This is an optimization exercise on Yosys and OpenROAD, whose aim is small area, not a production implementation.
At most, simulation tests tie the RTL to the original design; equivalence was not proved.
The series may have gaps, and a smaller design here may also do less where the tests do not look.
Only the layout flow was run in run 3; the RTL was not checked for function there.

Figure 1. Signal wires on met3 (run 1).
Drawn at 1 px/um.
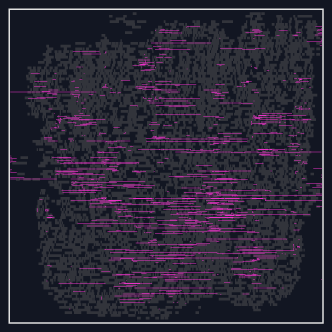
Figure 2. Logic cells by family (run 1).
Drawn at 1.5 px/um.
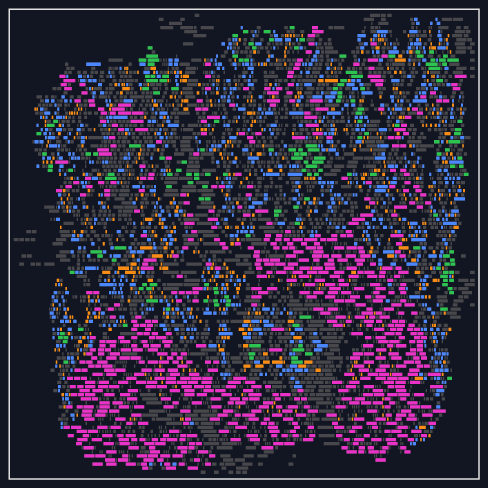
Figure 3. The routed nets (run 1).
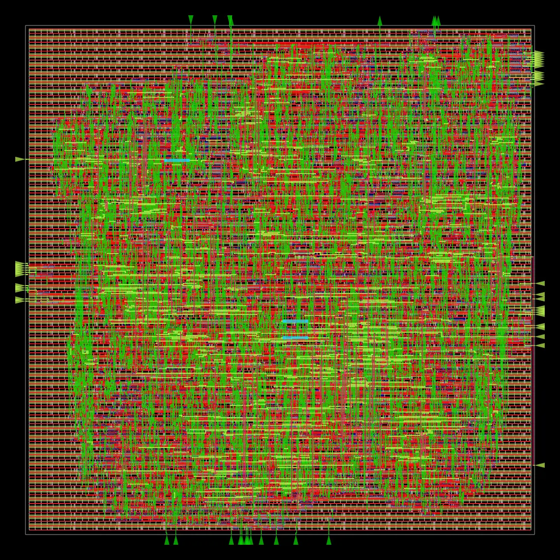
==> flow/design.v <==
`timescale 1ns/1ns
module fp16_dec(
    input  [15:0] x,
    output        s,
    output        z,           
    output        inf,         
    output        dn,          
    output [5:0]  e,           
    output [9:0]  m
);
    wire [4:0] ex = x[14:10];
    wire [9:0] mx = x[9:0];
    wire       e0 = (ex == 5'd0);
    reg  [3:0] lz;
    integer i;
    always @(*) begin
        lz = 4'd0;
        for (i = 0; i <= 9; i = i + 1)
            if (mx[i]) lz = 4'd9 - i[3:0];
    end
    wire [9:0] mn = mx << (lz + 4'd1);
    assign s   = x[15];
    assign z   = e0 & ~|mx;
    assign inf = &ex;
    assign dn  = e0 & |mx;
    assign e   = e0 ? -{2'b00, lz} : {1'b0, ex};
    assign m   = e0 ? mn : mx;
endmodule
module fp16_mul(
    input        sa, za, ia, da, input [5:0] ea, input [9:0] ma,
    input        sb, zb, ib, db, input [5:0] eb, input [9:0] mb,
    output [15:0] y
);
    wire [21:0] p  = {1'b1, ma} * {1'b1, mb};
    wire        p1 = p[21];
    wire [6:0]  E    = {ea[5], ea} + {eb[5], eb};
    wire [6:0]  Eb   = E ^ 7'h40;
    wire [6:0]  Epb  = Eb + {6'd0, p1};
    wire        s    = sa ^ sb;
    wire        d    = da ^ db;
    wire        zero = za | zb | (da & db);
    wire        inf  = ia | ib;
    wire        ovf  = Epb >= 7'd110;             
    wire        q16  = (E == 7'd16) & ~p1 & d;
    wire        big  = (Epb >= 7'd80) & ~q16;     
    reg  [4:0]  sh;
    always @(*) begin
        if (big)                  sh = {4'd0, p1};
        else if (q16)             sh = 5'd0;
        else if (E == 7'd15)      sh = {4'd0, d};
        else if (Eb < 7'd68)      sh = 5'd12;     
        else                      sh = 5'd16 - E[4:0];
    end
    wire [11:0] pm  = p[21:10] >> sh;
    wire [6:0]  eo7 = E + {6'd0, p1} - 7'd15;
    wire [4:0]  eo  = big ? eo7[4:0] : 5'd0;
    assign y = inf  ? {s, 5'b11111, 10'd0} :
               zero ? {s, 15'd0} :
               ovf  ? {s, 5'b11111, 10'd0} :
                      {s, eo, pm[9:0]};
endmodule
`timescale 1ns/1ns
module fp16_add(
    input  [15:0] a,
    input  [15:0] b,
    output [15:0] y
);
    wire       sa = a[15], sb = b[15];
    wire [4:0] ea = a[14:10], eb = b[14:10];
    wire [9:0] ma = a[9:0], mb = b[9:0];
    wire       ia = &ea, ib = &eb;
    wire       zab = ~|a[14:0] & ~|b[14:0];
    wire       agb = a[14:0] >= b[14:0];
    wire       eq  = a[14:0] == b[14:0];
    wire [14:0] L = agb ? a[14:0] : b[14:0];
    wire [14:0] S = agb ? b[14:0] : a[14:0];
    wire       sL  = agb ? sa : sb;
    wire       hL = |L[14:10], hS = |S[14:10];
    wire [4:0] eL = hL ? L[14:10] : 5'd1;
    wire [4:0] eS = hS ? S[14:10] : 5'd1;
    wire [4:0] df = eL - eS;
    wire [20:0] S21 = {hS, S[9:0], 10'd0} >> df;
    wire       st  = |S21[8:0];
    wire       sub = sa ^ sb;
    wire [12:0] Lv = {1'b0, hL, L[9:0], 1'b0};
    wire [12:0] Sv = {1'b0, S21[20:9]};
    wire [12:0] V  = Lv + (sub ? ~Sv : Sv) + {12'd0, sub & ~st};
    reg  [3:0] lz;
    integer i;
    always @(*) begin
        lz = 4'd0;
        for (i = 0; i <= 10; i = i + 1)
            if (V[i]) lz = 4'd10 - i[3:0];
    end
    wire [3:0] n  = lz + 4'd1;           
    wire       gt = {1'b0, eL} > {1'b0, n};
    reg  [4:0] eo;
    reg  [3:0] k;
    always @(*) begin
        if (V[12])      begin eo = eL + 5'd1; k = 4'd0; end
        else if (V[11]) begin eo = eL;        k = 4'd1; end
        else if (gt)    begin eo = eL - {1'b0, n}; k = n + 4'd1; end
        else            begin eo = 5'd0;      k = eL[3:0]; end
    end
    wire [12:0] Vs = V << k;
    wire [9:0]  mo = (&eo) ? 10'd0 : Vs[11:2];
    wire        so = zab ? 1'b0 : (~sub ? sa : (eq ? (~|ea & sa) : sL));
    wire        si = (ia & ib) ? (sa == sb ? sa : 1'b0) : (ia ? sa : sb);
    assign y = (ia | ib) ? {si, 5'b11111, 10'd0} : {so, eo, mo};
endmodule
`timescale 1ns/1ns
module macrow4(
    input clk,
    input reset_n,
    input enX,
    input[3:0] enW,
    input [15:0] X_i,
    input [15:0] W_i,
    output valid_o,
    output [15:0] Y_o
);
    reg [5:0] r_en;
    always @(posedge clk, negedge reset_n) begin
        if (!reset_n)
            r_en <= 6'd0;
        else
            r_en <= {r_en[4:0], enX};
    end
    assign valid_o = r_en[2] & r_en[5];
    wire       wd_s, wd_z, wd_i, wd_d;
    wire [5:0] wd_e;
    wire [9:0] wd_m;
    fp16_dec wdec(.x(W_i), .s(wd_s), .z(wd_z), .inf(wd_i), .dn(wd_d), .e(wd_e), .m(wd_m));
    reg [3:0]  w_s, w_z, w_i, w_d;
    reg [23:0] w_e;
    reg [39:0] w_m;
    genvar k;
    generate for (k = 0; k < 4; k = k + 1) begin : tap
        always @(posedge clk, negedge reset_n) begin
            if (!reset_n) begin
                w_s[k] <= 1'b0;
                w_z[k] <= 1'b1;
                w_i[k] <= 1'b0;
            end else if (enW[k]) begin
                w_s[k] <= wd_s;
                w_z[k] <= wd_z;
                w_i[k] <= wd_i;
            end
        end
        always @(posedge clk) begin
            if (enW[k]) begin
                w_d[k] <= wd_d;
                w_e[6*k +: 6]  <= wd_e;
                w_m[10*k +: 10] <= wd_m;
            end
        end
    end endgenerate
    reg [15:0] x1, x2;
    always @(posedge clk) begin
        x1 <= X_i;
        x2 <= x1;
    end
    wire       xd_s, xd_z, xd_i, xd_d;
    wire [5:0] xd_e;
    wire [9:0] xd_m;
    fp16_dec xdec(.x(x2), .s(xd_s), .z(xd_z), .inf(xd_i), .dn(xd_d), .e(xd_e), .m(xd_m));
    wire [15:0] p0, p1, p2, p3;
    fp16_mul m0(xd_s, xd_z, xd_i, xd_d, xd_e, xd_m, w_s[0], w_z[0], w_i[0], w_d[0], w_e[0 +: 6], w_m[0 +: 10], p0);
    fp16_mul m1(xd_s, xd_z, xd_i, xd_d, xd_e, xd_m, w_s[1], w_z[1], w_i[1], w_d[1], w_e[6 +: 6], w_m[10 +: 10], p1);
    fp16_mul m2(xd_s, xd_z, xd_i, xd_d, xd_e, xd_m, w_s[2], w_z[2], w_i[2], w_d[2], w_e[12 +: 6], w_m[20 +: 10], p2);
    fp16_mul m3(xd_s, xd_z, xd_i, xd_d, xd_e, xd_m, w_s[3], w_z[3], w_i[3], w_d[3], w_e[18 +: 6], w_m[30 +: 10], p3);
    reg  [15:0] s0, s1, s2, y;
    wire [15:0] a1, a2, a3;
    fp16_add ad1(.a(p1), .b(s0), .y(a1));
    fp16_add ad2(.a(p2), .b(s1), .y(a2));
    fp16_add ad3(.a(p3), .b(s2), .y(a3));
    always @(posedge clk) begin
        s0 <= (p0[14:0] == 15'd0) ? 16'd0 : p0;
        s1 <= a1;
        s2 <= a2;
        y  <= a3;
    end
    assign Y_o = y;
endmodule
==> flow/run.sh <==
#!/bin/bash
# synth_recipe.tcl (not shown) runs the flow's synth.tcl, then flattens the netlist and writes it again
# the make line also repeats each setting of config.mk as NAME=value (left out here)
make -C /OpenROAD-flow-scripts/flow DESIGN_CONFIG=/design/flow/config.mk WORK_HOME=/design/flow/orfs CLKGATE_MAP_FILE= SYNTH_SCRIPT=/design/flow/synth_recipe.tcl finish
==> flow/config.mk <==
export PLATFORM = sky130hd
export DESIGN_NAME = macrow4
export DESIGN_NICKNAME = macrow4
export VERILOG_FILES = /design/flow/design.v
export SDC_FILE = /design/flow/constraint.sdc
export NUM_CORES = 4
export LEC_CHECK = 0
export CAP_MARGIN = 20
export CORE_MARGIN = 2
export CORE_UTILIZATION = 40
export SLEW_MARGIN = 20
==> flow/constraint.sdc <==
create_clock -name core_clock -period 18.0 [get_ports {clk}]
set_input_delay 3.6000 -clock core_clock [delete_from_list [all_inputs] [get_ports {clk}]]
set_output_delay 3.6000 -clock core_clock [all_outputs]
set_load 0.01 [all_outputs]
==> qor.yml, run 1 <==
status:
  outcome: "finished with violations"
  so.violations: "setup timing"
floorplanning:
  die_h_um: 312
  core-area_um2: 94600
  dieArea_um2: 97500
  die_w_um: 312
clock_tree:
  ctsHtreeMaxLevel: 4
  cts-root-buf: "clkbuf_16"
  postCtsHoldBufs: 0
  numCtsBuffers: 17
  clkSlewWorstSetupHoldPaths_ns: 0.09
  clock-sinks: 182
  cts_tree: "yes"
  post-cts-setup-buffer-count: 121
layout:
  multi_input_area_um2: 33500
  fillerInstances: 8703
  num-nets-final: 6459
  buf_share_pct: 16.7
  num_antenna_cells: 0
  largest_register_ffs: 40
  seq_cell_count: 182
  seq_share_pct: 8.71
  final-seq-area_um2: 4430
  clkbuf_count: 17
placement:
  place_congestion: 0.958
  post_dp_cell_area_um2: 46400
  dp_hpwl_mm: 104
detailed_routing:
  drc_errors: 0
  firstDrtPassIters: 6
  viasPerCell: 5.58
  ant_nets: 0
  wire_per_inst_um: 18.8
sta:
  fin_tns_setup_ns: -5.03
  drv_slew: 0
  finalSetupViolCount: 20
  hold_viol: 0
  period_share_pct: 102
  fin_ws_ns: -0.422
  slew_headroom_pct: 25.1
  max_freq_ghz: 0.0543
yosys:
  synth_commonest_cells: "576 x inv_1, 537 x nand2_1, 397 x ha_1"
  synth-xor-area-share_pct: 4.17
  synthArstFlopShare_pct: 9.89
  yosysMostFrequentCell: "inv_1"
  synth-adder-area-share_pct: 30.4
  synth_flop_cell: "dfxtp_1"
  synth-compound-area-share_pct: 20.1
  yosysUniqueCellTypes: 118
  synth_simple_gate_area_share_pct: 21.3
  synth.area.mux_share_pct: 4.75
  synth_warnings: 4
  yosysSeqAreaShare_pct: 11.6
  synth_area_leaders: "fa_1 17%, ha_1 13%, inv_1 5.7%"
  syn-cell-area_um2: 38000
  syn_avg_cell_area_um2: 7.92
  yosys.area.top_type: "fa_1"
  yosys.area.top_type_share_pct: 17.3
critical_path:
  regToRegSetupSlack_ns: -0.42
  required_ns: 18.44
  crit_fanout: 7
  path_depth: 88
  reg2reg_to: "s1[8]"
  critical_path.max_stage_delay_ns: 0.66
  cp_top_family: "compound AO/OA/AOI/OAI gates"
  crit_arrival_ns: 18.87
grt:
  first_global_vias: 38381
  grt_max_degree: 32
  grt_pass1_wl_mm: 206
  antenna_found_initial: 8
worst_hold_path:
  holdPathEnd: "x2[4]"
## Picture notes: Figure 1
The layer holds 6.5% of the routed length. 524 nets have wire on it. The longest straight run is 127 um. The layer carries 8,530 um of wire.
met3 usage: 3.81%
Post-Route WL: 131 mm
vias: 38,917

## Picture notes: Figure 2
inverting AOI/OAI gates: marked blue, cells 864, most used a21oi_1. adder and majority cells: marked magenta, cells 727, most used ha_1, where widely spread. multiplexers: marked green, cells 172, most used mux2i_1. NOR gates: marked orange, cells 624, most used nor2_1, where widely spread.
fin cells: 6,972
multi-input combinational area share: 65.9%
commonest non-fill, non-tap cell in the layout: buf_4

## Picture notes: Figure 3
met3 wire length: 8.53 mm
M1 WL: 57.1 mm
metal2 WL: 61.2 mm

[run 1: per-stage QoR]
step / instances / util (%) / hold slack [ns] / worst slack (ns)
after CTS: 6900 / 51.6 / 0.326 / -0.00109
after detailed placement: 6747 / 49.0 / 0.314 / -1.22
after global placement: 6747 / 49.0 / 0.311 / -0.964
after global routing: 6972 / 53.7 / 0.340 / -1.19
after floorplan: 4799 / - / 0.310 / -0.248
final: 6972 / 53.7 / 0.324 / -0.422
[run 1: per-layer routing]
metal,global-route usage [%],vias up,share of wire (%)
li1,-,18590,-
met1,35.2,18834,44
met2,43.8,1250,47
met3,3.81,237,6.5
met4,7.93,6,2.9
met5,0,-,0.031
[run 1: layout by cell type (no fill, tap or decap), drive strengths merged, types with 48 or more instances in the layout]
cell type / n
ha: 397
mux2i: 125
nand2: 538
o21ai: 213
clkdlybuf4s50: 55
dfxtp: 96
buf: 1003
nor2: 372
a21o: 80
nand3: 105
a211oi: 65
a21oi: 252
xor2: 67
edfxtp: 68
o211ai: 57
inv: 586
fa: 329
nor3: 146
xnor2: 114
and2: 180
nand4: 48
==> run 2: a larger rewrite; changed files in full <==
==> flow/design.v <==
`timescale 1ns/1ns
module fp16_dec(
    input  [15:0] x,
    output        s,
    output        z,           
    output        inf,         
    output        dn,          
    output [5:0]  e,           
    output [9:0]  m
);
    wire [4:0] ex = x[14:10];
    wire [9:0] mx = x[9:0];
    wire       e0 = (ex == 5'd0);
    reg  [3:0] lz;
    integer i;
    always @(*) begin
        lz = 4'd0;
        for (i = 0; i <= 9; i = i + 1)
            if (mx[i]) lz = 4'd9 - i[3:0];
    end
    wire [9:0] mn = mx << (lz + 4'd1);
    assign s   = x[15];
    assign z   = e0 & ~|mx;
    assign inf = &ex;
    assign dn  = e0 & |mx;
    assign e   = e0 ? -{2'b00, lz} : {1'b0, ex};
    assign m   = e0 ? mn : mx;
endmodule
module fp16_mul(
    input        sa, za, ia, da, input [5:0] ea, input [9:0] ma,
    input        sb, zb, ib, db, input [5:0] eb, input [9:0] mb,
    output [15:0] y
);
    wire [21:0] p;
    mant_mul mm(.a(ma), .b(mb), .y(p[21:10]));
    assign p[9:0] = 10'd0;
    wire        p1 = p[21];
    wire [6:0]  E    = {ea[5], ea} + {eb[5], eb};
    wire [6:0]  Eb   = E ^ 7'h40;
    wire [6:0]  Epb  = Eb + {6'd0, p1};
    wire        s    = sa ^ sb;
    wire        d    = da ^ db;
    wire        zero = za | zb | (da & db);
    wire        inf  = ia | ib;
    wire        ovf  = Epb >= 7'd110;             
    wire        q16  = (E == 7'd16) & ~p1 & d;
    wire        big  = (Epb >= 7'd80) & ~q16;     
    reg  [4:0]  sh;
    always @(*) begin
        if (big)                  sh = {4'd0, p1};
        else if (q16)             sh = 5'd0;
        else if (E == 7'd15)      sh = {4'd0, d};
        else if (Eb < 7'd68)      sh = 5'd12;     
        else                      sh = 5'd16 - E[4:0];
    end
    wire [11:0] pm  = p[21:10] >> sh;
    wire [6:0]  eo7 = E + {6'd0, p1} - 7'd15;
    wire [4:0]  eo  = big ? eo7[4:0] : 5'd0;
    assign y = inf  ? {s, 5'b11111, 10'd0} :
               zero ? {s, 15'd0} :
               ovf  ? {s, 5'b11111, 10'd0} :
                      {s, eo, pm[9:0]};
endmodule
module mant_mul(input [9:0] a, input [9:0] b, output [11:0] y);
  wire n1 = a[0] & b[0];
  wire n2 = a[0] & b[1];
  wire n3 = a[0] & b[2];
  wire n4 = a[0] & b[3];
  wire n5 = a[0] & b[4];
  wire n6 = a[0] & b[5];
  wire n7 = a[0] & b[6];
  wire n8 = a[0] & b[7];
  wire n9 = a[0] & b[8];
  wire n10 = a[0] & b[9];
  wire n11 = a[1] & b[0];
  wire n12 = a[1] & b[1];
  wire n13 = a[1] & b[2];
  wire n14 = a[1] & b[3];
  wire n15 = a[1] & b[4];
  wire n16 = a[1] & b[5];
  wire n17 = a[1] & b[6];
  wire n18 = a[1] & b[7];
  wire n19 = a[1] & b[8];
  wire n20 = a[1] & b[9];
  wire n21 = a[2] & b[0];
  wire n22 = a[2] & b[1];
  wire n23 = a[2] & b[2];
  wire n24 = a[2] & b[3];
  wire n25 = a[2] & b[4];
  wire n26 = a[2] & b[5];
  wire n27 = a[2] & b[6];
  wire n28 = a[2] & b[7];
  wire n29 = a[2] & b[8];
  wire n30 = a[2] & b[9];
  wire n31 = a[3] & b[0];
  wire n32 = a[3] & b[1];
  wire n33 = a[3] & b[2];
  wire n34 = a[3] & b[3];
  wire n35 = a[3] & b[4];
  wire n36 = a[3] & b[5];
  wire n37 = a[3] & b[6];
  wire n38 = a[3] & b[7];
  wire n39 = a[3] & b[8];
  wire n40 = a[3] & b[9];
  wire n41 = a[4] & b[0];
  wire n42 = a[4] & b[1];
  wire n43 = a[4] & b[2];
  wire n44 = a[4] & b[3];
  wire n45 = a[4] & b[4];
  wire n46 = a[4] & b[5];
  wire n47 = a[4] & b[6];
  wire n48 = a[4] & b[7];
  wire n49 = a[4] & b[8];
  wire n50 = a[4] & b[9];
  wire n51 = a[5] & b[0];
  wire n52 = a[5] & b[1];
  wire n53 = a[5] & b[2];
  wire n54 = a[5] & b[3];
  wire n55 = a[5] & b[4];
  wire n56 = a[5] & b[5];
  wire n57 = a[5] & b[6];
  wire n58 = a[5] & b[7];
  wire n59 = a[5] & b[8];
  wire n60 = a[5] & b[9];
  wire n61 = a[6] & b[0];
  wire n62 = a[6] & b[1];
  wire n63 = a[6] & b[2];
  wire n64 = a[6] & b[3];
  wire n65 = a[6] & b[4];
  wire n66 = a[6] & b[5];
  wire n67 = a[6] & b[6];
  wire n68 = a[6] & b[7];
  wire n69 = a[6] & b[8];
  wire n70 = a[6] & b[9];
  wire n71 = a[7] & b[0];
  wire n72 = a[7] & b[1];
  wire n73 = a[7] & b[2];
  wire n74 = a[7] & b[3];
  wire n75 = a[7] & b[4];
  wire n76 = a[7] & b[5];
  wire n77 = a[7] & b[6];
  wire n78 = a[7] & b[7];
  wire n79 = a[7] & b[8];
  wire n80 = a[7] & b[9];
  wire n81 = a[8] & b[0];
  wire n82 = a[8] & b[1];
  wire n83 = a[8] & b[2];
  wire n84 = a[8] & b[3];
  wire n85 = a[8] & b[4];
  wire n86 = a[8] & b[5];
  wire n87 = a[8] & b[6];
  wire n88 = a[8] & b[7];
  wire n89 = a[8] & b[8];
  wire n90 = a[8] & b[9];
  wire n91 = a[9] & b[0];
  wire n92 = a[9] & b[1];
  wire n93 = a[9] & b[2];
  wire n94 = a[9] & b[3];
  wire n95 = a[9] & b[4];
  wire n96 = a[9] & b[5];
  wire n97 = a[9] & b[6];
  wire n98 = a[9] & b[7];
  wire n99 = a[9] & b[8];
  wire n100 = a[9] & b[9];
  wire n101 = n91 ^ n82;
  wire n102 = n91 & n82;
  wire n103 = b[0] ^ n92 ^ n83;
  wire n104 = (b[0] & n92) | (b[0] & n83) | (n92 & n83);
  wire n105 = n74 ^ n65;
  wire n106 = n74 & n65;
  wire n107 = b[1] ^ n93 ^ n84;
  wire n108 = (b[1] & n93) | (b[1] & n84) | (n93 & n84);
  wire n109 = n75 ^ n66;
  wire n110 = n75 & n66;
  wire n111 = b[2] ^ n94 ^ n85;
  wire n112 = (b[2] & n94) | (b[2] & n85) | (n94 & n85);
  wire n113 = n61 ^ n52;
  wire n114 = n61 & n52;
  wire n115 = n71 ^ n62 ^ n53;
  wire n116 = (n71 & n62) | (n71 & n53) | (n62 & n53);
  wire n117 = n44 ^ n35;
  wire n118 = n44 & n35;
  wire n119 = n81 ^ n72 ^ n63;
  wire n120 = (n81 & n72) | (n81 & n63) | (n72 & n63);
  wire n121 = n54 ^ n45 ^ n36;
  wire n122 = (n54 & n45) | (n54 & n36) | (n45 & n36);
  wire n123 = n27 ^ n18;
  wire n124 = n27 & n18;
  wire n125 = n73 ^ n64 ^ n55;
  wire n126 = (n73 & n64) | (n73 & n55) | (n64 & n55);
  wire n127 = n46 ^ n37 ^ n28;
  wire n128 = (n46 & n37) | (n46 & n28) | (n37 & n28);
  wire n129 = n19 ^ n10 ^ n101;
  wire n130 = (n19 & n10) | (n19 & n101) | (n10 & n101);
  wire n131 = n102 ^ n56 ^ n47;
  wire n132 = (n102 & n56) | (n102 & n47) | (n56 & n47);
  wire n133 = n38 ^ n29 ^ n20;
  wire n134 = (n38 & n29) | (n38 & n20) | (n29 & n20);
  wire n135 = a[0] ^ n103 ^ n105;
  wire n136 = (a[0] & n103) | (a[0] & n105) | (n103 & n105);
  wire n137 = n106 ^ n104 ^ n57;
  wire n138 = (n106 & n104) | (n106 & n57) | (n104 & n57);
  wire n139 = n48 ^ n39 ^ n30;
  wire n140 = (n48 & n39) | (n48 & n30) | (n39 & n30);
  wire n141 = a[1] ^ n107 ^ n109;
  wire n142 = (a[1] & n107) | (a[1] & n109) | (n107 & n109);
  wire n143 = n110 ^ n108 ^ n76;
  wire n144 = (n110 & n108) | (n110 & n76) | (n108 & n76);
  wire n145 = n67 ^ n58 ^ n49;
  wire n146 = (n67 & n58) | (n67 & n49) | (n58 & n49);
  wire n147 = n40 ^ a[2] ^ n111;
  wire n148 = (n40 & a[2]) | (n40 & n111) | (a[2] & n111);
  wire n149 = n112 ^ b[3] ^ n95;
  wire n150 = (n112 & b[3]) | (n112 & n95) | (b[3] & n95);
  wire n151 = n86 ^ n77 ^ n68;
  wire n152 = (n86 & n77) | (n86 & n68) | (n77 & n68);
  wire n153 = n59 ^ n50 ^ a[3];
  wire n154 = (n59 & n50) | (n59 & a[3]) | (n50 & a[3]);
  wire n155 = b[4] ^ n96 ^ n87;
  wire n156 = (b[4] & n96) | (b[4] & n87) | (n96 & n87);
  wire n157 = n78 ^ n69 ^ n60;
  wire n158 = (n78 & n69) | (n78 & n60) | (n69 & n60);
  wire n159 = b[5] ^ n97 ^ n88;
  wire n160 = (b[5] & n97) | (b[5] & n88) | (n97 & n88);
  wire n161 = n41 ^ n32;
  wire n162 = n41 & n32;
  wire n163 = n51 ^ n42 ^ n33;
  wire n164 = (n51 & n42) | (n51 & n33) | (n42 & n33);
  wire n165 = n24 ^ n15;
  wire n166 = n24 & n15;
  wire n167 = n43 ^ n34 ^ n25;
  wire n168 = (n43 & n34) | (n43 & n25) | (n34 & n25);
  wire n169 = n16 ^ n7 ^ n113;
  wire n170 = (n16 & n7) | (n16 & n113) | (n7 & n113);
  wire n171 = n114 ^ n26 ^ n17;
  wire n172 = (n114 & n26) | (n114 & n17) | (n26 & n17);
  wire n173 = n8 ^ n115 ^ n117;
  wire n174 = (n8 & n115) | (n8 & n117) | (n115 & n117);
  wire n175 = n118 ^ n116 ^ n9;
  wire n176 = (n118 & n116) | (n118 & n9) | (n116 & n9);
  wire n177 = n119 ^ n121 ^ n123;
  wire n178 = (n119 & n121) | (n119 & n123) | (n121 & n123);
  wire n179 = n124 ^ n122 ^ n120;
  wire n180 = (n124 & n122) | (n124 & n120) | (n122 & n120);
  wire n181 = n125 ^ n127 ^ n129;
  wire n182 = (n125 & n127) | (n125 & n129) | (n127 & n129);
  wire n183 = n130 ^ n128 ^ n126;
  wire n184 = (n130 & n128) | (n130 & n126) | (n128 & n126);
  wire n185 = n131 ^ n133 ^ n135;
  wire n186 = (n131 & n133) | (n131 & n135) | (n133 & n135);
  wire n187 = n136 ^ n134 ^ n132;
  wire n188 = (n136 & n134) | (n136 & n132) | (n134 & n132);
  wire n189 = n137 ^ n139 ^ n141;
  wire n190 = (n137 & n139) | (n137 & n141) | (n139 & n141);
  wire n191 = n142 ^ n140 ^ n138;
  wire n192 = (n142 & n140) | (n142 & n138) | (n140 & n138);
  wire n193 = n143 ^ n145 ^ n147;
  wire n194 = (n143 & n145) | (n143 & n147) | (n145 & n147);
  wire n195 = n148 ^ n146 ^ n144;
  wire n196 = (n148 & n146) | (n148 & n144) | (n146 & n144);
  wire n197 = n149 ^ n151 ^ n153;
  wire n198 = (n149 & n151) | (n149 & n153) | (n151 & n153);
  wire n199 = n154 ^ n152 ^ n150;
  wire n200 = (n154 & n152) | (n154 & n150) | (n152 & n150);
  wire n201 = a[4] ^ n155 ^ n157;
  wire n202 = (a[4] & n155) | (a[4] & n157) | (n155 & n157);
  wire n203 = n158 ^ n156 ^ n79;
  wire n204 = (n158 & n156) | (n158 & n79) | (n156 & n79);
  wire n205 = n70 ^ a[5] ^ n159;
  wire n206 = (n70 & a[5]) | (n70 & n159) | (a[5] & n159);
  wire n207 = n160 ^ b[6] ^ n98;
  wire n208 = (n160 & b[6]) | (n160 & n98) | (b[6] & n98);
  wire n209 = n89 ^ n80 ^ a[6];
  wire n210 = (n89 & n80) | (n89 & a[6]) | (n80 & a[6]);
  wire n211 = b[7] ^ n99 ^ n90;
  wire n212 = (b[7] & n99) | (b[7] & n90) | (n99 & n90);
  wire n213 = n31 ^ n22;
  wire n214 = n31 & n22;
  wire n215 = n23 ^ n14 ^ n5;
  wire n216 = (n23 & n14) | (n23 & n5) | (n14 & n5);
  wire n217 = n162 ^ n6 ^ n163;
  wire n218 = (n162 & n6) | (n162 & n163) | (n6 & n163);
  wire n219 = n166 ^ n164 ^ n167;
  wire n220 = (n166 & n164) | (n166 & n167) | (n164 & n167);
  wire n221 = n170 ^ n168 ^ n171;
  wire n222 = (n170 & n168) | (n170 & n171) | (n168 & n171);
  wire n223 = n174 ^ n172 ^ n175;
  wire n224 = (n174 & n172) | (n174 & n175) | (n172 & n175);
  wire n225 = n178 ^ n176 ^ n179;
  wire n226 = (n178 & n176) | (n178 & n179) | (n176 & n179);
  wire n227 = n182 ^ n180 ^ n183;
  wire n228 = (n182 & n180) | (n182 & n183) | (n180 & n183);
  wire n229 = n186 ^ n184 ^ n187;
  wire n230 = (n186 & n184) | (n186 & n187) | (n184 & n187);
  wire n231 = n190 ^ n188 ^ n191;
  wire n232 = (n190 & n188) | (n190 & n191) | (n188 & n191);
  wire n233 = n194 ^ n192 ^ n195;
  wire n234 = (n194 & n192) | (n194 & n195) | (n192 & n195);
  wire n235 = n198 ^ n196 ^ n199;
  wire n236 = (n198 & n196) | (n198 & n199) | (n196 & n199);
  wire n237 = n202 ^ n200 ^ n203;
  wire n238 = (n202 & n200) | (n202 & n203) | (n200 & n203);
  wire n239 = n206 ^ n204 ^ n207;
  wire n240 = (n206 & n204) | (n206 & n207) | (n204 & n207);
  wire n241 = n210 ^ n208 ^ a[7];
  wire n242 = (n210 & n208) | (n210 & a[7]) | (n208 & a[7]);
  wire n243 = n212 ^ b[8] ^ n100;
  wire n244 = (n212 & b[8]) | (n212 & n100) | (b[8] & n100);
  wire n245 = n21 ^ n12;
  wire n246 = n21 & n12;
  wire n247 = n13 ^ n4 ^ n213;
  wire n248 = (n13 & n4) | (n13 & n213) | (n4 & n213);
  wire n249 = n214 ^ n161 ^ n215;
  wire n250 = (n214 & n161) | (n214 & n215) | (n161 & n215);
  wire n251 = n216 ^ n165 ^ n217;
  wire n252 = (n216 & n165) | (n216 & n217) | (n165 & n217);
  wire n253 = n218 ^ n169 ^ n219;
  wire n254 = (n218 & n169) | (n218 & n219) | (n169 & n219);
  wire n255 = n220 ^ n173 ^ n221;
  wire n256 = (n220 & n173) | (n220 & n221) | (n173 & n221);
  wire n257 = n222 ^ n177 ^ n223;
  wire n258 = (n222 & n177) | (n222 & n223) | (n177 & n223);
  wire n259 = n224 ^ n181 ^ n225;
  wire n260 = (n224 & n181) | (n224 & n225) | (n181 & n225);
  wire n261 = n226 ^ n185 ^ n227;
  wire n262 = (n226 & n185) | (n226 & n227) | (n185 & n227);
  wire n263 = n228 ^ n189 ^ n229;
  wire n264 = (n228 & n189) | (n228 & n229) | (n189 & n229);
  wire n265 = n230 ^ n193 ^ n231;
  wire n266 = (n230 & n193) | (n230 & n231) | (n193 & n231);
  wire n267 = n232 ^ n197 ^ n233;
  wire n268 = (n232 & n197) | (n232 & n233) | (n197 & n233);
  wire n269 = n234 ^ n201 ^ n235;
  wire n270 = (n234 & n201) | (n234 & n235) | (n201 & n235);
  wire n271 = n236 ^ n205 ^ n237;
  wire n272 = (n236 & n205) | (n236 & n237) | (n205 & n237);
  wire n273 = n238 ^ n209 ^ n239;
  wire n274 = (n238 & n209) | (n238 & n239) | (n209 & n239);
  wire n275 = n240 ^ n211 ^ n241;
  wire n276 = (n240 & n211) | (n240 & n241) | (n211 & n241);
  wire n277 = n242 ^ a[8] ^ n243;
  wire n278 = (n242 & a[8]) | (n242 & n243) | (a[8] & n243);
  wire n279 = n244 ^ b[9] ^ a[9];
  wire n280 = (n244 & b[9]) | (n244 & a[9]) | (b[9] & a[9]);
  wire n281 = n2 ^ n11;
  wire n282 = n2 & n11;
  wire n283 = n245 ^ n3 ^ n282;
  wire n284 = (n245 & n3) | (n245 & n282) | (n3 & n282);
  wire n285 = n247 ^ n246 ^ n284;
  wire n286 = (n247 & n246) | (n247 & n284) | (n246 & n284);
  wire n287 = n249 ^ n248 ^ n286;
  wire n288 = (n249 & n248) | (n249 & n286) | (n248 & n286);
  wire n289 = n251 ^ n250 ^ n288;
  wire n290 = (n251 & n250) | (n251 & n288) | (n250 & n288);
  wire n291 = n253 ^ n252 ^ n290;
  wire n292 = (n253 & n252) | (n253 & n290) | (n252 & n290);
  wire n293 = n255 ^ n254 ^ n292;
  wire n294 = (n255 & n254) | (n255 & n292) | (n254 & n292);
  wire n295 = n257 ^ n256 ^ n294;
  wire n296 = (n257 & n256) | (n257 & n294) | (n256 & n294);
  wire n297 = n259 ^ n258 ^ n296;
  wire n298 = (n259 & n258) | (n259 & n296) | (n258 & n296);
  wire n299 = n261 ^ n260 ^ n298;
  wire n300 = (n261 & n260) | (n261 & n298) | (n260 & n298);
  wire n301 = n263 ^ n262 ^ n300;
  wire n302 = (n263 & n262) | (n263 & n300) | (n262 & n300);
  wire n303 = n265 ^ n264 ^ n302;
  wire n304 = (n265 & n264) | (n265 & n302) | (n264 & n302);
  wire n305 = n267 ^ n266 ^ n304;
  wire n306 = (n267 & n266) | (n267 & n304) | (n266 & n304);
  wire n307 = n269 ^ n268 ^ n306;
  wire n308 = (n269 & n268) | (n269 & n306) | (n268 & n306);
  wire n309 = n271 ^ n270 ^ n308;
  wire n310 = (n271 & n270) | (n271 & n308) | (n270 & n308);
  wire n311 = n273 ^ n272 ^ n310;
  wire n312 = (n273 & n272) | (n273 & n310) | (n272 & n310);
  wire n313 = n275 ^ n274 ^ n312;
  wire n314 = (n275 & n274) | (n275 & n312) | (n274 & n312);
  wire n315 = n277 ^ n276 ^ n314;
  wire n316 = (n277 & n276) | (n277 & n314) | (n276 & n314);
  wire n317 = n279 ^ n278 ^ n316;
  wire n318 = (n279 & n278) | (n279 & n316) | (n278 & n316);
  wire n319 = 1'b1 ^ n280 ^ n318;
  wire n320 = (1'b1 & n280) | (1'b1 & n318) | (n280 & n318);
  assign y = {n320, n319, n317, n315, n313, n311, n309, n307, n305, n303, n301, n299};
endmodule
`timescale 1ns/1ns
module fp16_add(
    input  [15:0] a,
    input  [15:0] b,
    output [15:0] y
);
    wire       sa = a[15], sb = b[15];
    wire [4:0] ea = a[14:10], eb = b[14:10];
    wire [9:0] ma = a[9:0], mb = b[9:0];
    wire       ia = &ea, ib = &eb;
    wire       zab = ~|a[14:0] & ~|b[14:0];
    wire       agb = a[14:0] >= b[14:0];
    wire       eq  = a[14:0] == b[14:0];
    wire [14:0] L = agb ? a[14:0] : b[14:0];
    wire [14:0] S = agb ? b[14:0] : a[14:0];
    wire       sL  = agb ? sa : sb;
    wire       hL = |L[14:10], hS = |S[14:10];
    wire [4:0] eL = hL ? L[14:10] : 5'd1;
    wire [4:0] eS = hS ? S[14:10] : 5'd1;
    wire [4:0] df = eL - eS;
    wire [20:0] S21 = {hS, S[9:0], 10'd0} >> df;
    wire       st  = |S21[8:0];
    wire       sub = sa ^ sb;
    wire [12:0] Lv = {1'b0, hL, L[9:0], 1'b0};
    wire [12:0] Sv = {1'b0, S21[20:9]};
    wire [12:0] V  = Lv + (sub ? ~Sv : Sv) + {12'd0, sub & ~st};
    reg  [3:0] lz;
    integer i;
    always @(*) begin
        lz = 4'd0;
        for (i = 0; i <= 10; i = i + 1)
            if (V[i]) lz = 4'd10 - i[3:0];
    end
    wire [3:0] n  = lz + 4'd1;           
    wire       gt = {1'b0, eL} > {1'b0, n};
    reg  [4:0] eo;
    reg  [3:0] k;
    always @(*) begin
        if (V[12])      begin eo = eL + 5'd1; k = 4'd0; end
        else if (V[11]) begin eo = eL;        k = 4'd1; end
        else if (gt)    begin eo = eL - {1'b0, n}; k = n + 4'd1; end
        else            begin eo = 5'd0;      k = eL[3:0]; end
    end
    wire [12:0] Vs = V << k;
    wire [9:0]  mo = (&eo) ? 10'd0 : Vs[11:2];
    wire        so = zab ? 1'b0 : (~sub ? sa : (eq ? (~|ea & sa) : sL));
    wire        si = (ia & ib) ? (sa == sb ? sa : 1'b0) : (ia ? sa : sb);
    assign y = (ia | ib) ? {si, 5'b11111, 10'd0} : {so, eo, mo};
endmodule
`timescale 1ns/1ns
module macrow4(
    input clk,
    input reset_n,
    input enX,
    input[3:0] enW,
    input [15:0] X_i,
    input [15:0] W_i,
    output valid_o,
    output [15:0] Y_o
);
    reg [5:0] r_en;
    always @(posedge clk, negedge reset_n) begin
        if (!reset_n)
            r_en <= 6'd0;
        else
            r_en <= {r_en[4:0], enX};
    end
    assign valid_o = r_en[2] & r_en[5];
    wire       wd_s, wd_z, wd_i, wd_d;
    wire [5:0] wd_e;
    wire [9:0] wd_m;
    fp16_dec wdec(.x(W_i), .s(wd_s), .z(wd_z), .inf(wd_i), .dn(wd_d), .e(wd_e), .m(wd_m));
    reg [3:0]  w_s, w_z, w_i, w_d;
    reg [23:0] w_e;
    reg [39:0] w_m;
    genvar k;
    generate for (k = 0; k < 4; k = k + 1) begin : tap
        always @(posedge clk, negedge reset_n) begin
            if (!reset_n) begin
                w_s[k] <= 1'b0;
                w_z[k] <= 1'b1;
                w_i[k] <= 1'b0;
            end else if (enW[k]) begin
                w_s[k] <= wd_s;
                w_z[k] <= wd_z;
                w_i[k] <= wd_i;
            end
        end
        always @(posedge clk) begin
            if (enW[k]) begin
                w_d[k] <= wd_d;
                w_e[6*k +: 6]  <= wd_e;
                w_m[10*k +: 10] <= wd_m;
            end
        end
    end endgenerate
    wire       xd_s, xd_z, xd_i, xd_d;
    wire [5:0] xd_e;
    wire [9:0] xd_m;
    fp16_dec xdec(.x(X_i), .s(xd_s), .z(xd_z), .inf(xd_i), .dn(xd_d), .e(xd_e), .m(xd_m));
    reg        x_s, x_z, x_i, x_d;
    reg [5:0]  x_e;
    reg [9:0]  x_m;
    always @(posedge clk) begin
        x_s <= xd_s;  x_z <= xd_z;  x_i <= xd_i;  x_d <= xd_d;
        x_e <= xd_e;  x_m <= xd_m;
    end
    wire [15:0] p0, p1, p2, p3;
    fp16_mul m0(x_s, x_z, x_i, x_d, x_e, x_m, w_s[0], w_z[0], w_i[0], w_d[0], w_e[0 +: 6], w_m[0 +: 10], p0);
    fp16_mul m1(x_s, x_z, x_i, x_d, x_e, x_m, w_s[1], w_z[1], w_i[1], w_d[1], w_e[6 +: 6], w_m[10 +: 10], p1);
    fp16_mul m2(x_s, x_z, x_i, x_d, x_e, x_m, w_s[2], w_z[2], w_i[2], w_d[2], w_e[12 +: 6], w_m[20 +: 10], p2);
    fp16_mul m3(x_s, x_z, x_i, x_d, x_e, x_m, w_s[3], w_z[3], w_i[3], w_d[3], w_e[18 +: 6], w_m[30 +: 10], p3);
    reg  [15:0] r_p0, r_p1, r_p2, r_p3;
    always @(posedge clk) begin
        r_p0 <= p0;
        r_p1 <= p1;
        r_p2 <= p2;
        r_p3 <= p3;
    end
    reg  [15:0] s0, s1, s2, y;
    wire [15:0] a1, a2, a3;
    fp16_add ad1(.a(r_p1), .b(s0), .y(a1));
    fp16_add ad2(.a(r_p2), .b(s1), .y(a2));
    fp16_add ad3(.a(r_p3), .b(s2), .y(a3));
    always @(posedge clk) begin
        s0 <= (r_p0[14:0] == 15'd0) ? 16'd0 : r_p0;
        s1 <= a1;
        s2 <= a2;
        y  <= a3;
    end
    assign Y_o = y;
endmodule
Figure 4. Logic cells by family (run 2).
Drawn at 1.5 px/um.
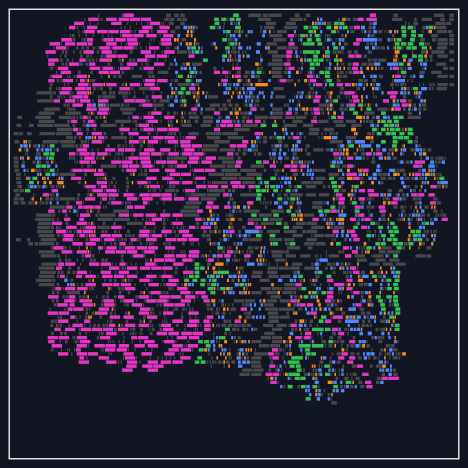
multiplexers: marked green, cells 271, most used mux2i_1. adder and majority cells: marked magenta, cells 615, most used fa_1, where widely spread. NOR gates: marked orange, cells 442, most used nor2_1, where widely spread. inverting AOI/OAI gates: marked blue, cells 601, most used a21oi_1.
multi-input combinational area share: 71.2%
fin cells: 5,187
commonest non-fill, non-tap cell in the layout: inv_1

Figure 5. Sizing map (run 2).
Drawn at 1.5 px/um.
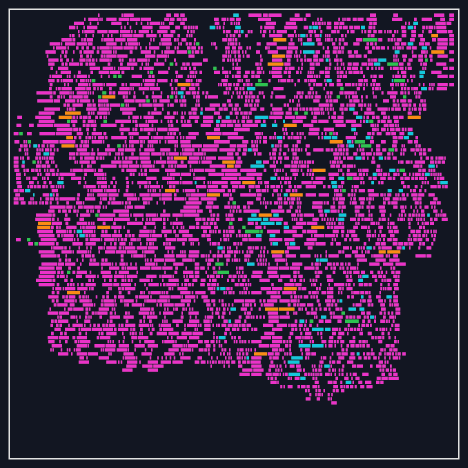
drive 1 or less: marked magenta, cells 3,821. drive 6 and up: marked orange, cells 36. drive 3 to 4: marked green, cells 52. drive 2: marked cyan, cells 123.
final worst slack: 6.30 ns
Non-CTS buffers: 86
Final Cell Area: 37,200 um2
Area growth syn-to-layout: 7.27%

==> qor.yml, run 2 <==
yosys:
  yosysSeqAreaShare_pct: 15.7
  synthArstFlopShare_pct: 7.69
  synth_flop_cell: "dfxtp_1"
  yosys.area.top_type_share_pct: 21.5
  syn-cell-area_um2: 34700
  synthCells: 4057
  yosysMostFrequentCell: "inv_1"
  synth_warnings: 4
  synth_commonest_cells: "549 x inv_1, 373 x fa_1, 323 x nand2_1"
  yosys.area.top_type: "fa_1"
  yosysUniqueCellTypes: 126
  syn_avg_cell_area_um2: 8.56
  synth_area_leaders: "fa_1 22%, dfxtp_1 8.5%, ha_1 7.8%"
grt:
  antenna_found_initial: 1
  first_global_vias: 27812
  grt_max_degree: 47
  grt_pass1_wl_mm: 147
  grt.overflow.total: 0
clock_tree:
  cts_tree: "yes"
  postCtsHoldBufs: 0
  cts-root-buf: "clkbuf_16"
  clock-sinks: 234
  ctsResizeCount: 0
  clkSlewWorstSetupHoldPaths_ns: 0.06
  post-cts-setup-buffer-count: 0
  ctsHtreeMaxLevel: 1
  numCtsBuffers: 27
  clk_latency_ns: 0.58
floorplanning:
  die_h_um: 299
  rows: 108
  initial_core_util_pct: 40.2
  die_w_um: 299
  dieArea_um2: 89200
  core-area_um2: 86300
detailed_routing:
  ant_nets: 0
  drc_errors: 0
  drt_wl_total_mm: 90.2
  vias: 27873
  viasPerCell: 5.37
  firstDrtPassIters: 5
  wire_per_inst_um: 17.4
layout:
  layout_common_cells: "549 x inv_1, 373 x fa_1, 323 x nand2_1"
  post-route-util_pct: 43.1
  num-nets-final: 4640
  num_antenna_cells: 0
  largest_registers: "w_m: 40 flops, w_e: 24 flops"
  drive_gt1_share_pct: 5.23
  largest_register_ffs: 40
sta:
  hold_ws_ns: 0.347
  finalSetupViolCount: 0
  hold_viol: 0
  max_freq_ghz: 0.0855
  fin_tns_setup_ns: 0
  tightest_slew_ns: 1.09
  drv_slew: 0
  slew_headroom_pct: 26.4
  period_share_pct: 65.0
  min_period_ns: 11.70
  rsz0062_at_grt: "no"
status:
  outcome: "timing/DRC/antenna clean"
critical_path:
  crit_fanout: 25
  critPathSlowestCell: "clkinv_1"
  critical_path.max_stage_delay_ns: 0.56
  cp-startpoint: "x_m[0]"
  crit_arrival_ns: 12.19
  worstReg2RegStart: "x_m[0]"
  required_ns: 18.50
  regToRegSetupSlack_ns: 6.30
  reg2reg_depth: 36
  reg2reg_to: "r_p3[1]"
  cp_top_family: "adder cells"
  path_depth: 36
placement:
  dpl.cell_count: 5136
  dp_hpwl_mm: 71.6
  place_congestion: 0.909
  post-place-ws_ns: 6.23
  post_dp_cell_area_um2: 36300
worst_hold_path:
  holdPathEnd: "r_en[2]"
  hold_path_depth: 0
  hp-class: "register to register"
flow_run:
  drv_cap: 0
run 2: changes by cell type in the layout (fill, tap and decap cells not counted), moves of 60 or more:
cell / before / now
buf_6: 60 / 0
mux2i_1: 79 / 215
and2_1: 167 / 315
ha_1: 357 / 217
buf_4: 924 / 31
nor3_1: 128 / 64
nor2_1: 347 / 267
nand2_1: 516 / 323
run 2: area by class of cell:
type / count / area (um2)
fill: 8541 / 49100
tap: 1155 / 1450
sequential: 234 / 5460
multi-input combinational: 3106 / 26500
clock buffer: 37 / 774
clock inverter: 13 / 170
timing repair buffer: 86 / 783
inverter: 556 / 2090
run 2: cell families (layout without fill, tap and decap cells):
logic type      after synthesis  after routing  synth area share, %
simple gates               1339           1339                 19.9
compound gates              744            744                 14.6
buf+inv                     717            692                 7.95
fa+ha+maj                   615            615                 30.1
mux                         271            271                 8.30
flops                       234            234                 15.7
xor+xnor                    137            137                 3.48
run 2: per-layer routing:
metal | part of all wire, % | vias to the layer above | wire [um] | global-route usage [%]
met1 | 48 | 13551 | 43500 | 28.3
met4 | 1.8 | 2 | 1600 | 4.18
met5 | 0.011 | - | 10 | 0
met2 | 46 | 559 | 41400 | 33.0
li1 | - | 13644 | - | -
met3 | 4.1 | 117 | 3690 | 2.12
--- run 3 (changed files replaced; the others as in run 2) ---
==> flow/design.v <==
`timescale 1ns/1ns
module LZA2(
    input [1:0] in,
    output valid, 
    output position
);
    assign valid = in[1]|in[0];
    assign position = ~in[1];
endmodule
`timescale 1ns/1ns
module LZA4(
    input [3:0] in,
    output valid,
    output [1:0] position
);
    wire u_valid;
    wire l_valid;
    wire u_position;
    wire l_position;
    LZA2 u1(in[3:2], u_valid, u_position);
    LZA2 u2(in[1:0], l_valid, l_position);
    assign valid = u_valid | l_valid;
    assign position[1] = ~u_valid;
    assign position[0] = u_valid ? u_position : l_position;
endmodule
`timescale 1ns/1ns
module LZA8(
    input [7:0] in,
    output valid,
    output [2:0] position
);
    wire u_valid;
    wire l_valid;
    wire[1:0] u_position;
    wire[1:0] l_position;
    LZA4 u1(in[7:4], u_valid, u_position);
    LZA4 u2(in[3:0], l_valid, l_position);
    assign valid = u_valid | l_valid;
    assign position[2] = ~u_valid;
    assign position[1:0] = u_valid ? u_position : l_position;
endmodule
`timescale 1ns/1ns
module LZA16(
    input [15:0] in,
    output valid,
    output [3:0] position
);
    wire u_valid;
    wire l_valid;
    wire[2:0] u_position;
    wire[2:0] l_position;
    LZA8 u1(in[15:8], u_valid, u_position);
    LZA8 u2(in[7:0], l_valid, l_position);
    assign valid = u_valid | l_valid;
    assign position[3] = ~u_valid;
    assign position[2:0] = u_valid ? u_position : l_position;
endmodule
`timescale 1ns/1ns
module FP_MUL(
    input [15:0] opA_i,
    input [15:0] opB_i,
    output [15:0] MUL_o
);
wire [4:0] a_exp = opA_i[14:10];
wire [9:0] a_mantissa = opA_i[9:0];
wire [4:0] b_exp = opB_i[14:10];
wire [9:0] b_mantissa = opB_i[9:0];
wire [5:0] r_exp = a_exp + b_exp;        
reg [21:0] r_mantissa;
wire [4:0] a_denorm_value;                    
wire [9:0] a_denorm_mantissa;
wire [4:0] b_denorm_value;        
wire [9:0] b_denorm_mantissa;
reg [4:0] o_exp;
reg [9:0] o_mantissa;
wire o_sign = opA_i[15] ^ opB_i[15];
wire a_valid;
wire[3:0] a_position;
wire b_valid;
wire[3:0] b_position;
always@(*) begin
    r_mantissa = 22'd0;
    o_exp = 5'd0;
    o_mantissa = 10'd0;
    if((a_exp == 5'b11111) || (b_exp == 5'b11111)) begin
        o_exp = 5'b11111;
        o_mantissa = 10'd0;
    end
    else if((a_exp == 5'd0) && (b_exp == 5'd0)) begin
        o_exp = 5'd0;
        o_mantissa = 10'd0;
    end
    else if((a_exp == 5'd0)) begin
        if(a_mantissa == 10'd0) begin
            o_exp = 5'd0;
            o_mantissa = 10'd0;
        end
        else begin
            r_mantissa = {1'b1, a_denorm_mantissa} * {1'b1, b_mantissa};    
            if((b_exp + r_mantissa[21] == a_denorm_value + 15) && r_mantissa[21]) begin
                o_exp = 1;    
                r_mantissa = r_mantissa >> 1;
            end
            else if(b_exp + r_mantissa[21] > a_denorm_value + 15) begin
                o_exp = b_exp + r_mantissa[21] - a_denorm_value - 14;    
                if(r_mantissa[21]) begin        
                    r_mantissa = r_mantissa >> 1;   
                end
                else                                                                         
                    r_mantissa = r_mantissa;
            end
            else begin
                o_exp = 5'd0;
                r_mantissa = (r_mantissa >> a_denorm_value - (b_exp) + 15);
            end   
            o_mantissa = r_mantissa[19:10];
        end
    end
    else if((b_exp == 5'd0)) begin
        if(b_mantissa == 10'd0) begin
            o_exp = 5'd0;
            o_mantissa = 10'd0;
        end
        else begin
            r_mantissa = {1'b1, b_denorm_mantissa} * {1'b1, a_mantissa};   
            if((a_exp + r_mantissa[21] == b_denorm_value + 15) && r_mantissa[21]) begin
                o_exp = 1;    
                r_mantissa = r_mantissa >> 1;
            end
            else if(a_exp + r_mantissa[21] > b_denorm_value + 15) begin
                o_exp = a_exp + r_mantissa[21] - b_denorm_value - 14;    
                if(r_mantissa[21]) begin       
                    r_mantissa = r_mantissa >> 1;   
                end
                else                                                                         
                    r_mantissa = r_mantissa;
            end
            else begin
                o_exp = 5'd0;
                r_mantissa = (r_mantissa >> b_denorm_value - (a_exp) + 15); 
            end   
            o_mantissa = r_mantissa[19:10];
        end
    end
    else begin
        r_mantissa = {1'b1, a_mantissa} * {1'b1, b_mantissa};
        if(r_exp < 15) begin
            if(r_exp == 14 && r_mantissa[21]) begin
                o_exp = 5'd0;
                r_mantissa = r_mantissa >> 2;
                o_mantissa = r_mantissa[19:10];
            end
            else begin
                o_exp = 5'd0;
                r_mantissa = r_mantissa >> (16-r_exp);    
                o_mantissa = r_mantissa[19:10];
            end
        end
        else if(r_exp == 15) begin
            if(r_mantissa[21]) begin  
                o_exp = 5'd1;
                r_mantissa = r_mantissa >> 1;
                o_mantissa = r_mantissa[19:10];
            end
            else begin
                o_exp = 5'd0;
                o_mantissa = r_mantissa[19:10];
            end
        end
        else if((r_exp + r_mantissa[21] >= 46) ) begin 
            o_exp = 5'b11111;
            o_mantissa = 10'd0;
        end
        else begin
            o_exp = a_exp + b_exp - 15;
            r_mantissa = {1'b1, a_mantissa} * {1'b1, b_mantissa};
            if(r_mantissa[21]) begin
                r_mantissa = r_mantissa >> 1;
                o_exp = o_exp + 1;
            end
            else 
                r_mantissa = r_mantissa;
            o_mantissa = r_mantissa[19:10];    
        end
    end
end
LZA16 u1(.in({a_mantissa,6'd0}), .valid(a_valid), .position(a_position));
LZA16 u2(.in({b_mantissa,6'd0}), .valid(b_valid), .position(b_position));
assign a_denorm_value = a_valid ? a_position + 1 : 0;
assign a_denorm_mantissa = a_valid ? (a_mantissa << (a_position + 1)) : a_mantissa;
assign b_denorm_value = b_valid ? b_position + 1 : 0;
assign b_denorm_mantissa = b_valid ? (b_mantissa << (b_position + 1)) : b_mantissa;
assign MUL_o = {o_sign,o_exp,o_mantissa};
endmodule
`timescale 1ns/1ns
module FP_ADD(opA_i, opB_i, ADD_o);
   input [15:0] opA_i;
   input [15:0] opB_i;
   output [15:0] ADD_o;
   reg   sign_A, sign_B, sign_out;
   reg   [4:0] exp_A, exp_B, exp_reg, exp_out;
   reg [20:0] man_A, man_B;  
   reg [21:0] man_reg, man_reg_2;    
   reg [19:0] man_out;  
   wire V_16, V_4;
   wire [3:0] P_16;
   wire [1:0] P_4;
   wire [4:0] norm_shift_num;
   always @(*) begin
      sign_out = 1'b0;
      exp_out = 5'd0;
      exp_reg = 5'd0;
      man_A = 21'd0;
      man_B = 21'd0;
      man_reg = 22'd0;
      man_reg_2 = 22'd0;
      man_out = 20'd0;
      sign_A = opA_i[15];
      sign_B = opB_i[15];
      exp_A = opA_i[14:10];
      exp_B = opB_i[14:10];
      if ((exp_A==5'b11111) || (exp_B==5'b11111)) begin
         exp_out = 5'b11111;
         man_out = 0;
         if ((exp_A==5'b11111) && (exp_B==5'b11111)) begin
            if (sign_A == sign_B)
               sign_out = sign_A;
            else 
               sign_out = 0;
         end
         else if (exp_A ==5'b11111)
            sign_out = sign_A;
         else if (exp_B==5'b11111)
            sign_out = sign_B;
      end
      else if ((exp_A==0 && opA_i[9:0]==0) && (exp_B==0 && opB_i[9:0]==0)) begin
         exp_out = 0;
         man_out = 0;
         sign_out = 0;
      end
      else if ((exp_A==0 && opA_i[9:0]==0)) begin
         exp_out = exp_B;
         man_out = {opB_i[9:0],{10{1'b0}}};
         sign_out = sign_B;
      end
      else if ((exp_B==0 && opB_i[9:0]==0)) begin
         exp_out = exp_A;
         man_out = {opA_i[9:0],{10{1'b0}}};
         sign_out = sign_A;
      end
      else if (exp_A == 0 && exp_B == 0) begin
         man_A = {1'b0, opA_i[9:0], {10{1'b0}}};   
         man_B = {1'b0, opB_i[9:0], {10{1'b0}}};     
         exp_reg = 0;
         if (sign_A == sign_B) begin
            man_reg = man_A + man_B;
            sign_out = sign_A;
         end
         else begin
            if (man_A > man_B) begin
               man_reg = man_A - man_B;
               sign_out = sign_A;
            end
            else if (man_A < man_B) begin
               man_reg = man_B - man_A;
               sign_out = sign_B;
            end
            else if (man_A == man_B) begin
               man_reg = 0;
               sign_out = sign_A;
            end
         end
         if (man_reg[20] == 1'b0) begin
            exp_out = 0;
            man_out = man_reg[19:0];
         end
         else if (man_reg[20] == 1'b1) begin
            exp_out = 1;
            man_out = man_reg[19:0];
         end
      end
      else if (exp_A == 0) begin
         man_A = {1'b0, opA_i[9:0], {10{1'b0}}};   
         man_B = {1'b1, opB_i[9:0], {10{1'b0}}};     
         man_A = man_A >> (exp_B - (exp_A + 1));
         if (sign_A == sign_B) begin
            man_reg = man_A + man_B;
				sign_out = sign_A;
				exp_reg = exp_B;
            if (man_reg[21] == 1) begin
               man_reg = man_reg >> 1;
               exp_reg = exp_reg + 1;
            end
            man_out = man_reg;
            exp_out = exp_reg;
         end
         else begin
            sign_out = sign_B;
            man_reg = man_B - man_A;
            if (man_reg[21:20] ==2'b01) begin
               exp_reg = exp_B;
               man_out = man_reg[19:0];
               exp_out = exp_reg;
            end
            else if (man_reg[21:20] ==2'b00) begin
               exp_reg = ((exp_B==5'b00001) ? 0 : exp_B);
               if (exp_reg < norm_shift_num) begin
               man_reg_2 = man_reg << (exp_reg);
               man_out = man_reg_2[19:0];
               exp_out = 0;
               end
               else if (exp_reg > norm_shift_num) begin
                  man_reg_2 = man_reg << (norm_shift_num);
                  man_out = man_reg_2[19:0];
                  exp_out = exp_reg - (norm_shift_num);
               end
               else if (exp_reg == norm_shift_num) begin
                  man_reg_2 = man_reg << (norm_shift_num);
                  man_out = man_reg_2[19:0];
                  exp_out = 1;
               end
            end   
         end
      end
      else if (exp_B == 0) begin
         man_A = {1'b1, opA_i[9:0], {10{1'b0}}};   
         man_B = {1'b0, opB_i[9:0], {10{1'b0}}};     
         man_B = man_B >> (exp_A - (exp_B + 1));
         if (sign_A == sign_B) begin
            man_reg = man_A + man_B;
            sign_out = sign_A;
            exp_reg = exp_A;
            if (man_reg[21] == 1) begin
               man_reg = man_reg >> 1;
               exp_reg = exp_reg + 1;
            end
            man_out = man_reg;
            exp_out = exp_reg;
         end
         else begin
            sign_out = sign_A;
            man_reg = man_A - man_B;
            if (man_reg[21:20] ==2'b01) begin
               exp_reg = exp_A;
               man_out = man_reg[19:0];
               exp_out = exp_reg;
            end
            else if (man_reg[21:20] ==2'b00) begin
               exp_reg = ((exp_A==5'b00001) ? 0 : exp_A);
               if (exp_reg < norm_shift_num) begin
               man_reg_2 = man_reg << (exp_reg);
               man_out = man_reg_2[19:0];
               exp_out = 0;
               end
               else if (exp_reg > norm_shift_num) begin
                  man_reg_2 = man_reg << (norm_shift_num);
                  man_out = man_reg_2[19:0];
                  exp_out = exp_reg - (norm_shift_num);
               end
               else if (exp_reg == norm_shift_num) begin
                  man_reg_2 = man_reg << (norm_shift_num);
                  man_out = man_reg_2[19:0];
                  exp_out = 1;
               end
            end   
         end
      end
      else begin
         man_A = {1'b1, opA_i[9:0], {10{1'b0}}};   
         man_B = {1'b1, opB_i[9:0], {10{1'b0}}};     
         if (exp_A > exp_B) begin
            man_B = man_B >> (exp_A - exp_B);
            exp_reg = exp_A;
         end
         else if (exp_A < exp_B) begin
            man_A = man_A >> (exp_B - exp_A);
            exp_reg = exp_B;
         end
         else if (exp_A == exp_B) begin
            exp_reg = exp_A;
         end
         if (sign_A == sign_B) begin
            man_reg = man_A + man_B;
            sign_out = sign_A;
            if (man_reg[21] == 1) begin
               man_reg = man_reg >> 1;
               exp_reg = exp_reg + 1;
            end   
            man_out = man_reg[19:0];
            exp_out = exp_reg;
            if (exp_reg ==5'b11111) begin
               exp_out = 5'b11111;
               man_out = 0;
            end
         end
         else begin
            if (man_A > man_B) begin
               man_reg = man_A - man_B;
               sign_out = sign_A;
            end
            else if (man_A < man_B) begin
               man_reg = man_B - man_A;
               sign_out = sign_B;
            end
            else begin 
               man_reg = 0;
               sign_out = 0;
            end
            if (man_reg[20] == 1'b1) begin  
               man_out = man_reg[19:0];
               exp_out = exp_reg;
            end
            else if ((exp_reg-1) > norm_shift_num) begin
               man_reg_2 = man_reg << (norm_shift_num);
               man_out = man_reg_2[19:0];
               exp_out = exp_reg - (norm_shift_num);
            end
            else if ((exp_reg-1) == norm_shift_num) begin
               man_reg_2 = man_reg << (norm_shift_num);
               man_out = man_reg_2[19:0];
               exp_out = 1;
            end
            else if ((exp_reg-1) < norm_shift_num) begin
               man_reg_2 = man_reg << (exp_reg - 1);
               man_out = man_reg_2[19:0];
               exp_out = 0;
            end
         end
      end
   end
   LZA16 u16 (man_reg[19:4], V_16, P_16);
   LZA4 u4 (man_reg[3:0], V_4, P_4);
   assign norm_shift_num = (V_16 ? P_16 : (V_4 ? (P_4 + 4'b1111) : 0)) + 1'b1;
   assign ADD_o = {sign_out, exp_out, man_out[19:10]};
endmodule
`timescale 1ns/1ns
module FP_MAC(
    input clk,
    input reset_n,
    input val_MAC,
    input enA,           
    input enB,           
    input [15:0] opA,   
    input [15:0] opB,
    input enADD,
    input [15:0] opADD,
    output [15:0] out_o
);
    reg[15:0] r_a, r_b;
    reg[15:0] r_add;
    reg[15:0] r_mul;
    wire[15:0] w_mul;
    reg [1:0] r_valid;
    always@(posedge clk, negedge reset_n) begin
        if(!reset_n) begin
            r_a <= 16'b0;
        end
        else if(enA)
            r_a <= opA;
        else
            r_a <= r_a;
    end
    always@(posedge clk, negedge reset_n) begin
        if(!reset_n) begin
            r_b <= 16'b0;
        end
        else if(enB)
            r_b <= opB;
        else
            r_b <= r_b;
    end
    always@(posedge clk, negedge reset_n) begin
        if(!reset_n) begin
            r_add <= 16'b0;
        end
        else if(enADD)
            r_add <= opADD;
        else
            r_add <= 16'b0;          
    end
    always@(posedge clk, negedge reset_n) begin
        if(!reset_n) begin
            r_mul <= 16'b0;
        end
        else
            r_mul <= w_mul;
    end
    always@(posedge clk, negedge reset_n) begin
        if(!reset_n)
            r_valid <= 2'b0;
        else begin
            r_valid <= {r_valid[0],val_MAC};
        end
    end
    FP_MUL u1(
        .opA_i(r_a),
        .opB_i(r_b),
        .MUL_o(w_mul)
    );
    FP_ADD u2(
        .opA_i(r_mul),
        .opB_i(r_add),
        .ADD_o(out_o)
    );
endmodule
`timescale 1ns/1ns
module macrow4(
    input clk,
    input reset_n,
    input enX,
    input[3:0] enW,
    input [15:0] X_i, 
    input [15:0] W_i,
    output valid_o,
    output [15:0] Y_o
);
reg [6:0] r_enX;
wire [15:0] w_out1, w_out2, w_out3;
reg [15:0] r_X_i;
    always@(posedge clk, negedge reset_n) begin
        if(!reset_n)
            r_enX <= 0;
        else
            r_enX <= {r_enX[5:0], enX};
    end
    always@(posedge clk, negedge reset_n) begin
        if(!reset_n)
            r_X_i <= 0;
        else
            r_X_i <= X_i;
    end
    FP_MAC mac_u1(
        .clk(clk),
        .reset_n(reset_n),
        .val_MAC(r_enX[0]),
        .enA(r_enX[0]),           
        .enB(enW[0]),           
        .opA(r_X_i),   
        .opB(W_i),
        .enADD(r_enX[1]),
        .opADD(16'b0),
        .out_o(w_out1)
    );
    FP_MAC mac_u2(
        .clk(clk),
        .reset_n(reset_n),
        .val_MAC(r_enX[1]),
        .enA(r_enX[1]),           
        .enB(enW[1]),           
        .opA(r_X_i),   
        .opB(W_i),
        .enADD(r_enX[2]),
        .opADD(w_out1),
        .out_o(w_out2)
    );
    FP_MAC mac_u3(
        .clk(clk),
        .reset_n(reset_n),
        .val_MAC(r_enX[2]),
        .enA(r_enX[2]),           
        .enB(enW[2]),           
        .opA(r_X_i),   
        .opB(W_i),
        .enADD(r_enX[3]),
        .opADD(w_out2),
        .out_o(w_out3)
    );
    FP_MAC mac_u4(
        .clk(clk),
        .reset_n(reset_n),
        .val_MAC(r_enX[3]),
        .enA(r_enX[3]),           
        .enB(enW[3]),           
        .opA(r_X_i),   
        .opB(W_i),
        .enADD(r_enX[4]),
        .opADD(w_out3),
        .out_o(Y_o)
    );
assign valid_o = enX ? r_enX[5] : r_enX[2];
endmodule
Figure 6. Signal wires on met3 (run 3).
Drawn at 1 px/um.
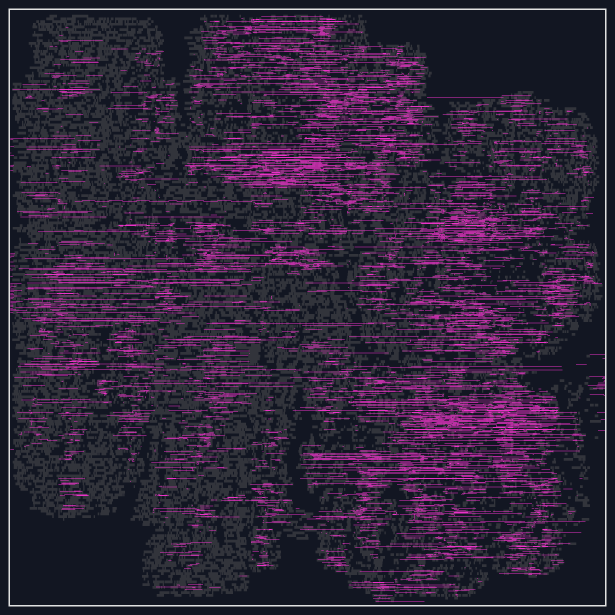
Post-Route WL: 623 mm
vias: 148,580

Figure 7. The routed nets (run 3).
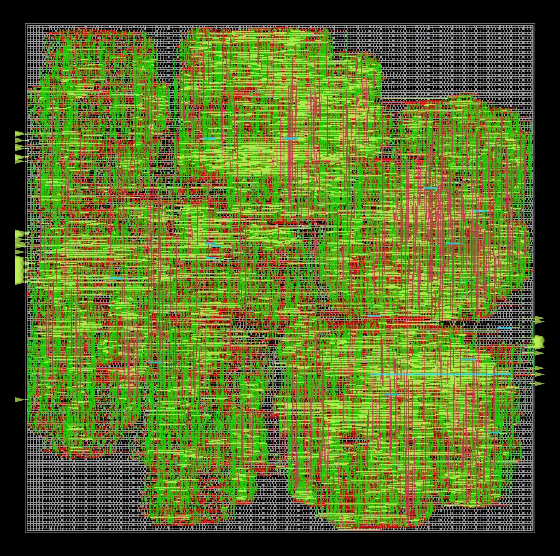
M1 WL: 268 mm
met3 wire length: 65.3 mm
Top Layer Used: met5
metal2 WL: 258 mm
Avg WL per Cell: 26.7 um

==> qor.yml, run 3 <==
status:
  outcome: "timing/DRC/antenna clean"
clock_tree:
  numCtsBuffers: 39
  clk_latency_ns: 0.69
  ctsResizeCount: 0
  ctsHtreeMaxLevel: 2
  postCtsHoldBufs: 0
  clkSlewWorstSetupHoldPaths_ns: 0.07
  post-cts-setup-buffer-count: 0
  cts_tree: "yes"
  clock-sinks: 262
layout:
  inv_count: 2075
  syn2layout_area_growth_pct: 5.58
  multi_input_area_um2: 121000
  non_clock_buffer_count: 595
  multi_input_cells: 15722
  final_cells: 23336
  clock_area_share_pct: 0.966
  buf_share_pct: 3.13
  multi_input_area_share_pct: 82.2
  num-nets-final: 21194
  final-seq-area_um2: 6560
  layout_common_cells: "2,174 x nand2_1, 2,003 x inv_1, 1,721 x nor2_1"
  fillerInstances: 36490
  num_antenna_cells: 15
  clkbuf_count: 42
  seq_cell_count: 262
  seq_share_pct: 4.45
  stdcell_area_um2: 147000
  post-route-util_pct: 42.3
  drive_gt1_share_pct: 6.94
  mostFrequentLayoutCell: "nand2_1"
critical_path:
  cp_top_family: "simple AND/OR/NAND/NOR gates"
  critPathMostFrequentCell: "a21oi_1"
  cp-start-kind: "register"
  required_ns: 14.40
  regToRegSetupSlack_ns: 2.53
  cp-startpoint: "mac_u4.r_add[10]"
  critical_path.max_stage_delay_ns: 0.79
  path_depth: 43
  crit_arrival_ns: 13.34
  crit_fanout: 56
  reg2reg_to: "mac_u4.r_add[13]"
  cp-end-kind: "primary output"
  worstReg2RegStart: "mac_u3.r_mul[12]"
  worst-path-buf-inv: 8
  reg2reg_depth: 47
yosys:
  yosys.area.top_type: "fa_1"
  yosysUniqueCellTypes: 131
  synthArstFlopShare_pct: 100
  synthCells: 19144
  yosys.area.top_type_share_pct: 14.6
  syn-cell-area_um2: 140000
  synth_commonest_cells: "2,176 x nand2_1, 2,004 x inv_1, 1,722 x nor2_1"
  synth_warnings: 4
  synth_area_leaders: "fa_1 15%, ha_1 13%, nand2_1 5.8%"
  syn_avg_cell_area_um2: 7.30
  yosysMostFrequentCell: "nand2_1"
  synth_flop_cell: "dfrtp_1"
placement:
  dp_hpwl_mm: 495
  place_congestion: 1.07
  post_dp_cell_area_um2: 146000
  dpl.cell_count: 23250
  post-place-ws_ns: 2.15
grt:
  grt.overflow.total: 0
  first_global_vias: 139489
  grt_pass1_wl_mm: 923
  grt_max_degree: 68
  antenna_found_initial: 34
sta:
  max_freq_ghz: 0.0590
  finalSetupViolCount: 0
  hold_ws_ns: 0.446
  fin_ws_ns: 1.06
  drv_slew: 0
  slew_headroom_pct: 10.9
  hold_viol: 0
  rsz0062_at_grt: "no"
  tightest_slew_ns: 1.33
  period_share_pct: 94.1
  fin_tns_setup_ns: 0
  min_period_ns: 16.94
detailed_routing:
  ant_nets: 0
  viasPerCell: 6.37
  drc_errors: 0
  firstDrtPassIters: 7
worst_hold_path:
  hp-class: "register to register"
floorplanning:
  dieArea_um2: 354000
  initial_core_util_pct: 40.1
  die_w_um: 595
  rows: 217
  die_h_um: 595
  taps: 4599
  core-area_um2: 349000
flow_run:
  drv_cap: 0
==> run 3: logic make-up (layout without fill, tap and decap cells) <==
group,after synthesis,after routing,share of synthesized area (%)
simple gates,6377,6377,21.1
mux,957,957,8.77
flops,262,262,4.69
other cells,2,34,0.00538
compound gates,5239,5239,25.0
xor+xnor,668,668,4.21
fa+ha+maj,2462,2462,27.5
buf+inv,3177,2738,8.70
==> run 3: worst min path at each step <==
stage,cells after the start,slack (ns),endpoint
after floorplan,0,0.35,r_enX[1]
after global placement,1,0.44,mac_u2.r_add[15]
after detailed placement,1,0.44,mac_u2.r_add[15]
after CTS,1,0.45,mac_u2.r_add[15]
after global routing,1,0.49,mac_u3.r_mul[15]
final,1,0.45,mac_u2.r_add[15]
==> run 3: per-layer routing <==
| layer | wire [um] | track usage (%) | vias to the layer above |
|---|---|---|---|
| li1 | - | - | 66856 |
| met1 | 268000 | 47.3 | 72005 |
| met2 | 258000 | 49.9 | 8175 |
| met3 | 65300 | 7.51 | 1512 |
| met4 | 31200 | 14.2 | 32 |
| met5 | 351 | 0 | - |
--- run 4 (changed files replaced; the others as in run 3) ---
==> flow/design.v <==
`timescale 1ns/1ns
module mant_mul(
    input  [9:0]  a,
    input  [9:0]  b,
    output [11:0] y
);
    wire n1 = a[0] & b[0];
    wire n2 = a[0] & b[1];
    wire n3 = a[0] & b[2];
    wire n4 = a[0] & b[3];
    wire n5 = a[0] & b[4];
    wire n6 = a[0] & b[5];
    wire n7 = a[0] & b[6];
    wire n8 = a[0] & b[7];
    wire n9 = a[0] & b[8];
    wire n10 = a[0] & b[9];
    wire n11 = a[1] & b[0];
    wire n12 = a[1] & b[1];
    wire n13 = a[1] & b[2];
    wire n14 = a[1] & b[3];
    wire n15 = a[1] & b[4];
    wire n16 = a[1] & b[5];
    wire n17 = a[1] & b[6];
    wire n18 = a[1] & b[7];
    wire n19 = a[1] & b[8];
    wire n20 = a[1] & b[9];
    wire n21 = a[2] & b[0];
    wire n22 = a[2] & b[1];
    wire n23 = a[2] & b[2];
    wire n24 = a[2] & b[3];
    wire n25 = a[2] & b[4];
    wire n26 = a[2] & b[5];
    wire n27 = a[2] & b[6];
    wire n28 = a[2] & b[7];
    wire n29 = a[2] & b[8];
    wire n30 = a[2] & b[9];
    wire n31 = a[3] & b[0];
    wire n32 = a[3] & b[1];
    wire n33 = a[3] & b[2];
    wire n34 = a[3] & b[3];
    wire n35 = a[3] & b[4];
    wire n36 = a[3] & b[5];
    wire n37 = a[3] & b[6];
    wire n38 = a[3] & b[7];
    wire n39 = a[3] & b[8];
    wire n40 = a[3] & b[9];
    wire n41 = a[4] & b[0];
    wire n42 = a[4] & b[1];
    wire n43 = a[4] & b[2];
    wire n44 = a[4] & b[3];
    wire n45 = a[4] & b[4];
    wire n46 = a[4] & b[5];
    wire n47 = a[4] & b[6];
    wire n48 = a[4] & b[7];
    wire n49 = a[4] & b[8];
    wire n50 = a[4] & b[9];
    wire n51 = a[5] & b[0];
    wire n52 = a[5] & b[1];
    wire n53 = a[5] & b[2];
    wire n54 = a[5] & b[3];
    wire n55 = a[5] & b[4];
    wire n56 = a[5] & b[5];
    wire n57 = a[5] & b[6];
    wire n58 = a[5] & b[7];
    wire n59 = a[5] & b[8];
    wire n60 = a[5] & b[9];
    wire n61 = a[6] & b[0];
    wire n62 = a[6] & b[1];
    wire n63 = a[6] & b[2];
    wire n64 = a[6] & b[3];
    wire n65 = a[6] & b[4];
    wire n66 = a[6] & b[5];
    wire n67 = a[6] & b[6];
    wire n68 = a[6] & b[7];
    wire n69 = a[6] & b[8];
    wire n70 = a[6] & b[9];
    wire n71 = a[7] & b[0];
    wire n72 = a[7] & b[1];
    wire n73 = a[7] & b[2];
    wire n74 = a[7] & b[3];
    wire n75 = a[7] & b[4];
    wire n76 = a[7] & b[5];
    wire n77 = a[7] & b[6];
    wire n78 = a[7] & b[7];
    wire n79 = a[7] & b[8];
    wire n80 = a[7] & b[9];
    wire n81 = a[8] & b[0];
    wire n82 = a[8] & b[1];
    wire n83 = a[8] & b[2];
    wire n84 = a[8] & b[3];
    wire n85 = a[8] & b[4];
    wire n86 = a[8] & b[5];
    wire n87 = a[8] & b[6];
    wire n88 = a[8] & b[7];
    wire n89 = a[8] & b[8];
    wire n90 = a[8] & b[9];
    wire n91 = a[9] & b[0];
    wire n92 = a[9] & b[1];
    wire n93 = a[9] & b[2];
    wire n94 = a[9] & b[3];
    wire n95 = a[9] & b[4];
    wire n96 = a[9] & b[5];
    wire n97 = a[9] & b[6];
    wire n98 = a[9] & b[7];
    wire n99 = a[9] & b[8];
    wire n100 = a[9] & b[9];
    wire n101, n102;
    ha_c h0(.a(n91), .b(n82), .s(n101), .co(n102));
    wire n103, n104;
    fa_c f1(.a(b[0]), .b(n92), .c(n83), .s(n103), .co(n104));
    wire n105, n106;
    ha_c h2(.a(n74), .b(n65), .s(n105), .co(n106));
    wire n107, n108;
    fa_c f3(.a(b[1]), .b(n93), .c(n84), .s(n107), .co(n108));
    wire n109, n110;
    ha_c h4(.a(n75), .b(n66), .s(n109), .co(n110));
    wire n111, n112;
    fa_c f5(.a(b[2]), .b(n94), .c(n85), .s(n111), .co(n112));
    wire n113, n114;
    ha_c h6(.a(n61), .b(n52), .s(n113), .co(n114));
    wire n115, n116;
    fa_c f7(.a(n71), .b(n62), .c(n53), .s(n115), .co(n116));
    wire n117, n118;
    ha_c h8(.a(n44), .b(n35), .s(n117), .co(n118));
    wire n119, n120;
    fa_c f9(.a(n81), .b(n72), .c(n63), .s(n119), .co(n120));
    wire n121, n122;
    fa_c f10(.a(n54), .b(n45), .c(n36), .s(n121), .co(n122));
    wire n123, n124;
    ha_c h11(.a(n27), .b(n18), .s(n123), .co(n124));
    wire n125, n126;
    fa_c f12(.a(n73), .b(n64), .c(n55), .s(n125), .co(n126));
    wire n127, n128;
    fa_c f13(.a(n46), .b(n37), .c(n28), .s(n127), .co(n128));
    wire n129, n130;
    fa_c f14(.a(n19), .b(n10), .c(n101), .s(n129), .co(n130));
    wire n131, n132;
    fa_c f15(.a(n102), .b(n56), .c(n47), .s(n131), .co(n132));
    wire n133, n134;
    fa_c f16(.a(n38), .b(n29), .c(n20), .s(n133), .co(n134));
    wire n135, n136;
    fa_c f17(.a(a[0]), .b(n103), .c(n105), .s(n135), .co(n136));
    wire n137, n138;
    fa_c f18(.a(n106), .b(n104), .c(n57), .s(n137), .co(n138));
    wire n139, n140;
    fa_c f19(.a(n48), .b(n39), .c(n30), .s(n139), .co(n140));
    wire n141, n142;
    fa_c f20(.a(a[1]), .b(n107), .c(n109), .s(n141), .co(n142));
    wire n143, n144;
    fa_c f21(.a(n110), .b(n108), .c(n76), .s(n143), .co(n144));
    wire n145, n146;
    fa_c f22(.a(n67), .b(n58), .c(n49), .s(n145), .co(n146));
    wire n147, n148;
    fa_c f23(.a(n40), .b(a[2]), .c(n111), .s(n147), .co(n148));
    wire n149, n150;
    fa_c f24(.a(n112), .b(b[3]), .c(n95), .s(n149), .co(n150));
    wire n151, n152;
    fa_c f25(.a(n86), .b(n77), .c(n68), .s(n151), .co(n152));
    wire n153, n154;
    fa_c f26(.a(n59), .b(n50), .c(a[3]), .s(n153), .co(n154));
    wire n155, n156;
    fa_c f27(.a(b[4]), .b(n96), .c(n87), .s(n155), .co(n156));
    wire n157, n158;
    fa_c f28(.a(n78), .b(n69), .c(n60), .s(n157), .co(n158));
    wire n159, n160;
    fa_c f29(.a(b[5]), .b(n97), .c(n88), .s(n159), .co(n160));
    wire n161, n162;
    ha_c h30(.a(n41), .b(n32), .s(n161), .co(n162));
    wire n163, n164;
    fa_c f31(.a(n51), .b(n42), .c(n33), .s(n163), .co(n164));
    wire n165, n166;
    ha_c h32(.a(n24), .b(n15), .s(n165), .co(n166));
    wire n167, n168;
    fa_c f33(.a(n43), .b(n34), .c(n25), .s(n167), .co(n168));
    wire n169, n170;
    fa_c f34(.a(n16), .b(n7), .c(n113), .s(n169), .co(n170));
    wire n171, n172;
    fa_c f35(.a(n114), .b(n26), .c(n17), .s(n171), .co(n172));
    wire n173, n174;
    fa_c f36(.a(n8), .b(n115), .c(n117), .s(n173), .co(n174));
    wire n175, n176;
    fa_c f37(.a(n118), .b(n116), .c(n9), .s(n175), .co(n176));
    wire n177, n178;
    fa_c f38(.a(n119), .b(n121), .c(n123), .s(n177), .co(n178));
    wire n179, n180;
    fa_c f39(.a(n124), .b(n122), .c(n120), .s(n179), .co(n180));
    wire n181, n182;
    fa_c f40(.a(n125), .b(n127), .c(n129), .s(n181), .co(n182));
    wire n183, n184;
    fa_c f41(.a(n130), .b(n128), .c(n126), .s(n183), .co(n184));
    wire n185, n186;
    fa_c f42(.a(n131), .b(n133), .c(n135), .s(n185), .co(n186));
    wire n187, n188;
    fa_c f43(.a(n136), .b(n134), .c(n132), .s(n187), .co(n188));
    wire n189, n190;
    fa_c f44(.a(n137), .b(n139), .c(n141), .s(n189), .co(n190));
    wire n191, n192;
    fa_c f45(.a(n142), .b(n140), .c(n138), .s(n191), .co(n192));
    wire n193, n194;
    fa_c f46(.a(n143), .b(n145), .c(n147), .s(n193), .co(n194));
    wire n195, n196;
    fa_c f47(.a(n148), .b(n146), .c(n144), .s(n195), .co(n196));
    wire n197, n198;
    fa_c f48(.a(n149), .b(n151), .c(n153), .s(n197), .co(n198));
    wire n199, n200;
    fa_c f49(.a(n154), .b(n152), .c(n150), .s(n199), .co(n200));
    wire n201, n202;
    fa_c f50(.a(a[4]), .b(n155), .c(n157), .s(n201), .co(n202));
    wire n203, n204;
    fa_c f51(.a(n158), .b(n156), .c(n79), .s(n203), .co(n204));
    wire n205, n206;
    fa_c f52(.a(n70), .b(a[5]), .c(n159), .s(n205), .co(n206));
    wire n207, n208;
    fa_c f53(.a(n160), .b(b[6]), .c(n98), .s(n207), .co(n208));
    wire n209, n210;
    fa_c f54(.a(n89), .b(n80), .c(a[6]), .s(n209), .co(n210));
    wire n211, n212;
    fa_c f55(.a(b[7]), .b(n99), .c(n90), .s(n211), .co(n212));
    wire n213, n214;
    ha_c h56(.a(n31), .b(n22), .s(n213), .co(n214));
    wire n215, n216;
    fa_c f57(.a(n23), .b(n14), .c(n5), .s(n215), .co(n216));
    wire n217, n218;
    fa_c f58(.a(n162), .b(n6), .c(n163), .s(n217), .co(n218));
    wire n219, n220;
    fa_c f59(.a(n166), .b(n164), .c(n167), .s(n219), .co(n220));
    wire n221, n222;
    fa_c f60(.a(n170), .b(n168), .c(n171), .s(n221), .co(n222));
    wire n223, n224;
    fa_c f61(.a(n174), .b(n172), .c(n175), .s(n223), .co(n224));
    wire n225, n226;
    fa_c f62(.a(n178), .b(n176), .c(n179), .s(n225), .co(n226));
    wire n227, n228;
    fa_c f63(.a(n182), .b(n180), .c(n183), .s(n227), .co(n228));
    wire n229, n230;
    fa_c f64(.a(n186), .b(n184), .c(n187), .s(n229), .co(n230));
    wire n231, n232;
    fa_c f65(.a(n190), .b(n188), .c(n191), .s(n231), .co(n232));
    wire n233, n234;
    fa_c f66(.a(n194), .b(n192), .c(n195), .s(n233), .co(n234));
    wire n235, n236;
    fa_c f67(.a(n198), .b(n196), .c(n199), .s(n235), .co(n236));
    wire n237, n238;
    fa_c f68(.a(n202), .b(n200), .c(n203), .s(n237), .co(n238));
    wire n239, n240;
    fa_c f69(.a(n206), .b(n204), .c(n207), .s(n239), .co(n240));
    wire n241, n242;
    fa_c f70(.a(n210), .b(n208), .c(a[7]), .s(n241), .co(n242));
    wire n243, n244;
    fa_c f71(.a(n212), .b(b[8]), .c(n100), .s(n243), .co(n244));
    wire n245, n246;
    ha_c h72(.a(n21), .b(n12), .s(n245), .co(n246));
    wire n247, n248;
    fa_c f73(.a(n13), .b(n4), .c(n213), .s(n247), .co(n248));
    wire n249, n250;
    fa_c f74(.a(n214), .b(n161), .c(n215), .s(n249), .co(n250));
    wire n251, n252;
    fa_c f75(.a(n216), .b(n165), .c(n217), .s(n251), .co(n252));
    wire n253, n254;
    fa_c f76(.a(n218), .b(n169), .c(n219), .s(n253), .co(n254));
    wire n255, n256;
    fa_c f77(.a(n220), .b(n173), .c(n221), .s(n255), .co(n256));
    wire n257, n258;
    fa_c f78(.a(n222), .b(n177), .c(n223), .s(n257), .co(n258));
    wire n259, n260;
    fa_c f79(.a(n224), .b(n181), .c(n225), .s(n259), .co(n260));
    wire n261, n262;
    fa_c f80(.a(n226), .b(n185), .c(n227), .s(n261), .co(n262));
    wire n263, n264;
    fa_c f81(.a(n228), .b(n189), .c(n229), .s(n263), .co(n264));
    wire n265, n266;
    fa_c f82(.a(n230), .b(n193), .c(n231), .s(n265), .co(n266));
    wire n267, n268;
    fa_c f83(.a(n232), .b(n197), .c(n233), .s(n267), .co(n268));
    wire n269, n270;
    fa_c f84(.a(n234), .b(n201), .c(n235), .s(n269), .co(n270));
    wire n271, n272;
    fa_c f85(.a(n236), .b(n205), .c(n237), .s(n271), .co(n272));
    wire n273, n274;
    fa_c f86(.a(n238), .b(n209), .c(n239), .s(n273), .co(n274));
    wire n275, n276;
    fa_c f87(.a(n240), .b(n211), .c(n241), .s(n275), .co(n276));
    wire n277, n278;
    fa_c f88(.a(n242), .b(a[8]), .c(n243), .s(n277), .co(n278));
    wire n279, n280;
    fa_c f89(.a(n244), .b(b[9]), .c(a[9]), .s(n279), .co(n280));
    wire n282 = n2 & n11;
    wire n284;
    maj_c f91(.a(n245), .b(n3), .c(n282), .co(n284));
    wire n286;
    maj_c f92(.a(n247), .b(n246), .c(n284), .co(n286));
    wire n288;
    maj_c f93(.a(n249), .b(n248), .c(n286), .co(n288));
    wire n290;
    maj_c f94(.a(n251), .b(n250), .c(n288), .co(n290));
    wire n292;
    maj_c f95(.a(n253), .b(n252), .c(n290), .co(n292));
    wire n294;
    maj_c f96(.a(n255), .b(n254), .c(n292), .co(n294));
    wire n296;
    maj_c f97(.a(n257), .b(n256), .c(n294), .co(n296));
    wire n298;
    maj_c f98(.a(n259), .b(n258), .c(n296), .co(n298));
    wire n299, n300;
    fa_c f99(.a(n261), .b(n260), .c(n298), .s(n299), .co(n300));
    wire n301, n302;
    fa_c f100(.a(n263), .b(n262), .c(n300), .s(n301), .co(n302));
    wire n303, n304;
    fa_c f101(.a(n265), .b(n264), .c(n302), .s(n303), .co(n304));
    wire n305, n306;
    fa_c f102(.a(n267), .b(n266), .c(n304), .s(n305), .co(n306));
    wire n307, n308;
    fa_c f103(.a(n269), .b(n268), .c(n306), .s(n307), .co(n308));
    wire n309, n310;
    fa_c f104(.a(n271), .b(n270), .c(n308), .s(n309), .co(n310));
    wire n311, n312;
    fa_c f105(.a(n273), .b(n272), .c(n310), .s(n311), .co(n312));
    wire n313, n314;
    fa_c f106(.a(n275), .b(n274), .c(n312), .s(n313), .co(n314));
    wire n315, n316;
    fa_c f107(.a(n277), .b(n276), .c(n314), .s(n315), .co(n316));
    wire n317, n318;
    fa_c f108(.a(n279), .b(n278), .c(n316), .s(n317), .co(n318));
    wire n319, n320;
    fa_c f109(.a(1'b1), .b(n280), .c(n318), .s(n319), .co(n320));
    assign y = {n320, n319, n317, n315, n313, n311, n309, n307, n305, n303, n301, n299};
endmodule
module fa_c(input a, input b, input c, output s, output co);
    assign s  = a ^ b ^ c;
    assign co = (a & b) | (a & c) | (b & c);
endmodule
module ha_c(input a, input b, output s, output co);
    assign s  = a ^ b;
    assign co = a & b;
endmodule
module maj_c(input a, input b, input c, output co);
    assign co = (a & b) | (a & c) | (b & c);
endmodule
`timescale 1ns/1ns
module macrow4(
    input clk,
    input reset_n,
    input enX,
    input[3:0] enW,
    input [15:0] X_i,
    input [15:0] W_i,
    output valid_o,
    output [15:0] Y_o
);
    function [19:0] f_dec(input [15:0] x);
        reg [3:0] lz;
        reg [9:0] mn;
        reg       e0;
        integer i;
        begin
            e0 = (x[14:10] == 5'd0);
            lz = 4'd0;
            for (i = 0; i <= 9; i = i + 1)
                if (x[i]) lz = 4'd9 - i[3:0];
            mn = x[9:0] << (lz + 4'd1);
            f_dec = {x[15], e0 & ~|x[9:0], &x[14:10], e0 & |x[9:0],
                     e0 ? -{2'b00, lz} : {1'b0, x[14:10]},
                     e0 ? mn : x[9:0]};
        end
    endfunction
    function [15:0] f_post(input [9:0] xa, input [9:0] wb, input [11:0] p);
        reg       p1, s, d, zero, inf, ovf, q16, big;
        reg [6:0] E, Eb, Epb, eo7;
        reg [4:0] sh, eo;
        reg [11:0] pm;
        begin
            p1   = p[11];
            E    = {xa[5], xa[5:0]} + {wb[5], wb[5:0]};
            Eb   = E ^ 7'h40;
            Epb  = Eb + {6'd0, p1};
            s    = xa[9] ^ wb[9];
            d    = xa[6] ^ wb[6];
            zero = xa[8] | wb[8] | (xa[6] & wb[6]);
            inf  = xa[7] | wb[7];
            ovf  = Epb >= 7'd110;             
            q16  = (E == 7'd16) & ~p1 & d;
            big  = (Epb >= 7'd80) & ~q16;     
            if (big)                  sh = {4'd0, p1};
            else if (q16)             sh = 5'd0;
            else if (E == 7'd15)      sh = {4'd0, d};
            else if (Eb < 7'd68)      sh = 5'd12;     
            else                      sh = 5'd16 - E[4:0];
            pm   = p >> sh;
            eo7  = E + {6'd0, p1} - 7'd15;
            eo   = big ? eo7[4:0] : 5'd0;
            f_post = inf  ? {s, 5'b11111, 10'd0} :
                     zero ? {s, 15'd0} :
                     ovf  ? {s, 5'b11111, 10'd0} :
                            {s, eo, pm[9:0]};
        end
    endfunction
    function [15:0] f_add(input [15:0] a, input [15:0] b);
        reg        sa, sb, ia, ib, zab, sub, agb, sL, hL, hS, c, st, gt, vz, so, si;
        reg [4:0]  ea, eL, eS, df, eo;
        reg [14:0] L, S;
        reg [20:0] S21;
        reg [12:0] Lv, Sv, V, Vs;
        reg [3:0]  lz, n, k;
        reg [5:0]  dn;
        reg [9:0]  mo;
        reg        x, yy;
        integer i;
        begin
            sa = a[15]; sb = b[15];
            ea = a[14:10];
            ia = &a[14:10]; ib = &b[14:10];
            zab = ~|a[14:0] & ~|b[14:0];
            sub = sa ^ sb;
            agb = 1'b1;
            for (i = 0; i < 15; i = i + 1)
                agb = (a[i] & ~b[i]) | (agb & (a[i] | ~b[i]));
            L  = agb ? a[14:0] : b[14:0];
            S  = agb ? b[14:0] : a[14:0];
            sL = agb ? sa : sb;
            hL = |L[14:10]; hS = |S[14:10];
            eL = {L[14:11], L[10] | ~hL};       
            eS = {S[14:11], S[10] | ~hS};
            c = 1'b1;
            for (i = 0; i < 5; i = i + 1) begin
                df[i] = eL[i] ^ ~eS[i] ^ c;
                c = (eL[i] & ~eS[i]) | (c & (eL[i] | ~eS[i]));
            end
            S21 = {hS, S[9:0], 10'd0} >> df;
            st  = |S21[8:0];
            Lv = {1'b0, hL, L[9:0], 1'b0};
            Sv = {1'b0, S21[20:9]} ^ {13{sub}};
            c = sub & ~st;
            for (i = 0; i < 13; i = i + 1) begin
                V[i] = Lv[i] ^ Sv[i] ^ c;
                c = (Lv[i] & Sv[i]) | (c & (Lv[i] | Sv[i]));
            end
            lz = 4'd0;
            for (i = 0; i <= 10; i = i + 1)
                if (V[i]) lz = 4'd10 - i[3:0];
            n = lz + 4'd1;
            c = 1'b0;
            for (i = 0; i < 6; i = i + 1) begin
                x  = (i < 5) ? eL[i] : 1'b0;
                yy = ~((i < 4) ? n[i] : 1'b0);
                dn[i] = x ^ yy ^ c;
                c = (x & yy) | (c & (x | yy));
            end
            gt = ~dn[5];
            if (V[12])      begin eo = eL + 5'd1;      k = 4'd0;     end
            else if (V[11]) begin eo = eL;             k = 4'd1;     end
            else if (gt)    begin eo = dn[4:0] + 5'd1; k = n + 4'd1; end
            else            begin eo = 5'd0;           k = eL[3:0];  end
            Vs = V << k;
            mo = (&eo) ? 10'd0 : Vs[11:2];
            vz = ~|V;
            so = zab ? 1'b0 : (~sub ? sa : (vz ? (~|ea & sa) : sL));
            si = (ia & ib) ? (sa == sb ? sa : 1'b0) : (ia ? sa : sb);
            f_add = (ia | ib) ? {si, 5'b11111, 10'd0} : {so, eo, mo};
        end
    endfunction
    reg [5:0] r_en;
    always @(posedge clk, negedge reset_n) begin
        if (!reset_n)
            r_en <= 6'd0;
        else
            r_en <= {r_en[4:0], enX};
    end
    assign valid_o = r_en[2] & r_en[5];
    wire [19:0] wd = f_dec(W_i);
    reg  [3:0]  w_s, w_z, w_i, w_d;
    reg  [23:0] w_e;
    reg  [39:0] w_m;
    genvar k;
    generate for (k = 0; k < 4; k = k + 1) begin : tap
        always @(posedge clk, negedge reset_n) begin
            if (!reset_n) begin
                w_s[k] <= 1'b0;
                w_z[k] <= 1'b1;
                w_i[k] <= 1'b0;
            end else if (enW[k]) begin
                w_s[k] <= wd[19];
                w_z[k] <= wd[18];
                w_i[k] <= wd[17];
            end
        end
        always @(posedge clk) begin
            if (enW[k]) begin
                w_d[k] <= wd[16];
                w_e[6*k +: 6]   <= wd[15:10];
                w_m[10*k +: 10] <= wd[9:0];
            end
        end
    end endgenerate
    wire [19:0] xd = f_dec(X_i);
    reg  [9:0]  x_a;         
    reg  [9:0]  x_m;
    always @(posedge clk) begin
        x_a <= xd[19:10];
        x_m <= xd[9:0];
    end
    wire [11:0] pm0, pm1, pm2, pm3;
    mant_mul mm0(.a(x_m), .b(w_m[0 +: 10]),  .y(pm0));
    mant_mul mm1(.a(x_m), .b(w_m[10 +: 10]), .y(pm1));
    mant_mul mm2(.a(x_m), .b(w_m[20 +: 10]), .y(pm2));
    mant_mul mm3(.a(x_m), .b(w_m[30 +: 10]), .y(pm3));
    reg [15:0] r_p0, r_p1, r_p2, r_p3;
    always @(posedge clk) begin
        r_p0 <= f_post(x_a, {w_s[0], w_z[0], w_i[0], w_d[0], w_e[0 +: 6]},  pm0);
        r_p1 <= f_post(x_a, {w_s[1], w_z[1], w_i[1], w_d[1], w_e[6 +: 6]},  pm1);
        r_p2 <= f_post(x_a, {w_s[2], w_z[2], w_i[2], w_d[2], w_e[12 +: 6]}, pm2);
        r_p3 <= f_post(x_a, {w_s[3], w_z[3], w_i[3], w_d[3], w_e[18 +: 6]}, pm3);
    end
    reg [15:0] s0, s1, s2, y;
    always @(posedge clk) begin
        s0 <= (r_p0[14:0] == 15'd0) ? 16'd0 : r_p0;
        s1 <= f_add(r_p1, s0);
        s2 <= f_add(r_p2, s1);
        y  <= f_add(r_p3, s2);
    end
    assign Y_o = y;
endmodule
==> flow/config.mk <==
export PLATFORM = sky130hd
export DESIGN_NAME = macrow4
export DESIGN_NICKNAME = macrow4
export VERILOG_FILES = /design/flow/design.v
export SDC_FILE = /design/flow/constraint.sdc
export NUM_CORES = 4
export LEC_CHECK = 0
export CAP_MARGIN = 20
export CORE_MARGIN = 2
export CORE_UTILIZATION = 40
export SLEW_MARGIN = 20
export SYNTH_HIERARCHICAL = 1
Figure 8. Sizing map (run 4).
Drawn at 1.5 px/um.
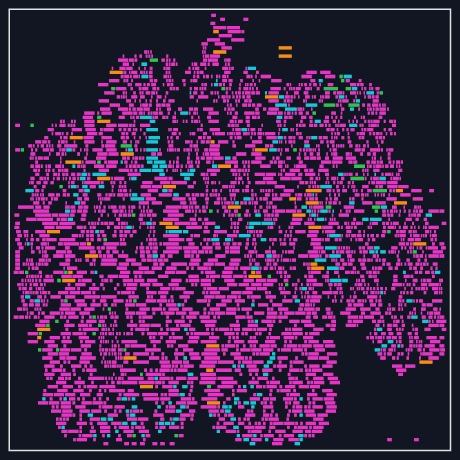
drive 2: marked cyan, cells 201. drive 1 or less: marked magenta, cells 3,251. drive 6 and up: marked orange, cells 43. drive 3 to 4: marked green, cells 51.
Final Cell Area: 35,800 um2
final worst slack: 3.43 ns
Area growth syn-to-layout: 6.96%
Non-CTS buffers: 88

Figure 9. Signal wires on met3 (run 4).
Drawn at 1 px/um.
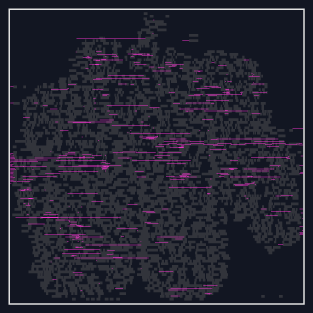
The wires run mostly horizontal. The longest straight run is 79.1 um. 250 nets have wire on it. The layer carries 3,740 um of wire.
met3 usage: 2.07%
Post-Route WL: 88.6 mm
vias: 26,436

==> qor.yml, run 4 <==
layout:
  layout_common_cells: "410 x fa_1, 372 x and2_1, 284 x nand2_1"
  post-route-util_pct: 43.0
  num_antenna_cells: 0
  drive_gt1_share_pct: 8.32
  num-nets-final: 4124
  fillerInstances: 8155
  largest_registers: "w_m: 40 flops, w_e: 24 flops"
  final_cells: 4626
  mostFrequentLayoutCell: "fa_1"
  largest_register_ffs: 40
yosys:
  syn_avg_cell_area_um2: 9.38
  synth_top_family_by_area: "adder cells"
  yosysMostFrequentCell: "fa_1"
  synthArstFlopShare_pct: 7.69
  synth_area_leaders: "fa_1 25%, dfxtp_1 8.9%, and2_1 7.0%"
  synth_flop_cell: "dfxtp_1"
  synth.area.mux_share_pct: 8.65
  synth_simple_gate_area_share_pct: 21.9
  yosysSeqAreaShare_pct: 16.3
  synth-xor-area-share_pct: 3.34
  synth-adder-area-share_pct: 31.5
  yosysUniqueCellTypes: 122
  synth-compound-area-share_pct: 13.9
  ys_seq_elements: 234
  syn-cell-area_um2: 33500
  synthCells: 3567
  synth_warnings: 7
  yosys.area.top_type_share_pct: 24.5
  yosys.area.top_type: "fa_1"
  synth_commonest_cells: "410 x fa_1, 372 x and2_1, 284 x nand2_1"
grt:
  antenna_found_initial: 1
  first_global_vias: 26576
  grt_max_degree: 45
  grtUsageTotal_pct: 20.8
  grt_pass1_wl_mm: 146
  grt.overflow.total: 0
detailed_routing:
  ant_nets: 0
  firstDrtPassIters: 6
  wire_per_inst_um: 19.1
  viasPerCell: 5.71
  drc_errors: 0
critical_path:
  reg2reg_depth: 46
  cp-start-kind: "register"
  crit_fanout: 32
  cp-startpoint: "r_p1[11]"
  critPathSlowestCell: "nor2_1"
  worst-path-buf-inv: 5
  reg2reg_to: "s1[9]"
  cp-end-kind: "register"
  critical_path.max_stage_delay_ns: 0.80
  worstReg2RegStart: "r_p1[11]"
  required_ns: 18.44
  critPathMostFrequentCell: "fa_1"
  cp_top_family: "adder cells"
  regToRegSetupSlack_ns: 3.43
  path_depth: 46
  crit_arrival_ns: 15.01
  worst-setup-path-type: "register to register"
sta:
  rsz0062_at_grt: "no"
  fin_tns_setup_ns: 0
  min_period_ns: 14.57
  drv_slew: 0
  slew_headroom_pct: 26.1
  finalSetupViolCount: 0
  tightest_slew_ns: 1.10
  hold_ws_ns: 0.342
  period_share_pct: 80.9
  hold_viol: 0
clock_tree:
  cts_tree: "yes"
  cts-root-buf: "clkbuf_16"
  clk_latency_ns: 0.63
  ctsHtreeMaxLevel: 1
  clkSlewWorstSetupHoldPaths_ns: 0.06
  clock-sinks: 234
  ctsResizeCount: 0
  numCtsBuffers: 30
  post-cts-setup-buffer-count: 0
  postCtsHoldBufs: 0
worst_hold_path:
  holdPathEnd: "r_en[3]"
  hold_path_depth: 0
  hp-class: "register to register"
  min-delay-start: "r_en[2]"
placement:
  post-place-ws_ns: 3.46
  place_congestion: 0.906
  dpl.cell_count: 4570
  dp_hpwl_mm: 68.0
  post_dp_cell_area_um2: 34700
floorplanning:
  dieArea_um2: 86000
  core-area_um2: 83300
  die_w_um: 293
  die_h_um: 293
  rows: 106
  initial_core_util_pct: 40.2
status:
  outcome: "timing/DRC/antenna clean"
flow_run:
  drv_cap: 0
[run 4: routing by layer]
| metal | vias to the layer above | share of wire [%] | wire length (um) | track usage [%] |
|---|---|---|---|---|
| met4 | 0 | 1.8 | 1550 | 3.68 |
| met5 | - | 0 | 0 | 0 |
| met3 | 101 | 4.2 | 3740 | 2.07 |
| met1 | 13177 | 45 | 40200 | 28.5 |
| met2 | 612 | 49 | 43100 | 35.9 |
| li1 | 12546 | - | - | - |
[run 4: cells by family (layout without fill, tap and decap cells)]
logic type               Yosys count  in the layout
buffers and inverters            316            295
multiplexers                     251            251
flip-flops                       234            234
adder cells (fa/ha/maj)          601            601
AND/OR/NAND/NOR                 1365           1365
XOR/XNOR                         125            125
other                              4              4
AO/OA/AOI/OAI                    671            671
[run 4: cell type report]
type	instances	area, um2	area share (%)
repair buffers	88	798	2.23
clock buffers	38	842	2.35
clock inverters	18	185	0.517
inverters	151	567	1.58
flip-flops and latches	234	5460	15.3
well taps	1080	1350	3.78
multi-input cells	3017	26600	74.3
## Run 5: large edit since run 4, in outline
flow/design.v: 521 -> 360 lines; modules unchanged: 3
  mant_mul: edited, 326 -> 160 lines
  macrow4: edited, 182 -> 187 lines
--- a/flow/config.mk
+++ b/flow/config.mk
@@ -6,7 +6,9 @@
 export NUM_CORES = 4
 export LEC_CHECK = 0
+export ABC_AREA = 1
 export CAP_MARGIN = 20
 export CORE_MARGIN = 2
 export CORE_UTILIZATION = 40
+export CTS_BUF_LIST = sky130_fd_sc_hd__clkbuf_4 sky130_fd_sc_hd__clkbuf_8
 export SLEW_MARGIN = 20
 export SYNTH_HIERARCHICAL = 1
Figure 10. The routed nets (run 5).
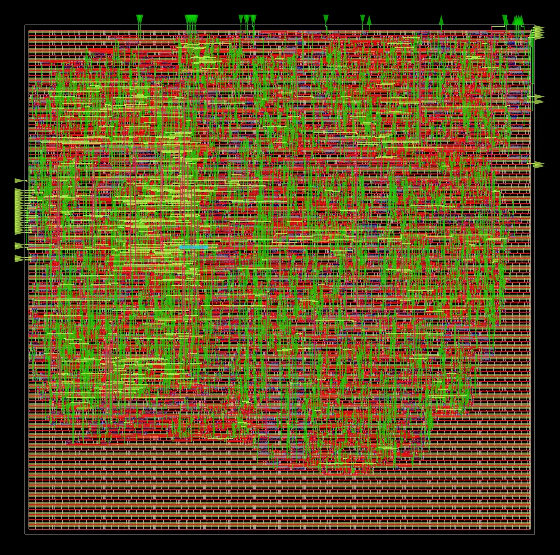
gr usage total: 22.9%
M1 WL: 42.2 mm
vias: 29,715
Post-Route WL: 90.4 mm
Avg WL per Cell: 16.0 um

Figure 11. Logic cells by family (run 5).
Drawn at 1.5 px/um.
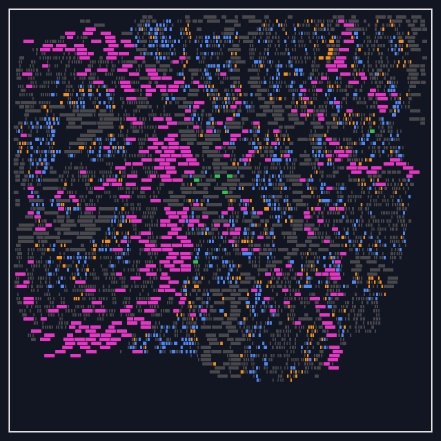
adder and majority cells: marked magenta, cells 386, most used fa_1, where widely spread. multiplexers: marked green, cells 6, most used mux2_2, where middle. inverting AOI/OAI gates: marked blue, cells 612, most used o21ai_0, where widely spread. NOR gates: marked orange, cells 333, most used nor2_1, where widely spread.
commonest non-fill, non-tap cell in the layout: nand2_1
fin cells: 5,644
multi-input combinational area share: 68.5%

==> qor.yml, run 5 <==
grt:
  grt.overflow.total: 0
  grt_util_met1_pct: 32.2
  grt_pass1_wl_mm: 147
  use_met3_pct: 2.84
  grt_max_degree: 54
  first_global_vias: 27873
yosys:
  synth_commonest_cells: "1,582 x nand2_1, 536 x inv_1, 507 x nand3_1"
  synth_area_leaders: "nand2_1 19%, fa_1 15%, dfxtp_1 9.5%"
  synth.area.mux_share_pct: 0.212
  yosysMostFrequentCell: "nand2_1"
  synth_simple_gate_area_share_pct: 36.3
  synthArstFlopShare_pct: 6.25
  yosysSeqAreaShare_pct: 17.0
  ys_seq_elements: 224
  synth_top_family_by_area: "simple AND/OR/NAND/NOR gates"
layout:
  largest_registers: "w_m: 40 flops, w_e: 24 flops"
  post-route-util_pct: 43.0
  stdcell_area_um2: 32600
  fillerInstances: 8069
floorplanning:
  rows: 101
  core-area_um2: 75800
  dieArea_um2: 78800
  die_w_um: 281
sta:
  min_period_ns: 12.58
  drv_slew: 0
  finalSetupViolCount: 0
  hold_ws_ns: 0.345
placement:
  dp_hpwl_mm: 70.3
  dpl.cell_count: 5566
  post_dp_cell_area_um2: 31700
critical_path:
  cp-startpoint: "x_m[1]"
  cp-end-kind: "register"
  critPathMostFrequentCell: "fa_1"
  crit_arrival_ns: 13.07
  reg2reg_to: "r_p3[3]"
  cp-start-kind: "register"
clock_tree:
  post-cts-setup-buffer-count: 0
  postCtsHoldBufs: 0
  ctsHtreeMaxLevel: 2
  clk_latency_ns: 0.62
  clkSlewWorstSetupHoldPaths_ns: 0.06
  clock-sinks: 224
  numCtsBuffers: 43
flow_run:
  drv_cap: 0
detailed_routing:
  ant_nets: 0
  wl_met2_mm: 40.6
worst_hold_path:
  min-delay-start: "r_en[1]"
status:
  outcome: "timing/DRC/antenna clean"
run 5: cell types whose count changed after synthesis, moves of 165 or more:
cell,delta
nand3_1,+403
nand2_1,+1298
mux2i_1,-165
fa_1,-179
and2_1,-368
o21ai_0,+167
inv_1,+397
run 5: final cells by class:
| class | instances | area, um2 | area share (%) |
|---|---|---|---|
| Antenna cell | 2 | 5.00 | 0.0153 |
| Clock buffer | 59 | 762 | 2.34 |
| Clock inverter | 17 | 146 | 0.449 |
| Inverter | 598 | 2240 | 6.88 |
| Multi-Input combinational cell | 3691 | 22300 | 68.5 |
| Sequential cell | 224 | 5210 | 16.0 |
| Tap cell | 978 | 1220 | 3.75 |
| Timing Repair Buffer | 75 | 701 | 2.15 |
==> run 6: changes to the inputs <==
--- a/flow/config.mk
+++ b/flow/config.mk
@@ -9,6 +9,5 @@
 export CAP_MARGIN = 20
 export CORE_MARGIN = 2
 export CORE_UTILIZATION = 40
-export CTS_BUF_LIST = sky130_fd_sc_hd__clkbuf_4 sky130_fd_sc_hd__clkbuf_8
 export SLEW_MARGIN = 20
 export SYNTH_HIERARCHICAL = 1
Figure 12. Logic cells by family (run 6).
Drawn at 1.5 px/um.
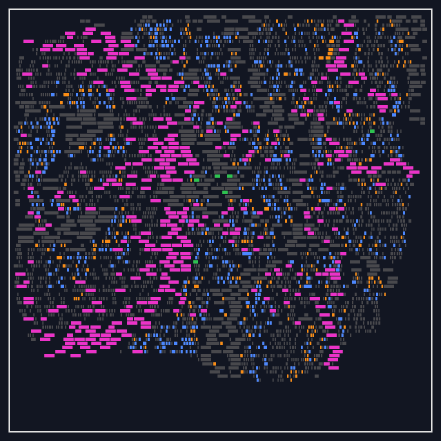
multiplexers: marked green, cells 6, most used mux2_2, where middle. adder and majority cells: marked magenta, cells 386, most used fa_1, where widely spread. NOR gates: marked orange, cells 333, most used nor2_1, where widely spread. inverting AOI/OAI gates: marked blue, cells 612, most used o21ai_0, where widely spread.
fin cells: 5,613
multi-input combinational area share: 68.5%

Figure 13. Wires at chosen ports, followed through buffers (run 6).
Drawn at 1.5 px/um.
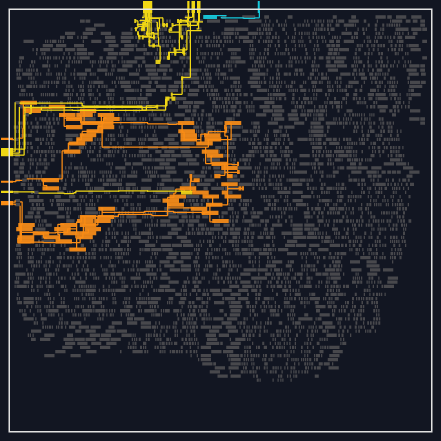
enX: marked cyan, bits 1, direction input, edge top, end cells 1, wire 45.6 um. X_i: marked yellow, bits 16, direction input, edge 11 top, 5 left, end cells 37, wire 1,050 um. enW: marked orange, bits 4, direction input, edge left, end cells 76, wire 1,090 um.
input/output buffers: 55
Ports: 56

==> qor.yml, run 6 <==
status:
  outcome: "timing/DRC/antenna clean"
floorplanning:
  die_w_um: 281
  taps: 978
yosys:
  synth-compound-area-share_pct: 11.5
  syn_avg_cell_area_um2: 6.54
  synthArstFlopShare_pct: 6.25
  synth-adder-area-share_pct: 21.4
  synth-xor-area-share_pct: 3.22
  synth_simple_gate_area_share_pct: 36.3
  synth_commonest_cells: "1,582 x nand2_1, 536 x inv_1, 507 x nand3_1"
  ys_seq_elements: 224
  synth_top_family_by_area: "simple AND/OR/NAND/NOR gates"
  synth_flop_cell: "dfxtp_1"
  synth_warnings: 7
  yosys.area.top_type_share_pct: 19.4
  yosys.area.top_type: "nand2_1"
  synth_area_leaders: "nand2_1 19%, fa_1 15%, dfxtp_1 9.5%"
clock_tree:
  clock-sinks: 224
  numCtsBuffers: 26
  ctsResizeCount: 0
  post-cts-setup-buffer-count: 0
  postCtsHoldBufs: 0
  ctsHtreeMaxLevel: 1
critical_path:
  crit_fanout: 43
  regToRegSetupSlack_ns: 5.39
  required_ns: 18.44
  cp-start-kind: "register"
  reg2reg_to: "r_p3[3]"
  worst-setup-path-type: "register to register"
  crit_arrival_ns: 13.05
  worstReg2RegStart: "x_m[1]"
  reg2reg_depth: 51
layout:
  num_antenna_cells: 1
  seq_share_pct: 16.0
  mostFrequentLayoutCell: "nand2_1"
  multi_input_area_um2: 22300
  largest_register_ffs: 40
  post-route-util_pct: 43.0
  largest_cell_class: "multi-input gates"
  largest_registers: "w_m: 40 flops, w_e: 24 flops"
  seq_cell_count: 224
  inv_count: 598
grt:
  first_global_vias: 27729
  antenna_found_initial: 3
  grt_util_met1_pct: 32.2
  busiest_layer: "met2"
  grt_max_degree: 54
detailed_routing:
  viasPerCell: 5.25
  ant_nets: 0
  drt_wl_total_mm: 89.8
  wl_met3_mm: 5.48
  vias: 29477
  wl_met1_mm: 41.9
  wire_per_inst_um: 16.0
sta:
  finalSetupViolCount: 0
  rsz0062_at_grt: "no"
  hold_viol: 0
  period_share_pct: 70.1
  tightest_slew_ns: 1.07
placement:
  place_congestion: 0.921
  dp_hpwl_mm: 70.3
flow_run:
  drv_cap: 0
worst_hold_path:
  hp-class: "register to register"
  hold_path_depth: 0
  holdPathEnd: "r_en[1]"
-- run 6: cell counts after synthesis --
No cell type changed its count.
-- run 6: critical path, delay by kind of cell (launching register included) --
family / cells / cell delay (ns)
buffers and inverters: 9 / 1.41
and+or+nand+nor: 14 / 1.80
xor gates and xnor gates: 3 / 0.86
DFF: 1 / 0.31
adders and majority gates: 17 / 6.51
AOI/OAI and AO/OA: 8 / 1.52
-- run 6: through the flow --
stage	area, um2	hold slack (ns)	setup slack [ns]	cells
2_1_floorplan	30600	0.331	6.85	4682
3_5_place_dp	31700	0.339	5.60	5566
5_1_grt	32600	0.350	4.48	5612
6_report	32600	0.349	5.39	5613
3_3_place_gp	31700	0.332	5.77	5566
4_1_cts	32600	0.351	5.57	5612
==> run 7: changes to the inputs <==
--- a/flow/design.v
+++ b/flow/design.v
@@ -164,7 +164,7 @@
     assign co = (a & b) | (a & c) | (b & c);
 endmodule
 module maj_c(input a, input b, input c, output co);
-    assign co = (a & b) | (a & c) | (b & c);
+    assign co = (a & b) | (c & (a | b));
 endmodule
 module ha_c(input a, input b, output s, output co);
     assign s  = a ^ b;
@@ -198,34 +198,30 @@
         end
     endfunction
     function [15:0] f_post(input [9:0] xa, input [9:0] wb, input [11:0] p);
-        reg       p1, s, d, zero, inf, ovf, q16, big;
-        reg [6:0] E, Eb, Epb, eo7;
-        reg [4:0] sh, eo;
+        reg       p1, s, d, zero, inf, pos, ovf, q16, big;
+        reg [6:0] Ep, F;
+        reg [3:0] sh;
         reg [11:0] pm;
         begin
             p1   = p[11];
-            E    = {xa[5], xa[5:0]} + {wb[5], wb[5:0]};
-            Eb   = E ^ 7'h40;
-            Epb  = Eb + {6'd0, p1};
+            Ep   = {xa[5], xa[5:0]} + {wb[5], wb[5:0]};    
+            F    = Ep + {6'd0, p1};                         
             s    = xa[9] ^ wb[9];
             d    = xa[6] ^ wb[6];
             zero = xa[8] | wb[8] | (xa[6] & wb[6]);
             inf  = xa[7] | wb[7];
-            ovf  = Epb >= 7'd110;             
-            q16  = (E == 7'd16) & ~p1 & d;
-            big  = (Epb >= 7'd80) & ~q16;     
-            if (big)                  sh = {4'd0, p1};
-            else if (q16)             sh = 5'd0;
-            else if (E == 7'd15)      sh = {4'd0, d};
-            else if (Eb < 7'd68)      sh = 5'd12;     
-            else                      sh = 5'd16 - E[4:0];
+            pos  = ~F[6] & |F[5:0];                         
+            ovf  = ~F[6] & (F[5] | &F[4:0]);                
+            q16  = (Ep == 7'd1) & ~p1 & d;
+            big  = pos & ~q16;
+            if (big)                      sh = {3'd0, p1};
+            else if (q16)                 sh = 4'd0;
+            else if (Ep == 7'd0)          sh = {3'd0, d};
+            else if (Ep[6:2] < 5'b11101)  sh = 4'd12;       
+            else                          sh = 4'd1 - Ep[3:0];
             pm   = p >> sh;
-            eo7  = E + {6'd0, p1} - 7'd15;
-            eo   = big ? eo7[4:0] : 5'd0;
-            f_post = inf  ? {s, 5'b11111, 10'd0} :
-                     zero ? {s, 15'd0} :
-                     ovf  ? {s, 5'b11111, 10'd0} :
-                            {s, eo, pm[9:0]};
+            f_post = {s, {5{inf | (~zero & ovf)}} | ((big & ~(inf | zero | ovf)) ? F[4:0] : 5'd0),
+                      (inf | zero | ovf) ? 10'd0 : pm[9:0]};
         end
     endfunction
     function [15:0] f_add(input [15:0] a, input [15:0] b);
@@ -335,7 +331,8 @@
         x_e <= xd[15:10];
         x_m <= xd[9:0];
     end
-    wire [9:0]  x_a = {x_s, x_z, x_e == 6'd31, x_e[5] | (x_e == 6'd0), x_e};
+    wire [5:0]  x_e15 = x_e - 6'd15;
+    wire [9:0]  x_a = {x_s, x_z, x_e == 6'd31, x_e[5] | (x_e == 6'd0), x_e15};
     wire [12:0] x3  = {2'b01, x_m, 1'b0} + {3'b001, x_m};      
     wire [11:0] pm0, pm1, pm2, pm3;
     mant_mul mm0(.a(x_m), .x3(x3), .b(w_m[0 +: 10]),  .y(pm0));
--- a/flow/config.mk
+++ b/flow/config.mk
@@ -9,5 +9,7 @@
 export CAP_MARGIN = 20
 export CORE_MARGIN = 2
 export CORE_UTILIZATION = 40
+export CTS_CLUSTER_DIAMETER = 100
+export CTS_CLUSTER_SIZE = 30
 export SLEW_MARGIN = 20
 export SYNTH_HIERARCHICAL = 1
Figure 14. Wires at chosen ports, followed through buffers (run 7).
Drawn at 1.5 px/um.
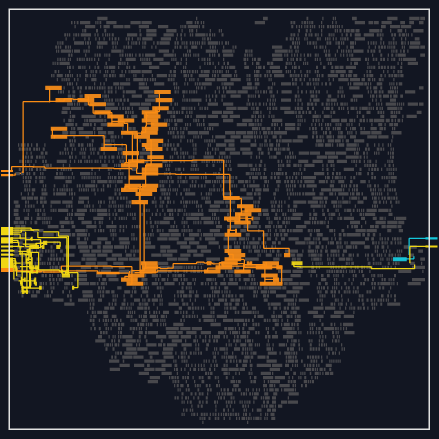

Figure 15. The routed nets (run 7).
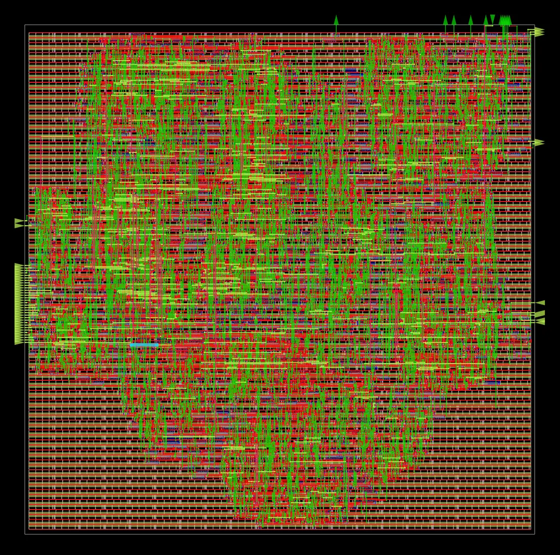
M1 WL: 40.4 mm
metal2 WL: 42.1 mm
Post-Route WL: 89.2 mm
vias: 29,018
gr usage total: 22.8%

==> qor.yml, run 7 <==
critical_path:
  critPathMostFrequentCell: "nand2_1"
  reg2reg_to: "s1[7]"
  path_depth: 74
  worst-setup-path-type: "register to register"
  critPathSlowestCell: "xor2_1"
  required_ns: 18.47
  crit_fanout: 47
yosys:
  synth.area.mux_share_pct: 0.744
  yosysMostFrequentCell: "nand2_1"
  syn-cell-area_um2: 30300
  synth_flop_cell: "dfxtp_1"
  synth_top_family_by_area: "simple AND/OR/NAND/NOR gates"
  synth_commonest_cells: "1,433 x nand2_1, 537 x inv_1, 536 x nand3_1"
  ys_seq_elements: 224
  synth_area_leaders: "nand2_1 18%, fa_1 15%, dfxtp_1 9.7%"
clock_tree:
  clk_latency_ns: 0.53
  numCtsBuffers: 16
  clock-sinks: 224
  ctsResizeCount: 0
  clkSlewWorstSetupHoldPaths_ns: 0.10
  postCtsHoldBufs: 0
layout:
  fillerInstances: 7814
  largest_registers: "w_m: 40 flops, w_e: 24 flops"
  clkbuf_count: 17
  multi_input_cells: 3583
  num_antenna_cells: 1
  non_clock_buffer_count: 81
  multi_input_area_um2: 21900
  seq_cell_count: 224
  layout_common_cells: "1,433 x nand2_1, 537 x inv_1, 536 x nand3_1"
sta:
  max_freq_ghz: 0.0772
  drv_slew: 0
  fin_ws_ns: 5.04
  rsz0062_at_grt: "no"
  period_share_pct: 72.0
  slew_headroom_pct: 27.0
  fin_tns_setup_ns: 0
grt:
  antenna_found_initial: 1
  grt_max_degree: 53
  grt.overflow.total: 0
detailed_routing:
  drc_errors: 0
floorplanning:
  core-area_um2: 74700
  die_h_um: 279
  num_io_pins: 56
  dieArea_um2: 77900
  rows: 100
  die_w_um: 279
placement:
  dp_hpwl_mm: 70.5
status:
  outcome: "timing/DRC/antenna clean"
flow_run:
  drv_cap: 0
-- run 7: stage by stage --
stage / hold WS, ns / utilization (%) / instances / cell area [um2]
finish: 0.350 / 42.7 / 5481 / 31900
global route: 0.362 / 42.7 / 5480 / 31900
CTS: 0.349 / 42.7 / 5480 / 31900
detailed placement: 0.340 / 41.9 / 5452 / 31300
global placement: 0.336 / 41.9 / 5452 / 31300
floorplan: 0.331 / - / 4570 / 30300
-- run 7: per-layer routing --
layer / up-vias / part of all wire, % / wire, um / track usage [%]
li1: 14599 / - / - / -
met1: 13467 / 45 / 40400 / 31.0
met2: 818 / 47 / 42100 / 39.5
met3: 132 / 5.2 / 4680 / 1.97
met4: 2 / 2.3 / 2050 / 5.00
met5: - / 0.015 / 13 / 0
-- run 7: modules after synthesis, one instance, submodules excluded --
module / flip-flops and latches / copies in the design / cell area, um2
maj_c: 0 / 28 / 16.3
macrow4: 224 / 1 / 21100
ha_c: 0 / 32 / 12.5
mant_mul: 0 / 4 / 1160
fa_c: 0 / 184 / 20.0
==> run 8: changes to the inputs <==
--- a/flow/config.mk
+++ b/flow/config.mk
@@ -9,7 +9,5 @@
 export CAP_MARGIN = 20
 export CORE_MARGIN = 2
 export CORE_UTILIZATION = 40
-export CTS_CLUSTER_DIAMETER = 100
-export CTS_CLUSTER_SIZE = 30
 export SLEW_MARGIN = 20
 export SYNTH_HIERARCHICAL = 1
Figure 16. Sizing map (run 8).
Drawn at 1.5 px/um.
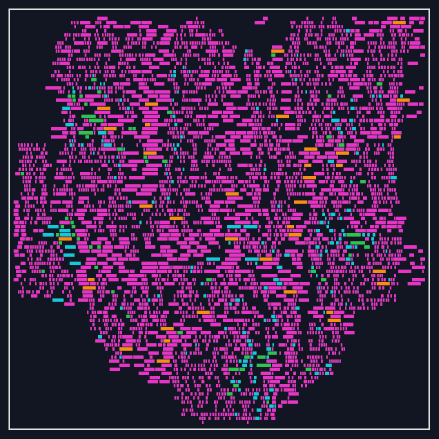
drive 3 to 4: marked green, cells 57. drive 2: marked cyan, cells 181. drive 6 and up: marked orange, cells 36. drive 1 or less: marked magenta, cells 4,257.
Final Cell Area: 32,200 um2
final worst slack: 5.07 ns
Non-CTS buffers: 81

Figure 17. The routed nets (run 8).
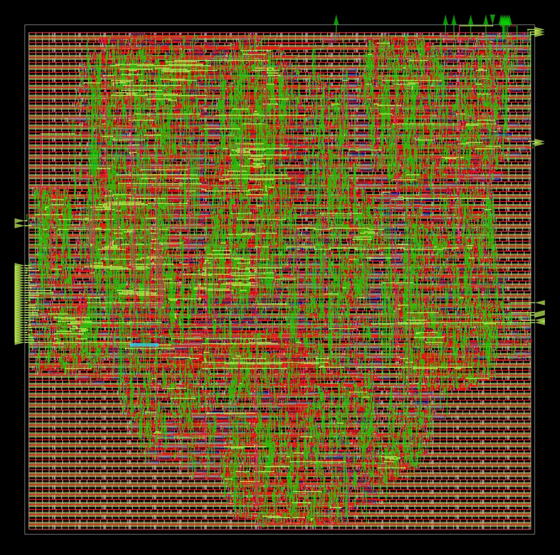
vias: 29,154
met3 wire length: 4.44 mm
M1 WL: 40.7 mm

==> qor.yml, run 8 <==
placement:
  post-place-ws_ns: 5.15
  dpl.cell_count: 5452
  place_congestion: 0.945
  portBuffers: 55
yosys:
  synth-compound-area-share_pct: 11.6
  syn_avg_cell_area_um2: 6.62
  ys_seq_elements: 224
  synthCells: 4570
  synth-xor-area-share_pct: 3.34
  synth_area_leaders: "nand2_1 18%, fa_1 15%, dfxtp_1 9.7%"
  synth_top_family_by_area: "simple AND/OR/NAND/NOR gates"
  synth_flop_cell: "dfxtp_1"
  yosysSeqAreaShare_pct: 17.2
  synth-adder-area-share_pct: 21.4
  synthArstFlopShare_pct: 6.25
  synth.area.mux_share_pct: 0.744
layout:
  multi_input_cells: 3583
  multi_input_area_um2: 21900
  clock_area_share_pct: 2.72
  largest_registers: "w_m: 40 flops, w_e: 24 flops"
  multi_input_area_share_pct: 68.1
  layout_common_cells: "1,433 x nand2_1, 537 x inv_1, 536 x nand3_1"
  seq_share_pct: 16.2
  largest_register_ffs: 40
  drive_gt1_share_pct: 6.05
  num_antenna_cells: 1
  buf_share_pct: 2.32
  final_cells: 5501
  inv_count: 595
  mostFrequentLayoutCell: "nand2_1"
  largest_cell_class: "multi-input gates"
  post-route-util_pct: 43.1
  final-seq-area_um2: 5210
clock_tree:
  postCtsHoldBufs: 0
  cts_tree: "yes"
  post-cts-setup-buffer-count: 0
  clkSlewWorstSetupHoldPaths_ns: 0.06
  cts-root-buf: "clkbuf_16"
  ctsResizeCount: 0
detailed_routing:
  viasPerCell: 5.30
  drt_wl_total_mm: 89.4
  ant_nets: 0
  firstDrtPassIters: 6
grt:
  use_met2_pct: 39.4
  grt_pass1_wl_mm: 146
  grt.overflow.total: 0
status:
  outcome: "timing/DRC/antenna clean"
critical_path:
  cp-end-kind: "register"
  required_ns: 18.50
  cp_top_family: "adder cells"
  critPathMostFrequentCell: "nand2_1"
  critical_path.max_stage_delay_ns: 0.72
  critPathSlowestCell: "xor2_1"
  worst-setup-path-type: "register to register"
sta:
  rsz0062_at_grt: "no"
  drv_slew: 0
  period_share_pct: 71.9
  max_freq_ghz: 0.0773
  fin_tns_setup_ns: 0
  slew_headroom_pct: 27.2
  tightest_slew_ns: 1.09
floorplanning:
  die_w_um: 279
  num_io_pins: 56
  die_h_um: 279
flow_run:
  drv_cap: 0
## run 8: cell count changes in the layout (fill, tap and decap cells not counted), moves of 3 or more
cell	change
inv_6	-3
inv_16	-4
clkbuf_1	+3
clkinv_2	+6
clkbuf_8	+7
clkbuf_16	+11
## run 8: path summary, 6_finish.rpt
kind	from	to	slack (ns)	depth (start not counted)
setup / recovery	s0[1]	s1[7]	5.07	74
hold / removal	r_p0[10]	s0[10]	0.35	0
setup reg to reg	s0[1]	s1[7]	5.07	74
hold reg to reg	r_p0[10]	s0[10]	0.35	0
max in group asynchronous	reset_n	w_s[2]	13.97	1
min in group asynchronous	reset_n	r_en[1]	3.51	1
## run 8: Yosys stat by module, one instance, submodules excluded
module | flip-flops and latches | area, um2 | copies in the design | cells inside
mant_mul | 0 | 1160 | 4 | 265
macrow4 | 224 | 21100 | 1 | 3182
fa_c | 0 | 20.0 | 184 | 1
maj_c | 0 | 16.3 | 28 | 4
ha_c | 0 | 12.5 | 32 | 1
## run 8: metal layers
metal	up-vias	routed length [um]
li1	14633	-
met2	779	42000
met3	159	4440
met4	2	2210
met5	-	13
met1	13581	40700

## Gallery

Wires at chosen ports, followed through buffers.
Plate I
Drawn at 1.5 px/um.
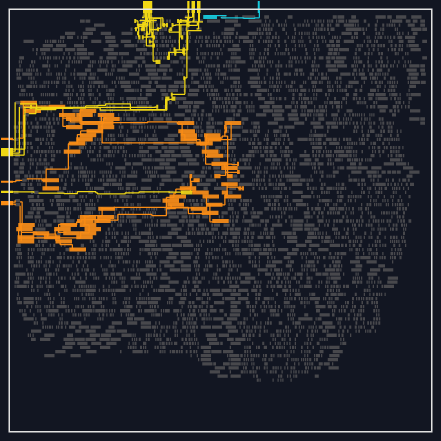
Plate II
Drawn at 1 px/um.
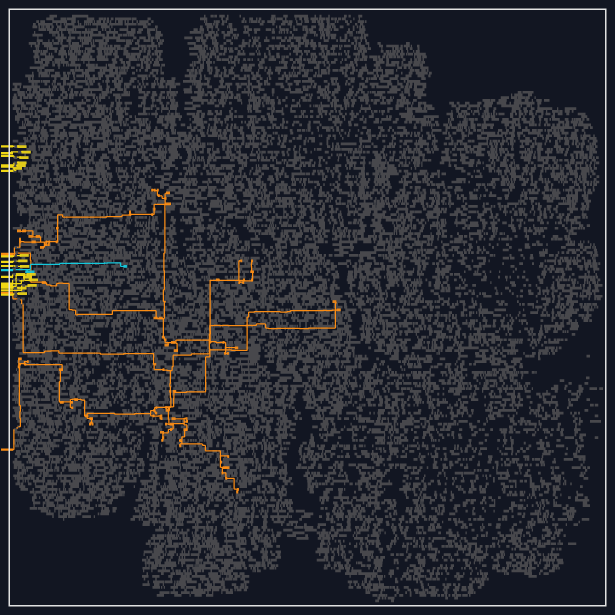
Plate III
Drawn at 1.5 px/um.
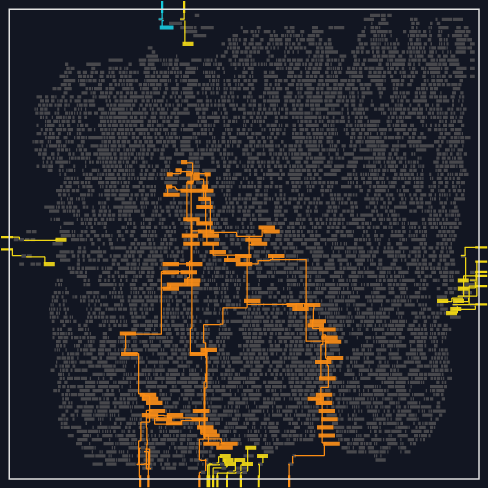
Plate IV
Drawn at 1.5 px/um.
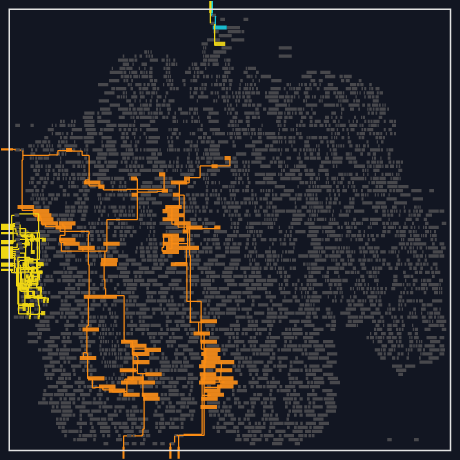
Plate V
Drawn at 1.5 px/um.
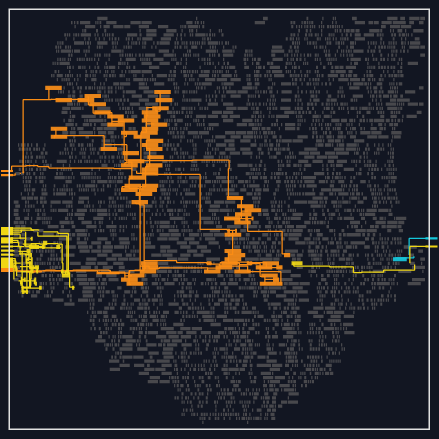
For run 8, see Plate V.
For run 4, see Plate IV.
For run 1, see Plate III.
For run 3, see Plate II.
For run 5, see Plate I.
Of these, most cells: Plate II
Of these, largest die: Plate II

Key to Plate III:
enW: marked orange, bits 4, direction input, edge bottom, end cells 80, wire 1,630 um. enX: marked cyan, bits 1, direction input, edge top, end cells 1, wire 12.9 um. X_i: marked yellow, bits 16, direction input, edge 7 bottom, 6 right, 2 left, 1 top, end cells 16, wire 422 um.


==> gallery <==
Logic cells by family.
Drawn at 1.5 px/um.
(a)
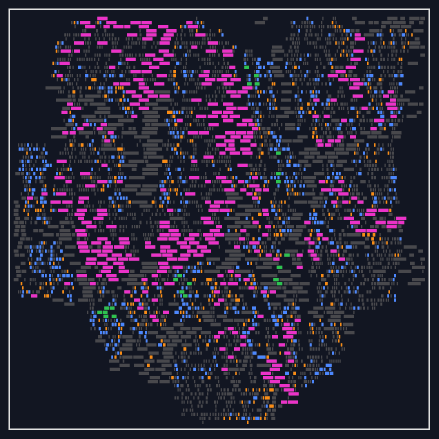
(b)
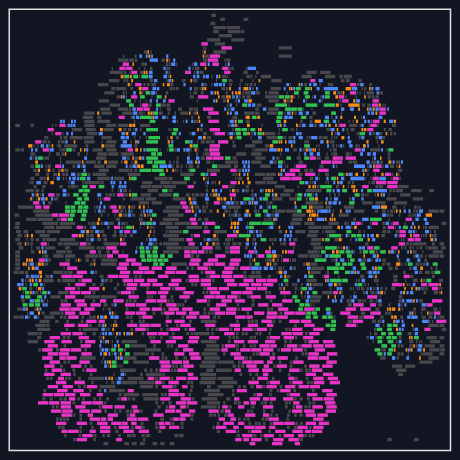
(a) -> run 8
(b) -> run 4
- most cells: (a)

Key to (a):
multiplexers: marked green, cells 22, most used mux2i_1. inverting AOI/OAI gates: marked blue, cells 600, most used o21ai_0, where widely spread. adder and majority cells: marked magenta, cells 380, most used fa_1. NOR gates: marked orange, cells 371, most used nor2_1, where widely spread.

==> afterwards: timing with drivers on the ports <==
How much do the figures lean on ideal ports? The routed layouts below were timed once more, with nothing changed but the port constraints. Step 1 sets driving cells, clkbuf_16 on the clock port and buf_2 on the other inputs (assumed; they add their load-dependent delay and slew). Step 2 moves the port delays by t, midway between the first and last clock arrival at a register: inputs arrive t later, outputs are due t later. That takes back most of the time a late clock gives input paths. Slacks: ideal ports / drivers / drivers and shift; pairs: ideal ports / drivers.
run | shift t [ns] | setup slack, ns | hold slack, ns | worst setup path after step 2 | clock arrival spread, ns
run 1 | 0.583 | -0.422 / -0.422 / -0.422 | 0.324 / 0.324 / 0.324 | register to register | 0.027 / 0.027
run 2 | 0.635 | 6.304 / 6.304 / 6.304 | 0.347 / 0.347 / 0.347 | register to register | 0.025 / 0.025
run 3 | 0.766 | 1.065 / 0.962 / 1.728 | 0.446 / 0.446 / 0.446 | register to output | 0.050 / 0.051
run 4 | 0.660 | 3.431 / 3.431 / 3.431 | 0.342 / 0.342 / 0.342 | register to register | 0.075 / 0.075
run 5 | 0.659 | 5.424 / 5.424 / 5.424 | 0.345 / 0.345 / 0.345 | register to register | 0.048 / 0.049
run 6 | 0.621 | 5.388 / 5.388 / 5.388 | 0.349 / 0.349 / 0.349 | register to register | 0.026 / 0.026
run 7 | 0.590 | 5.042 / 5.042 / 5.042 | 0.350 / 0.350 / 0.350 | register to register | 0.019 / 0.018
run 8 | 0.618 | 5.066 / 5.066 / 5.066 | 0.349 / 0.349 / 0.349 | register to register | 0.017 / 0.018
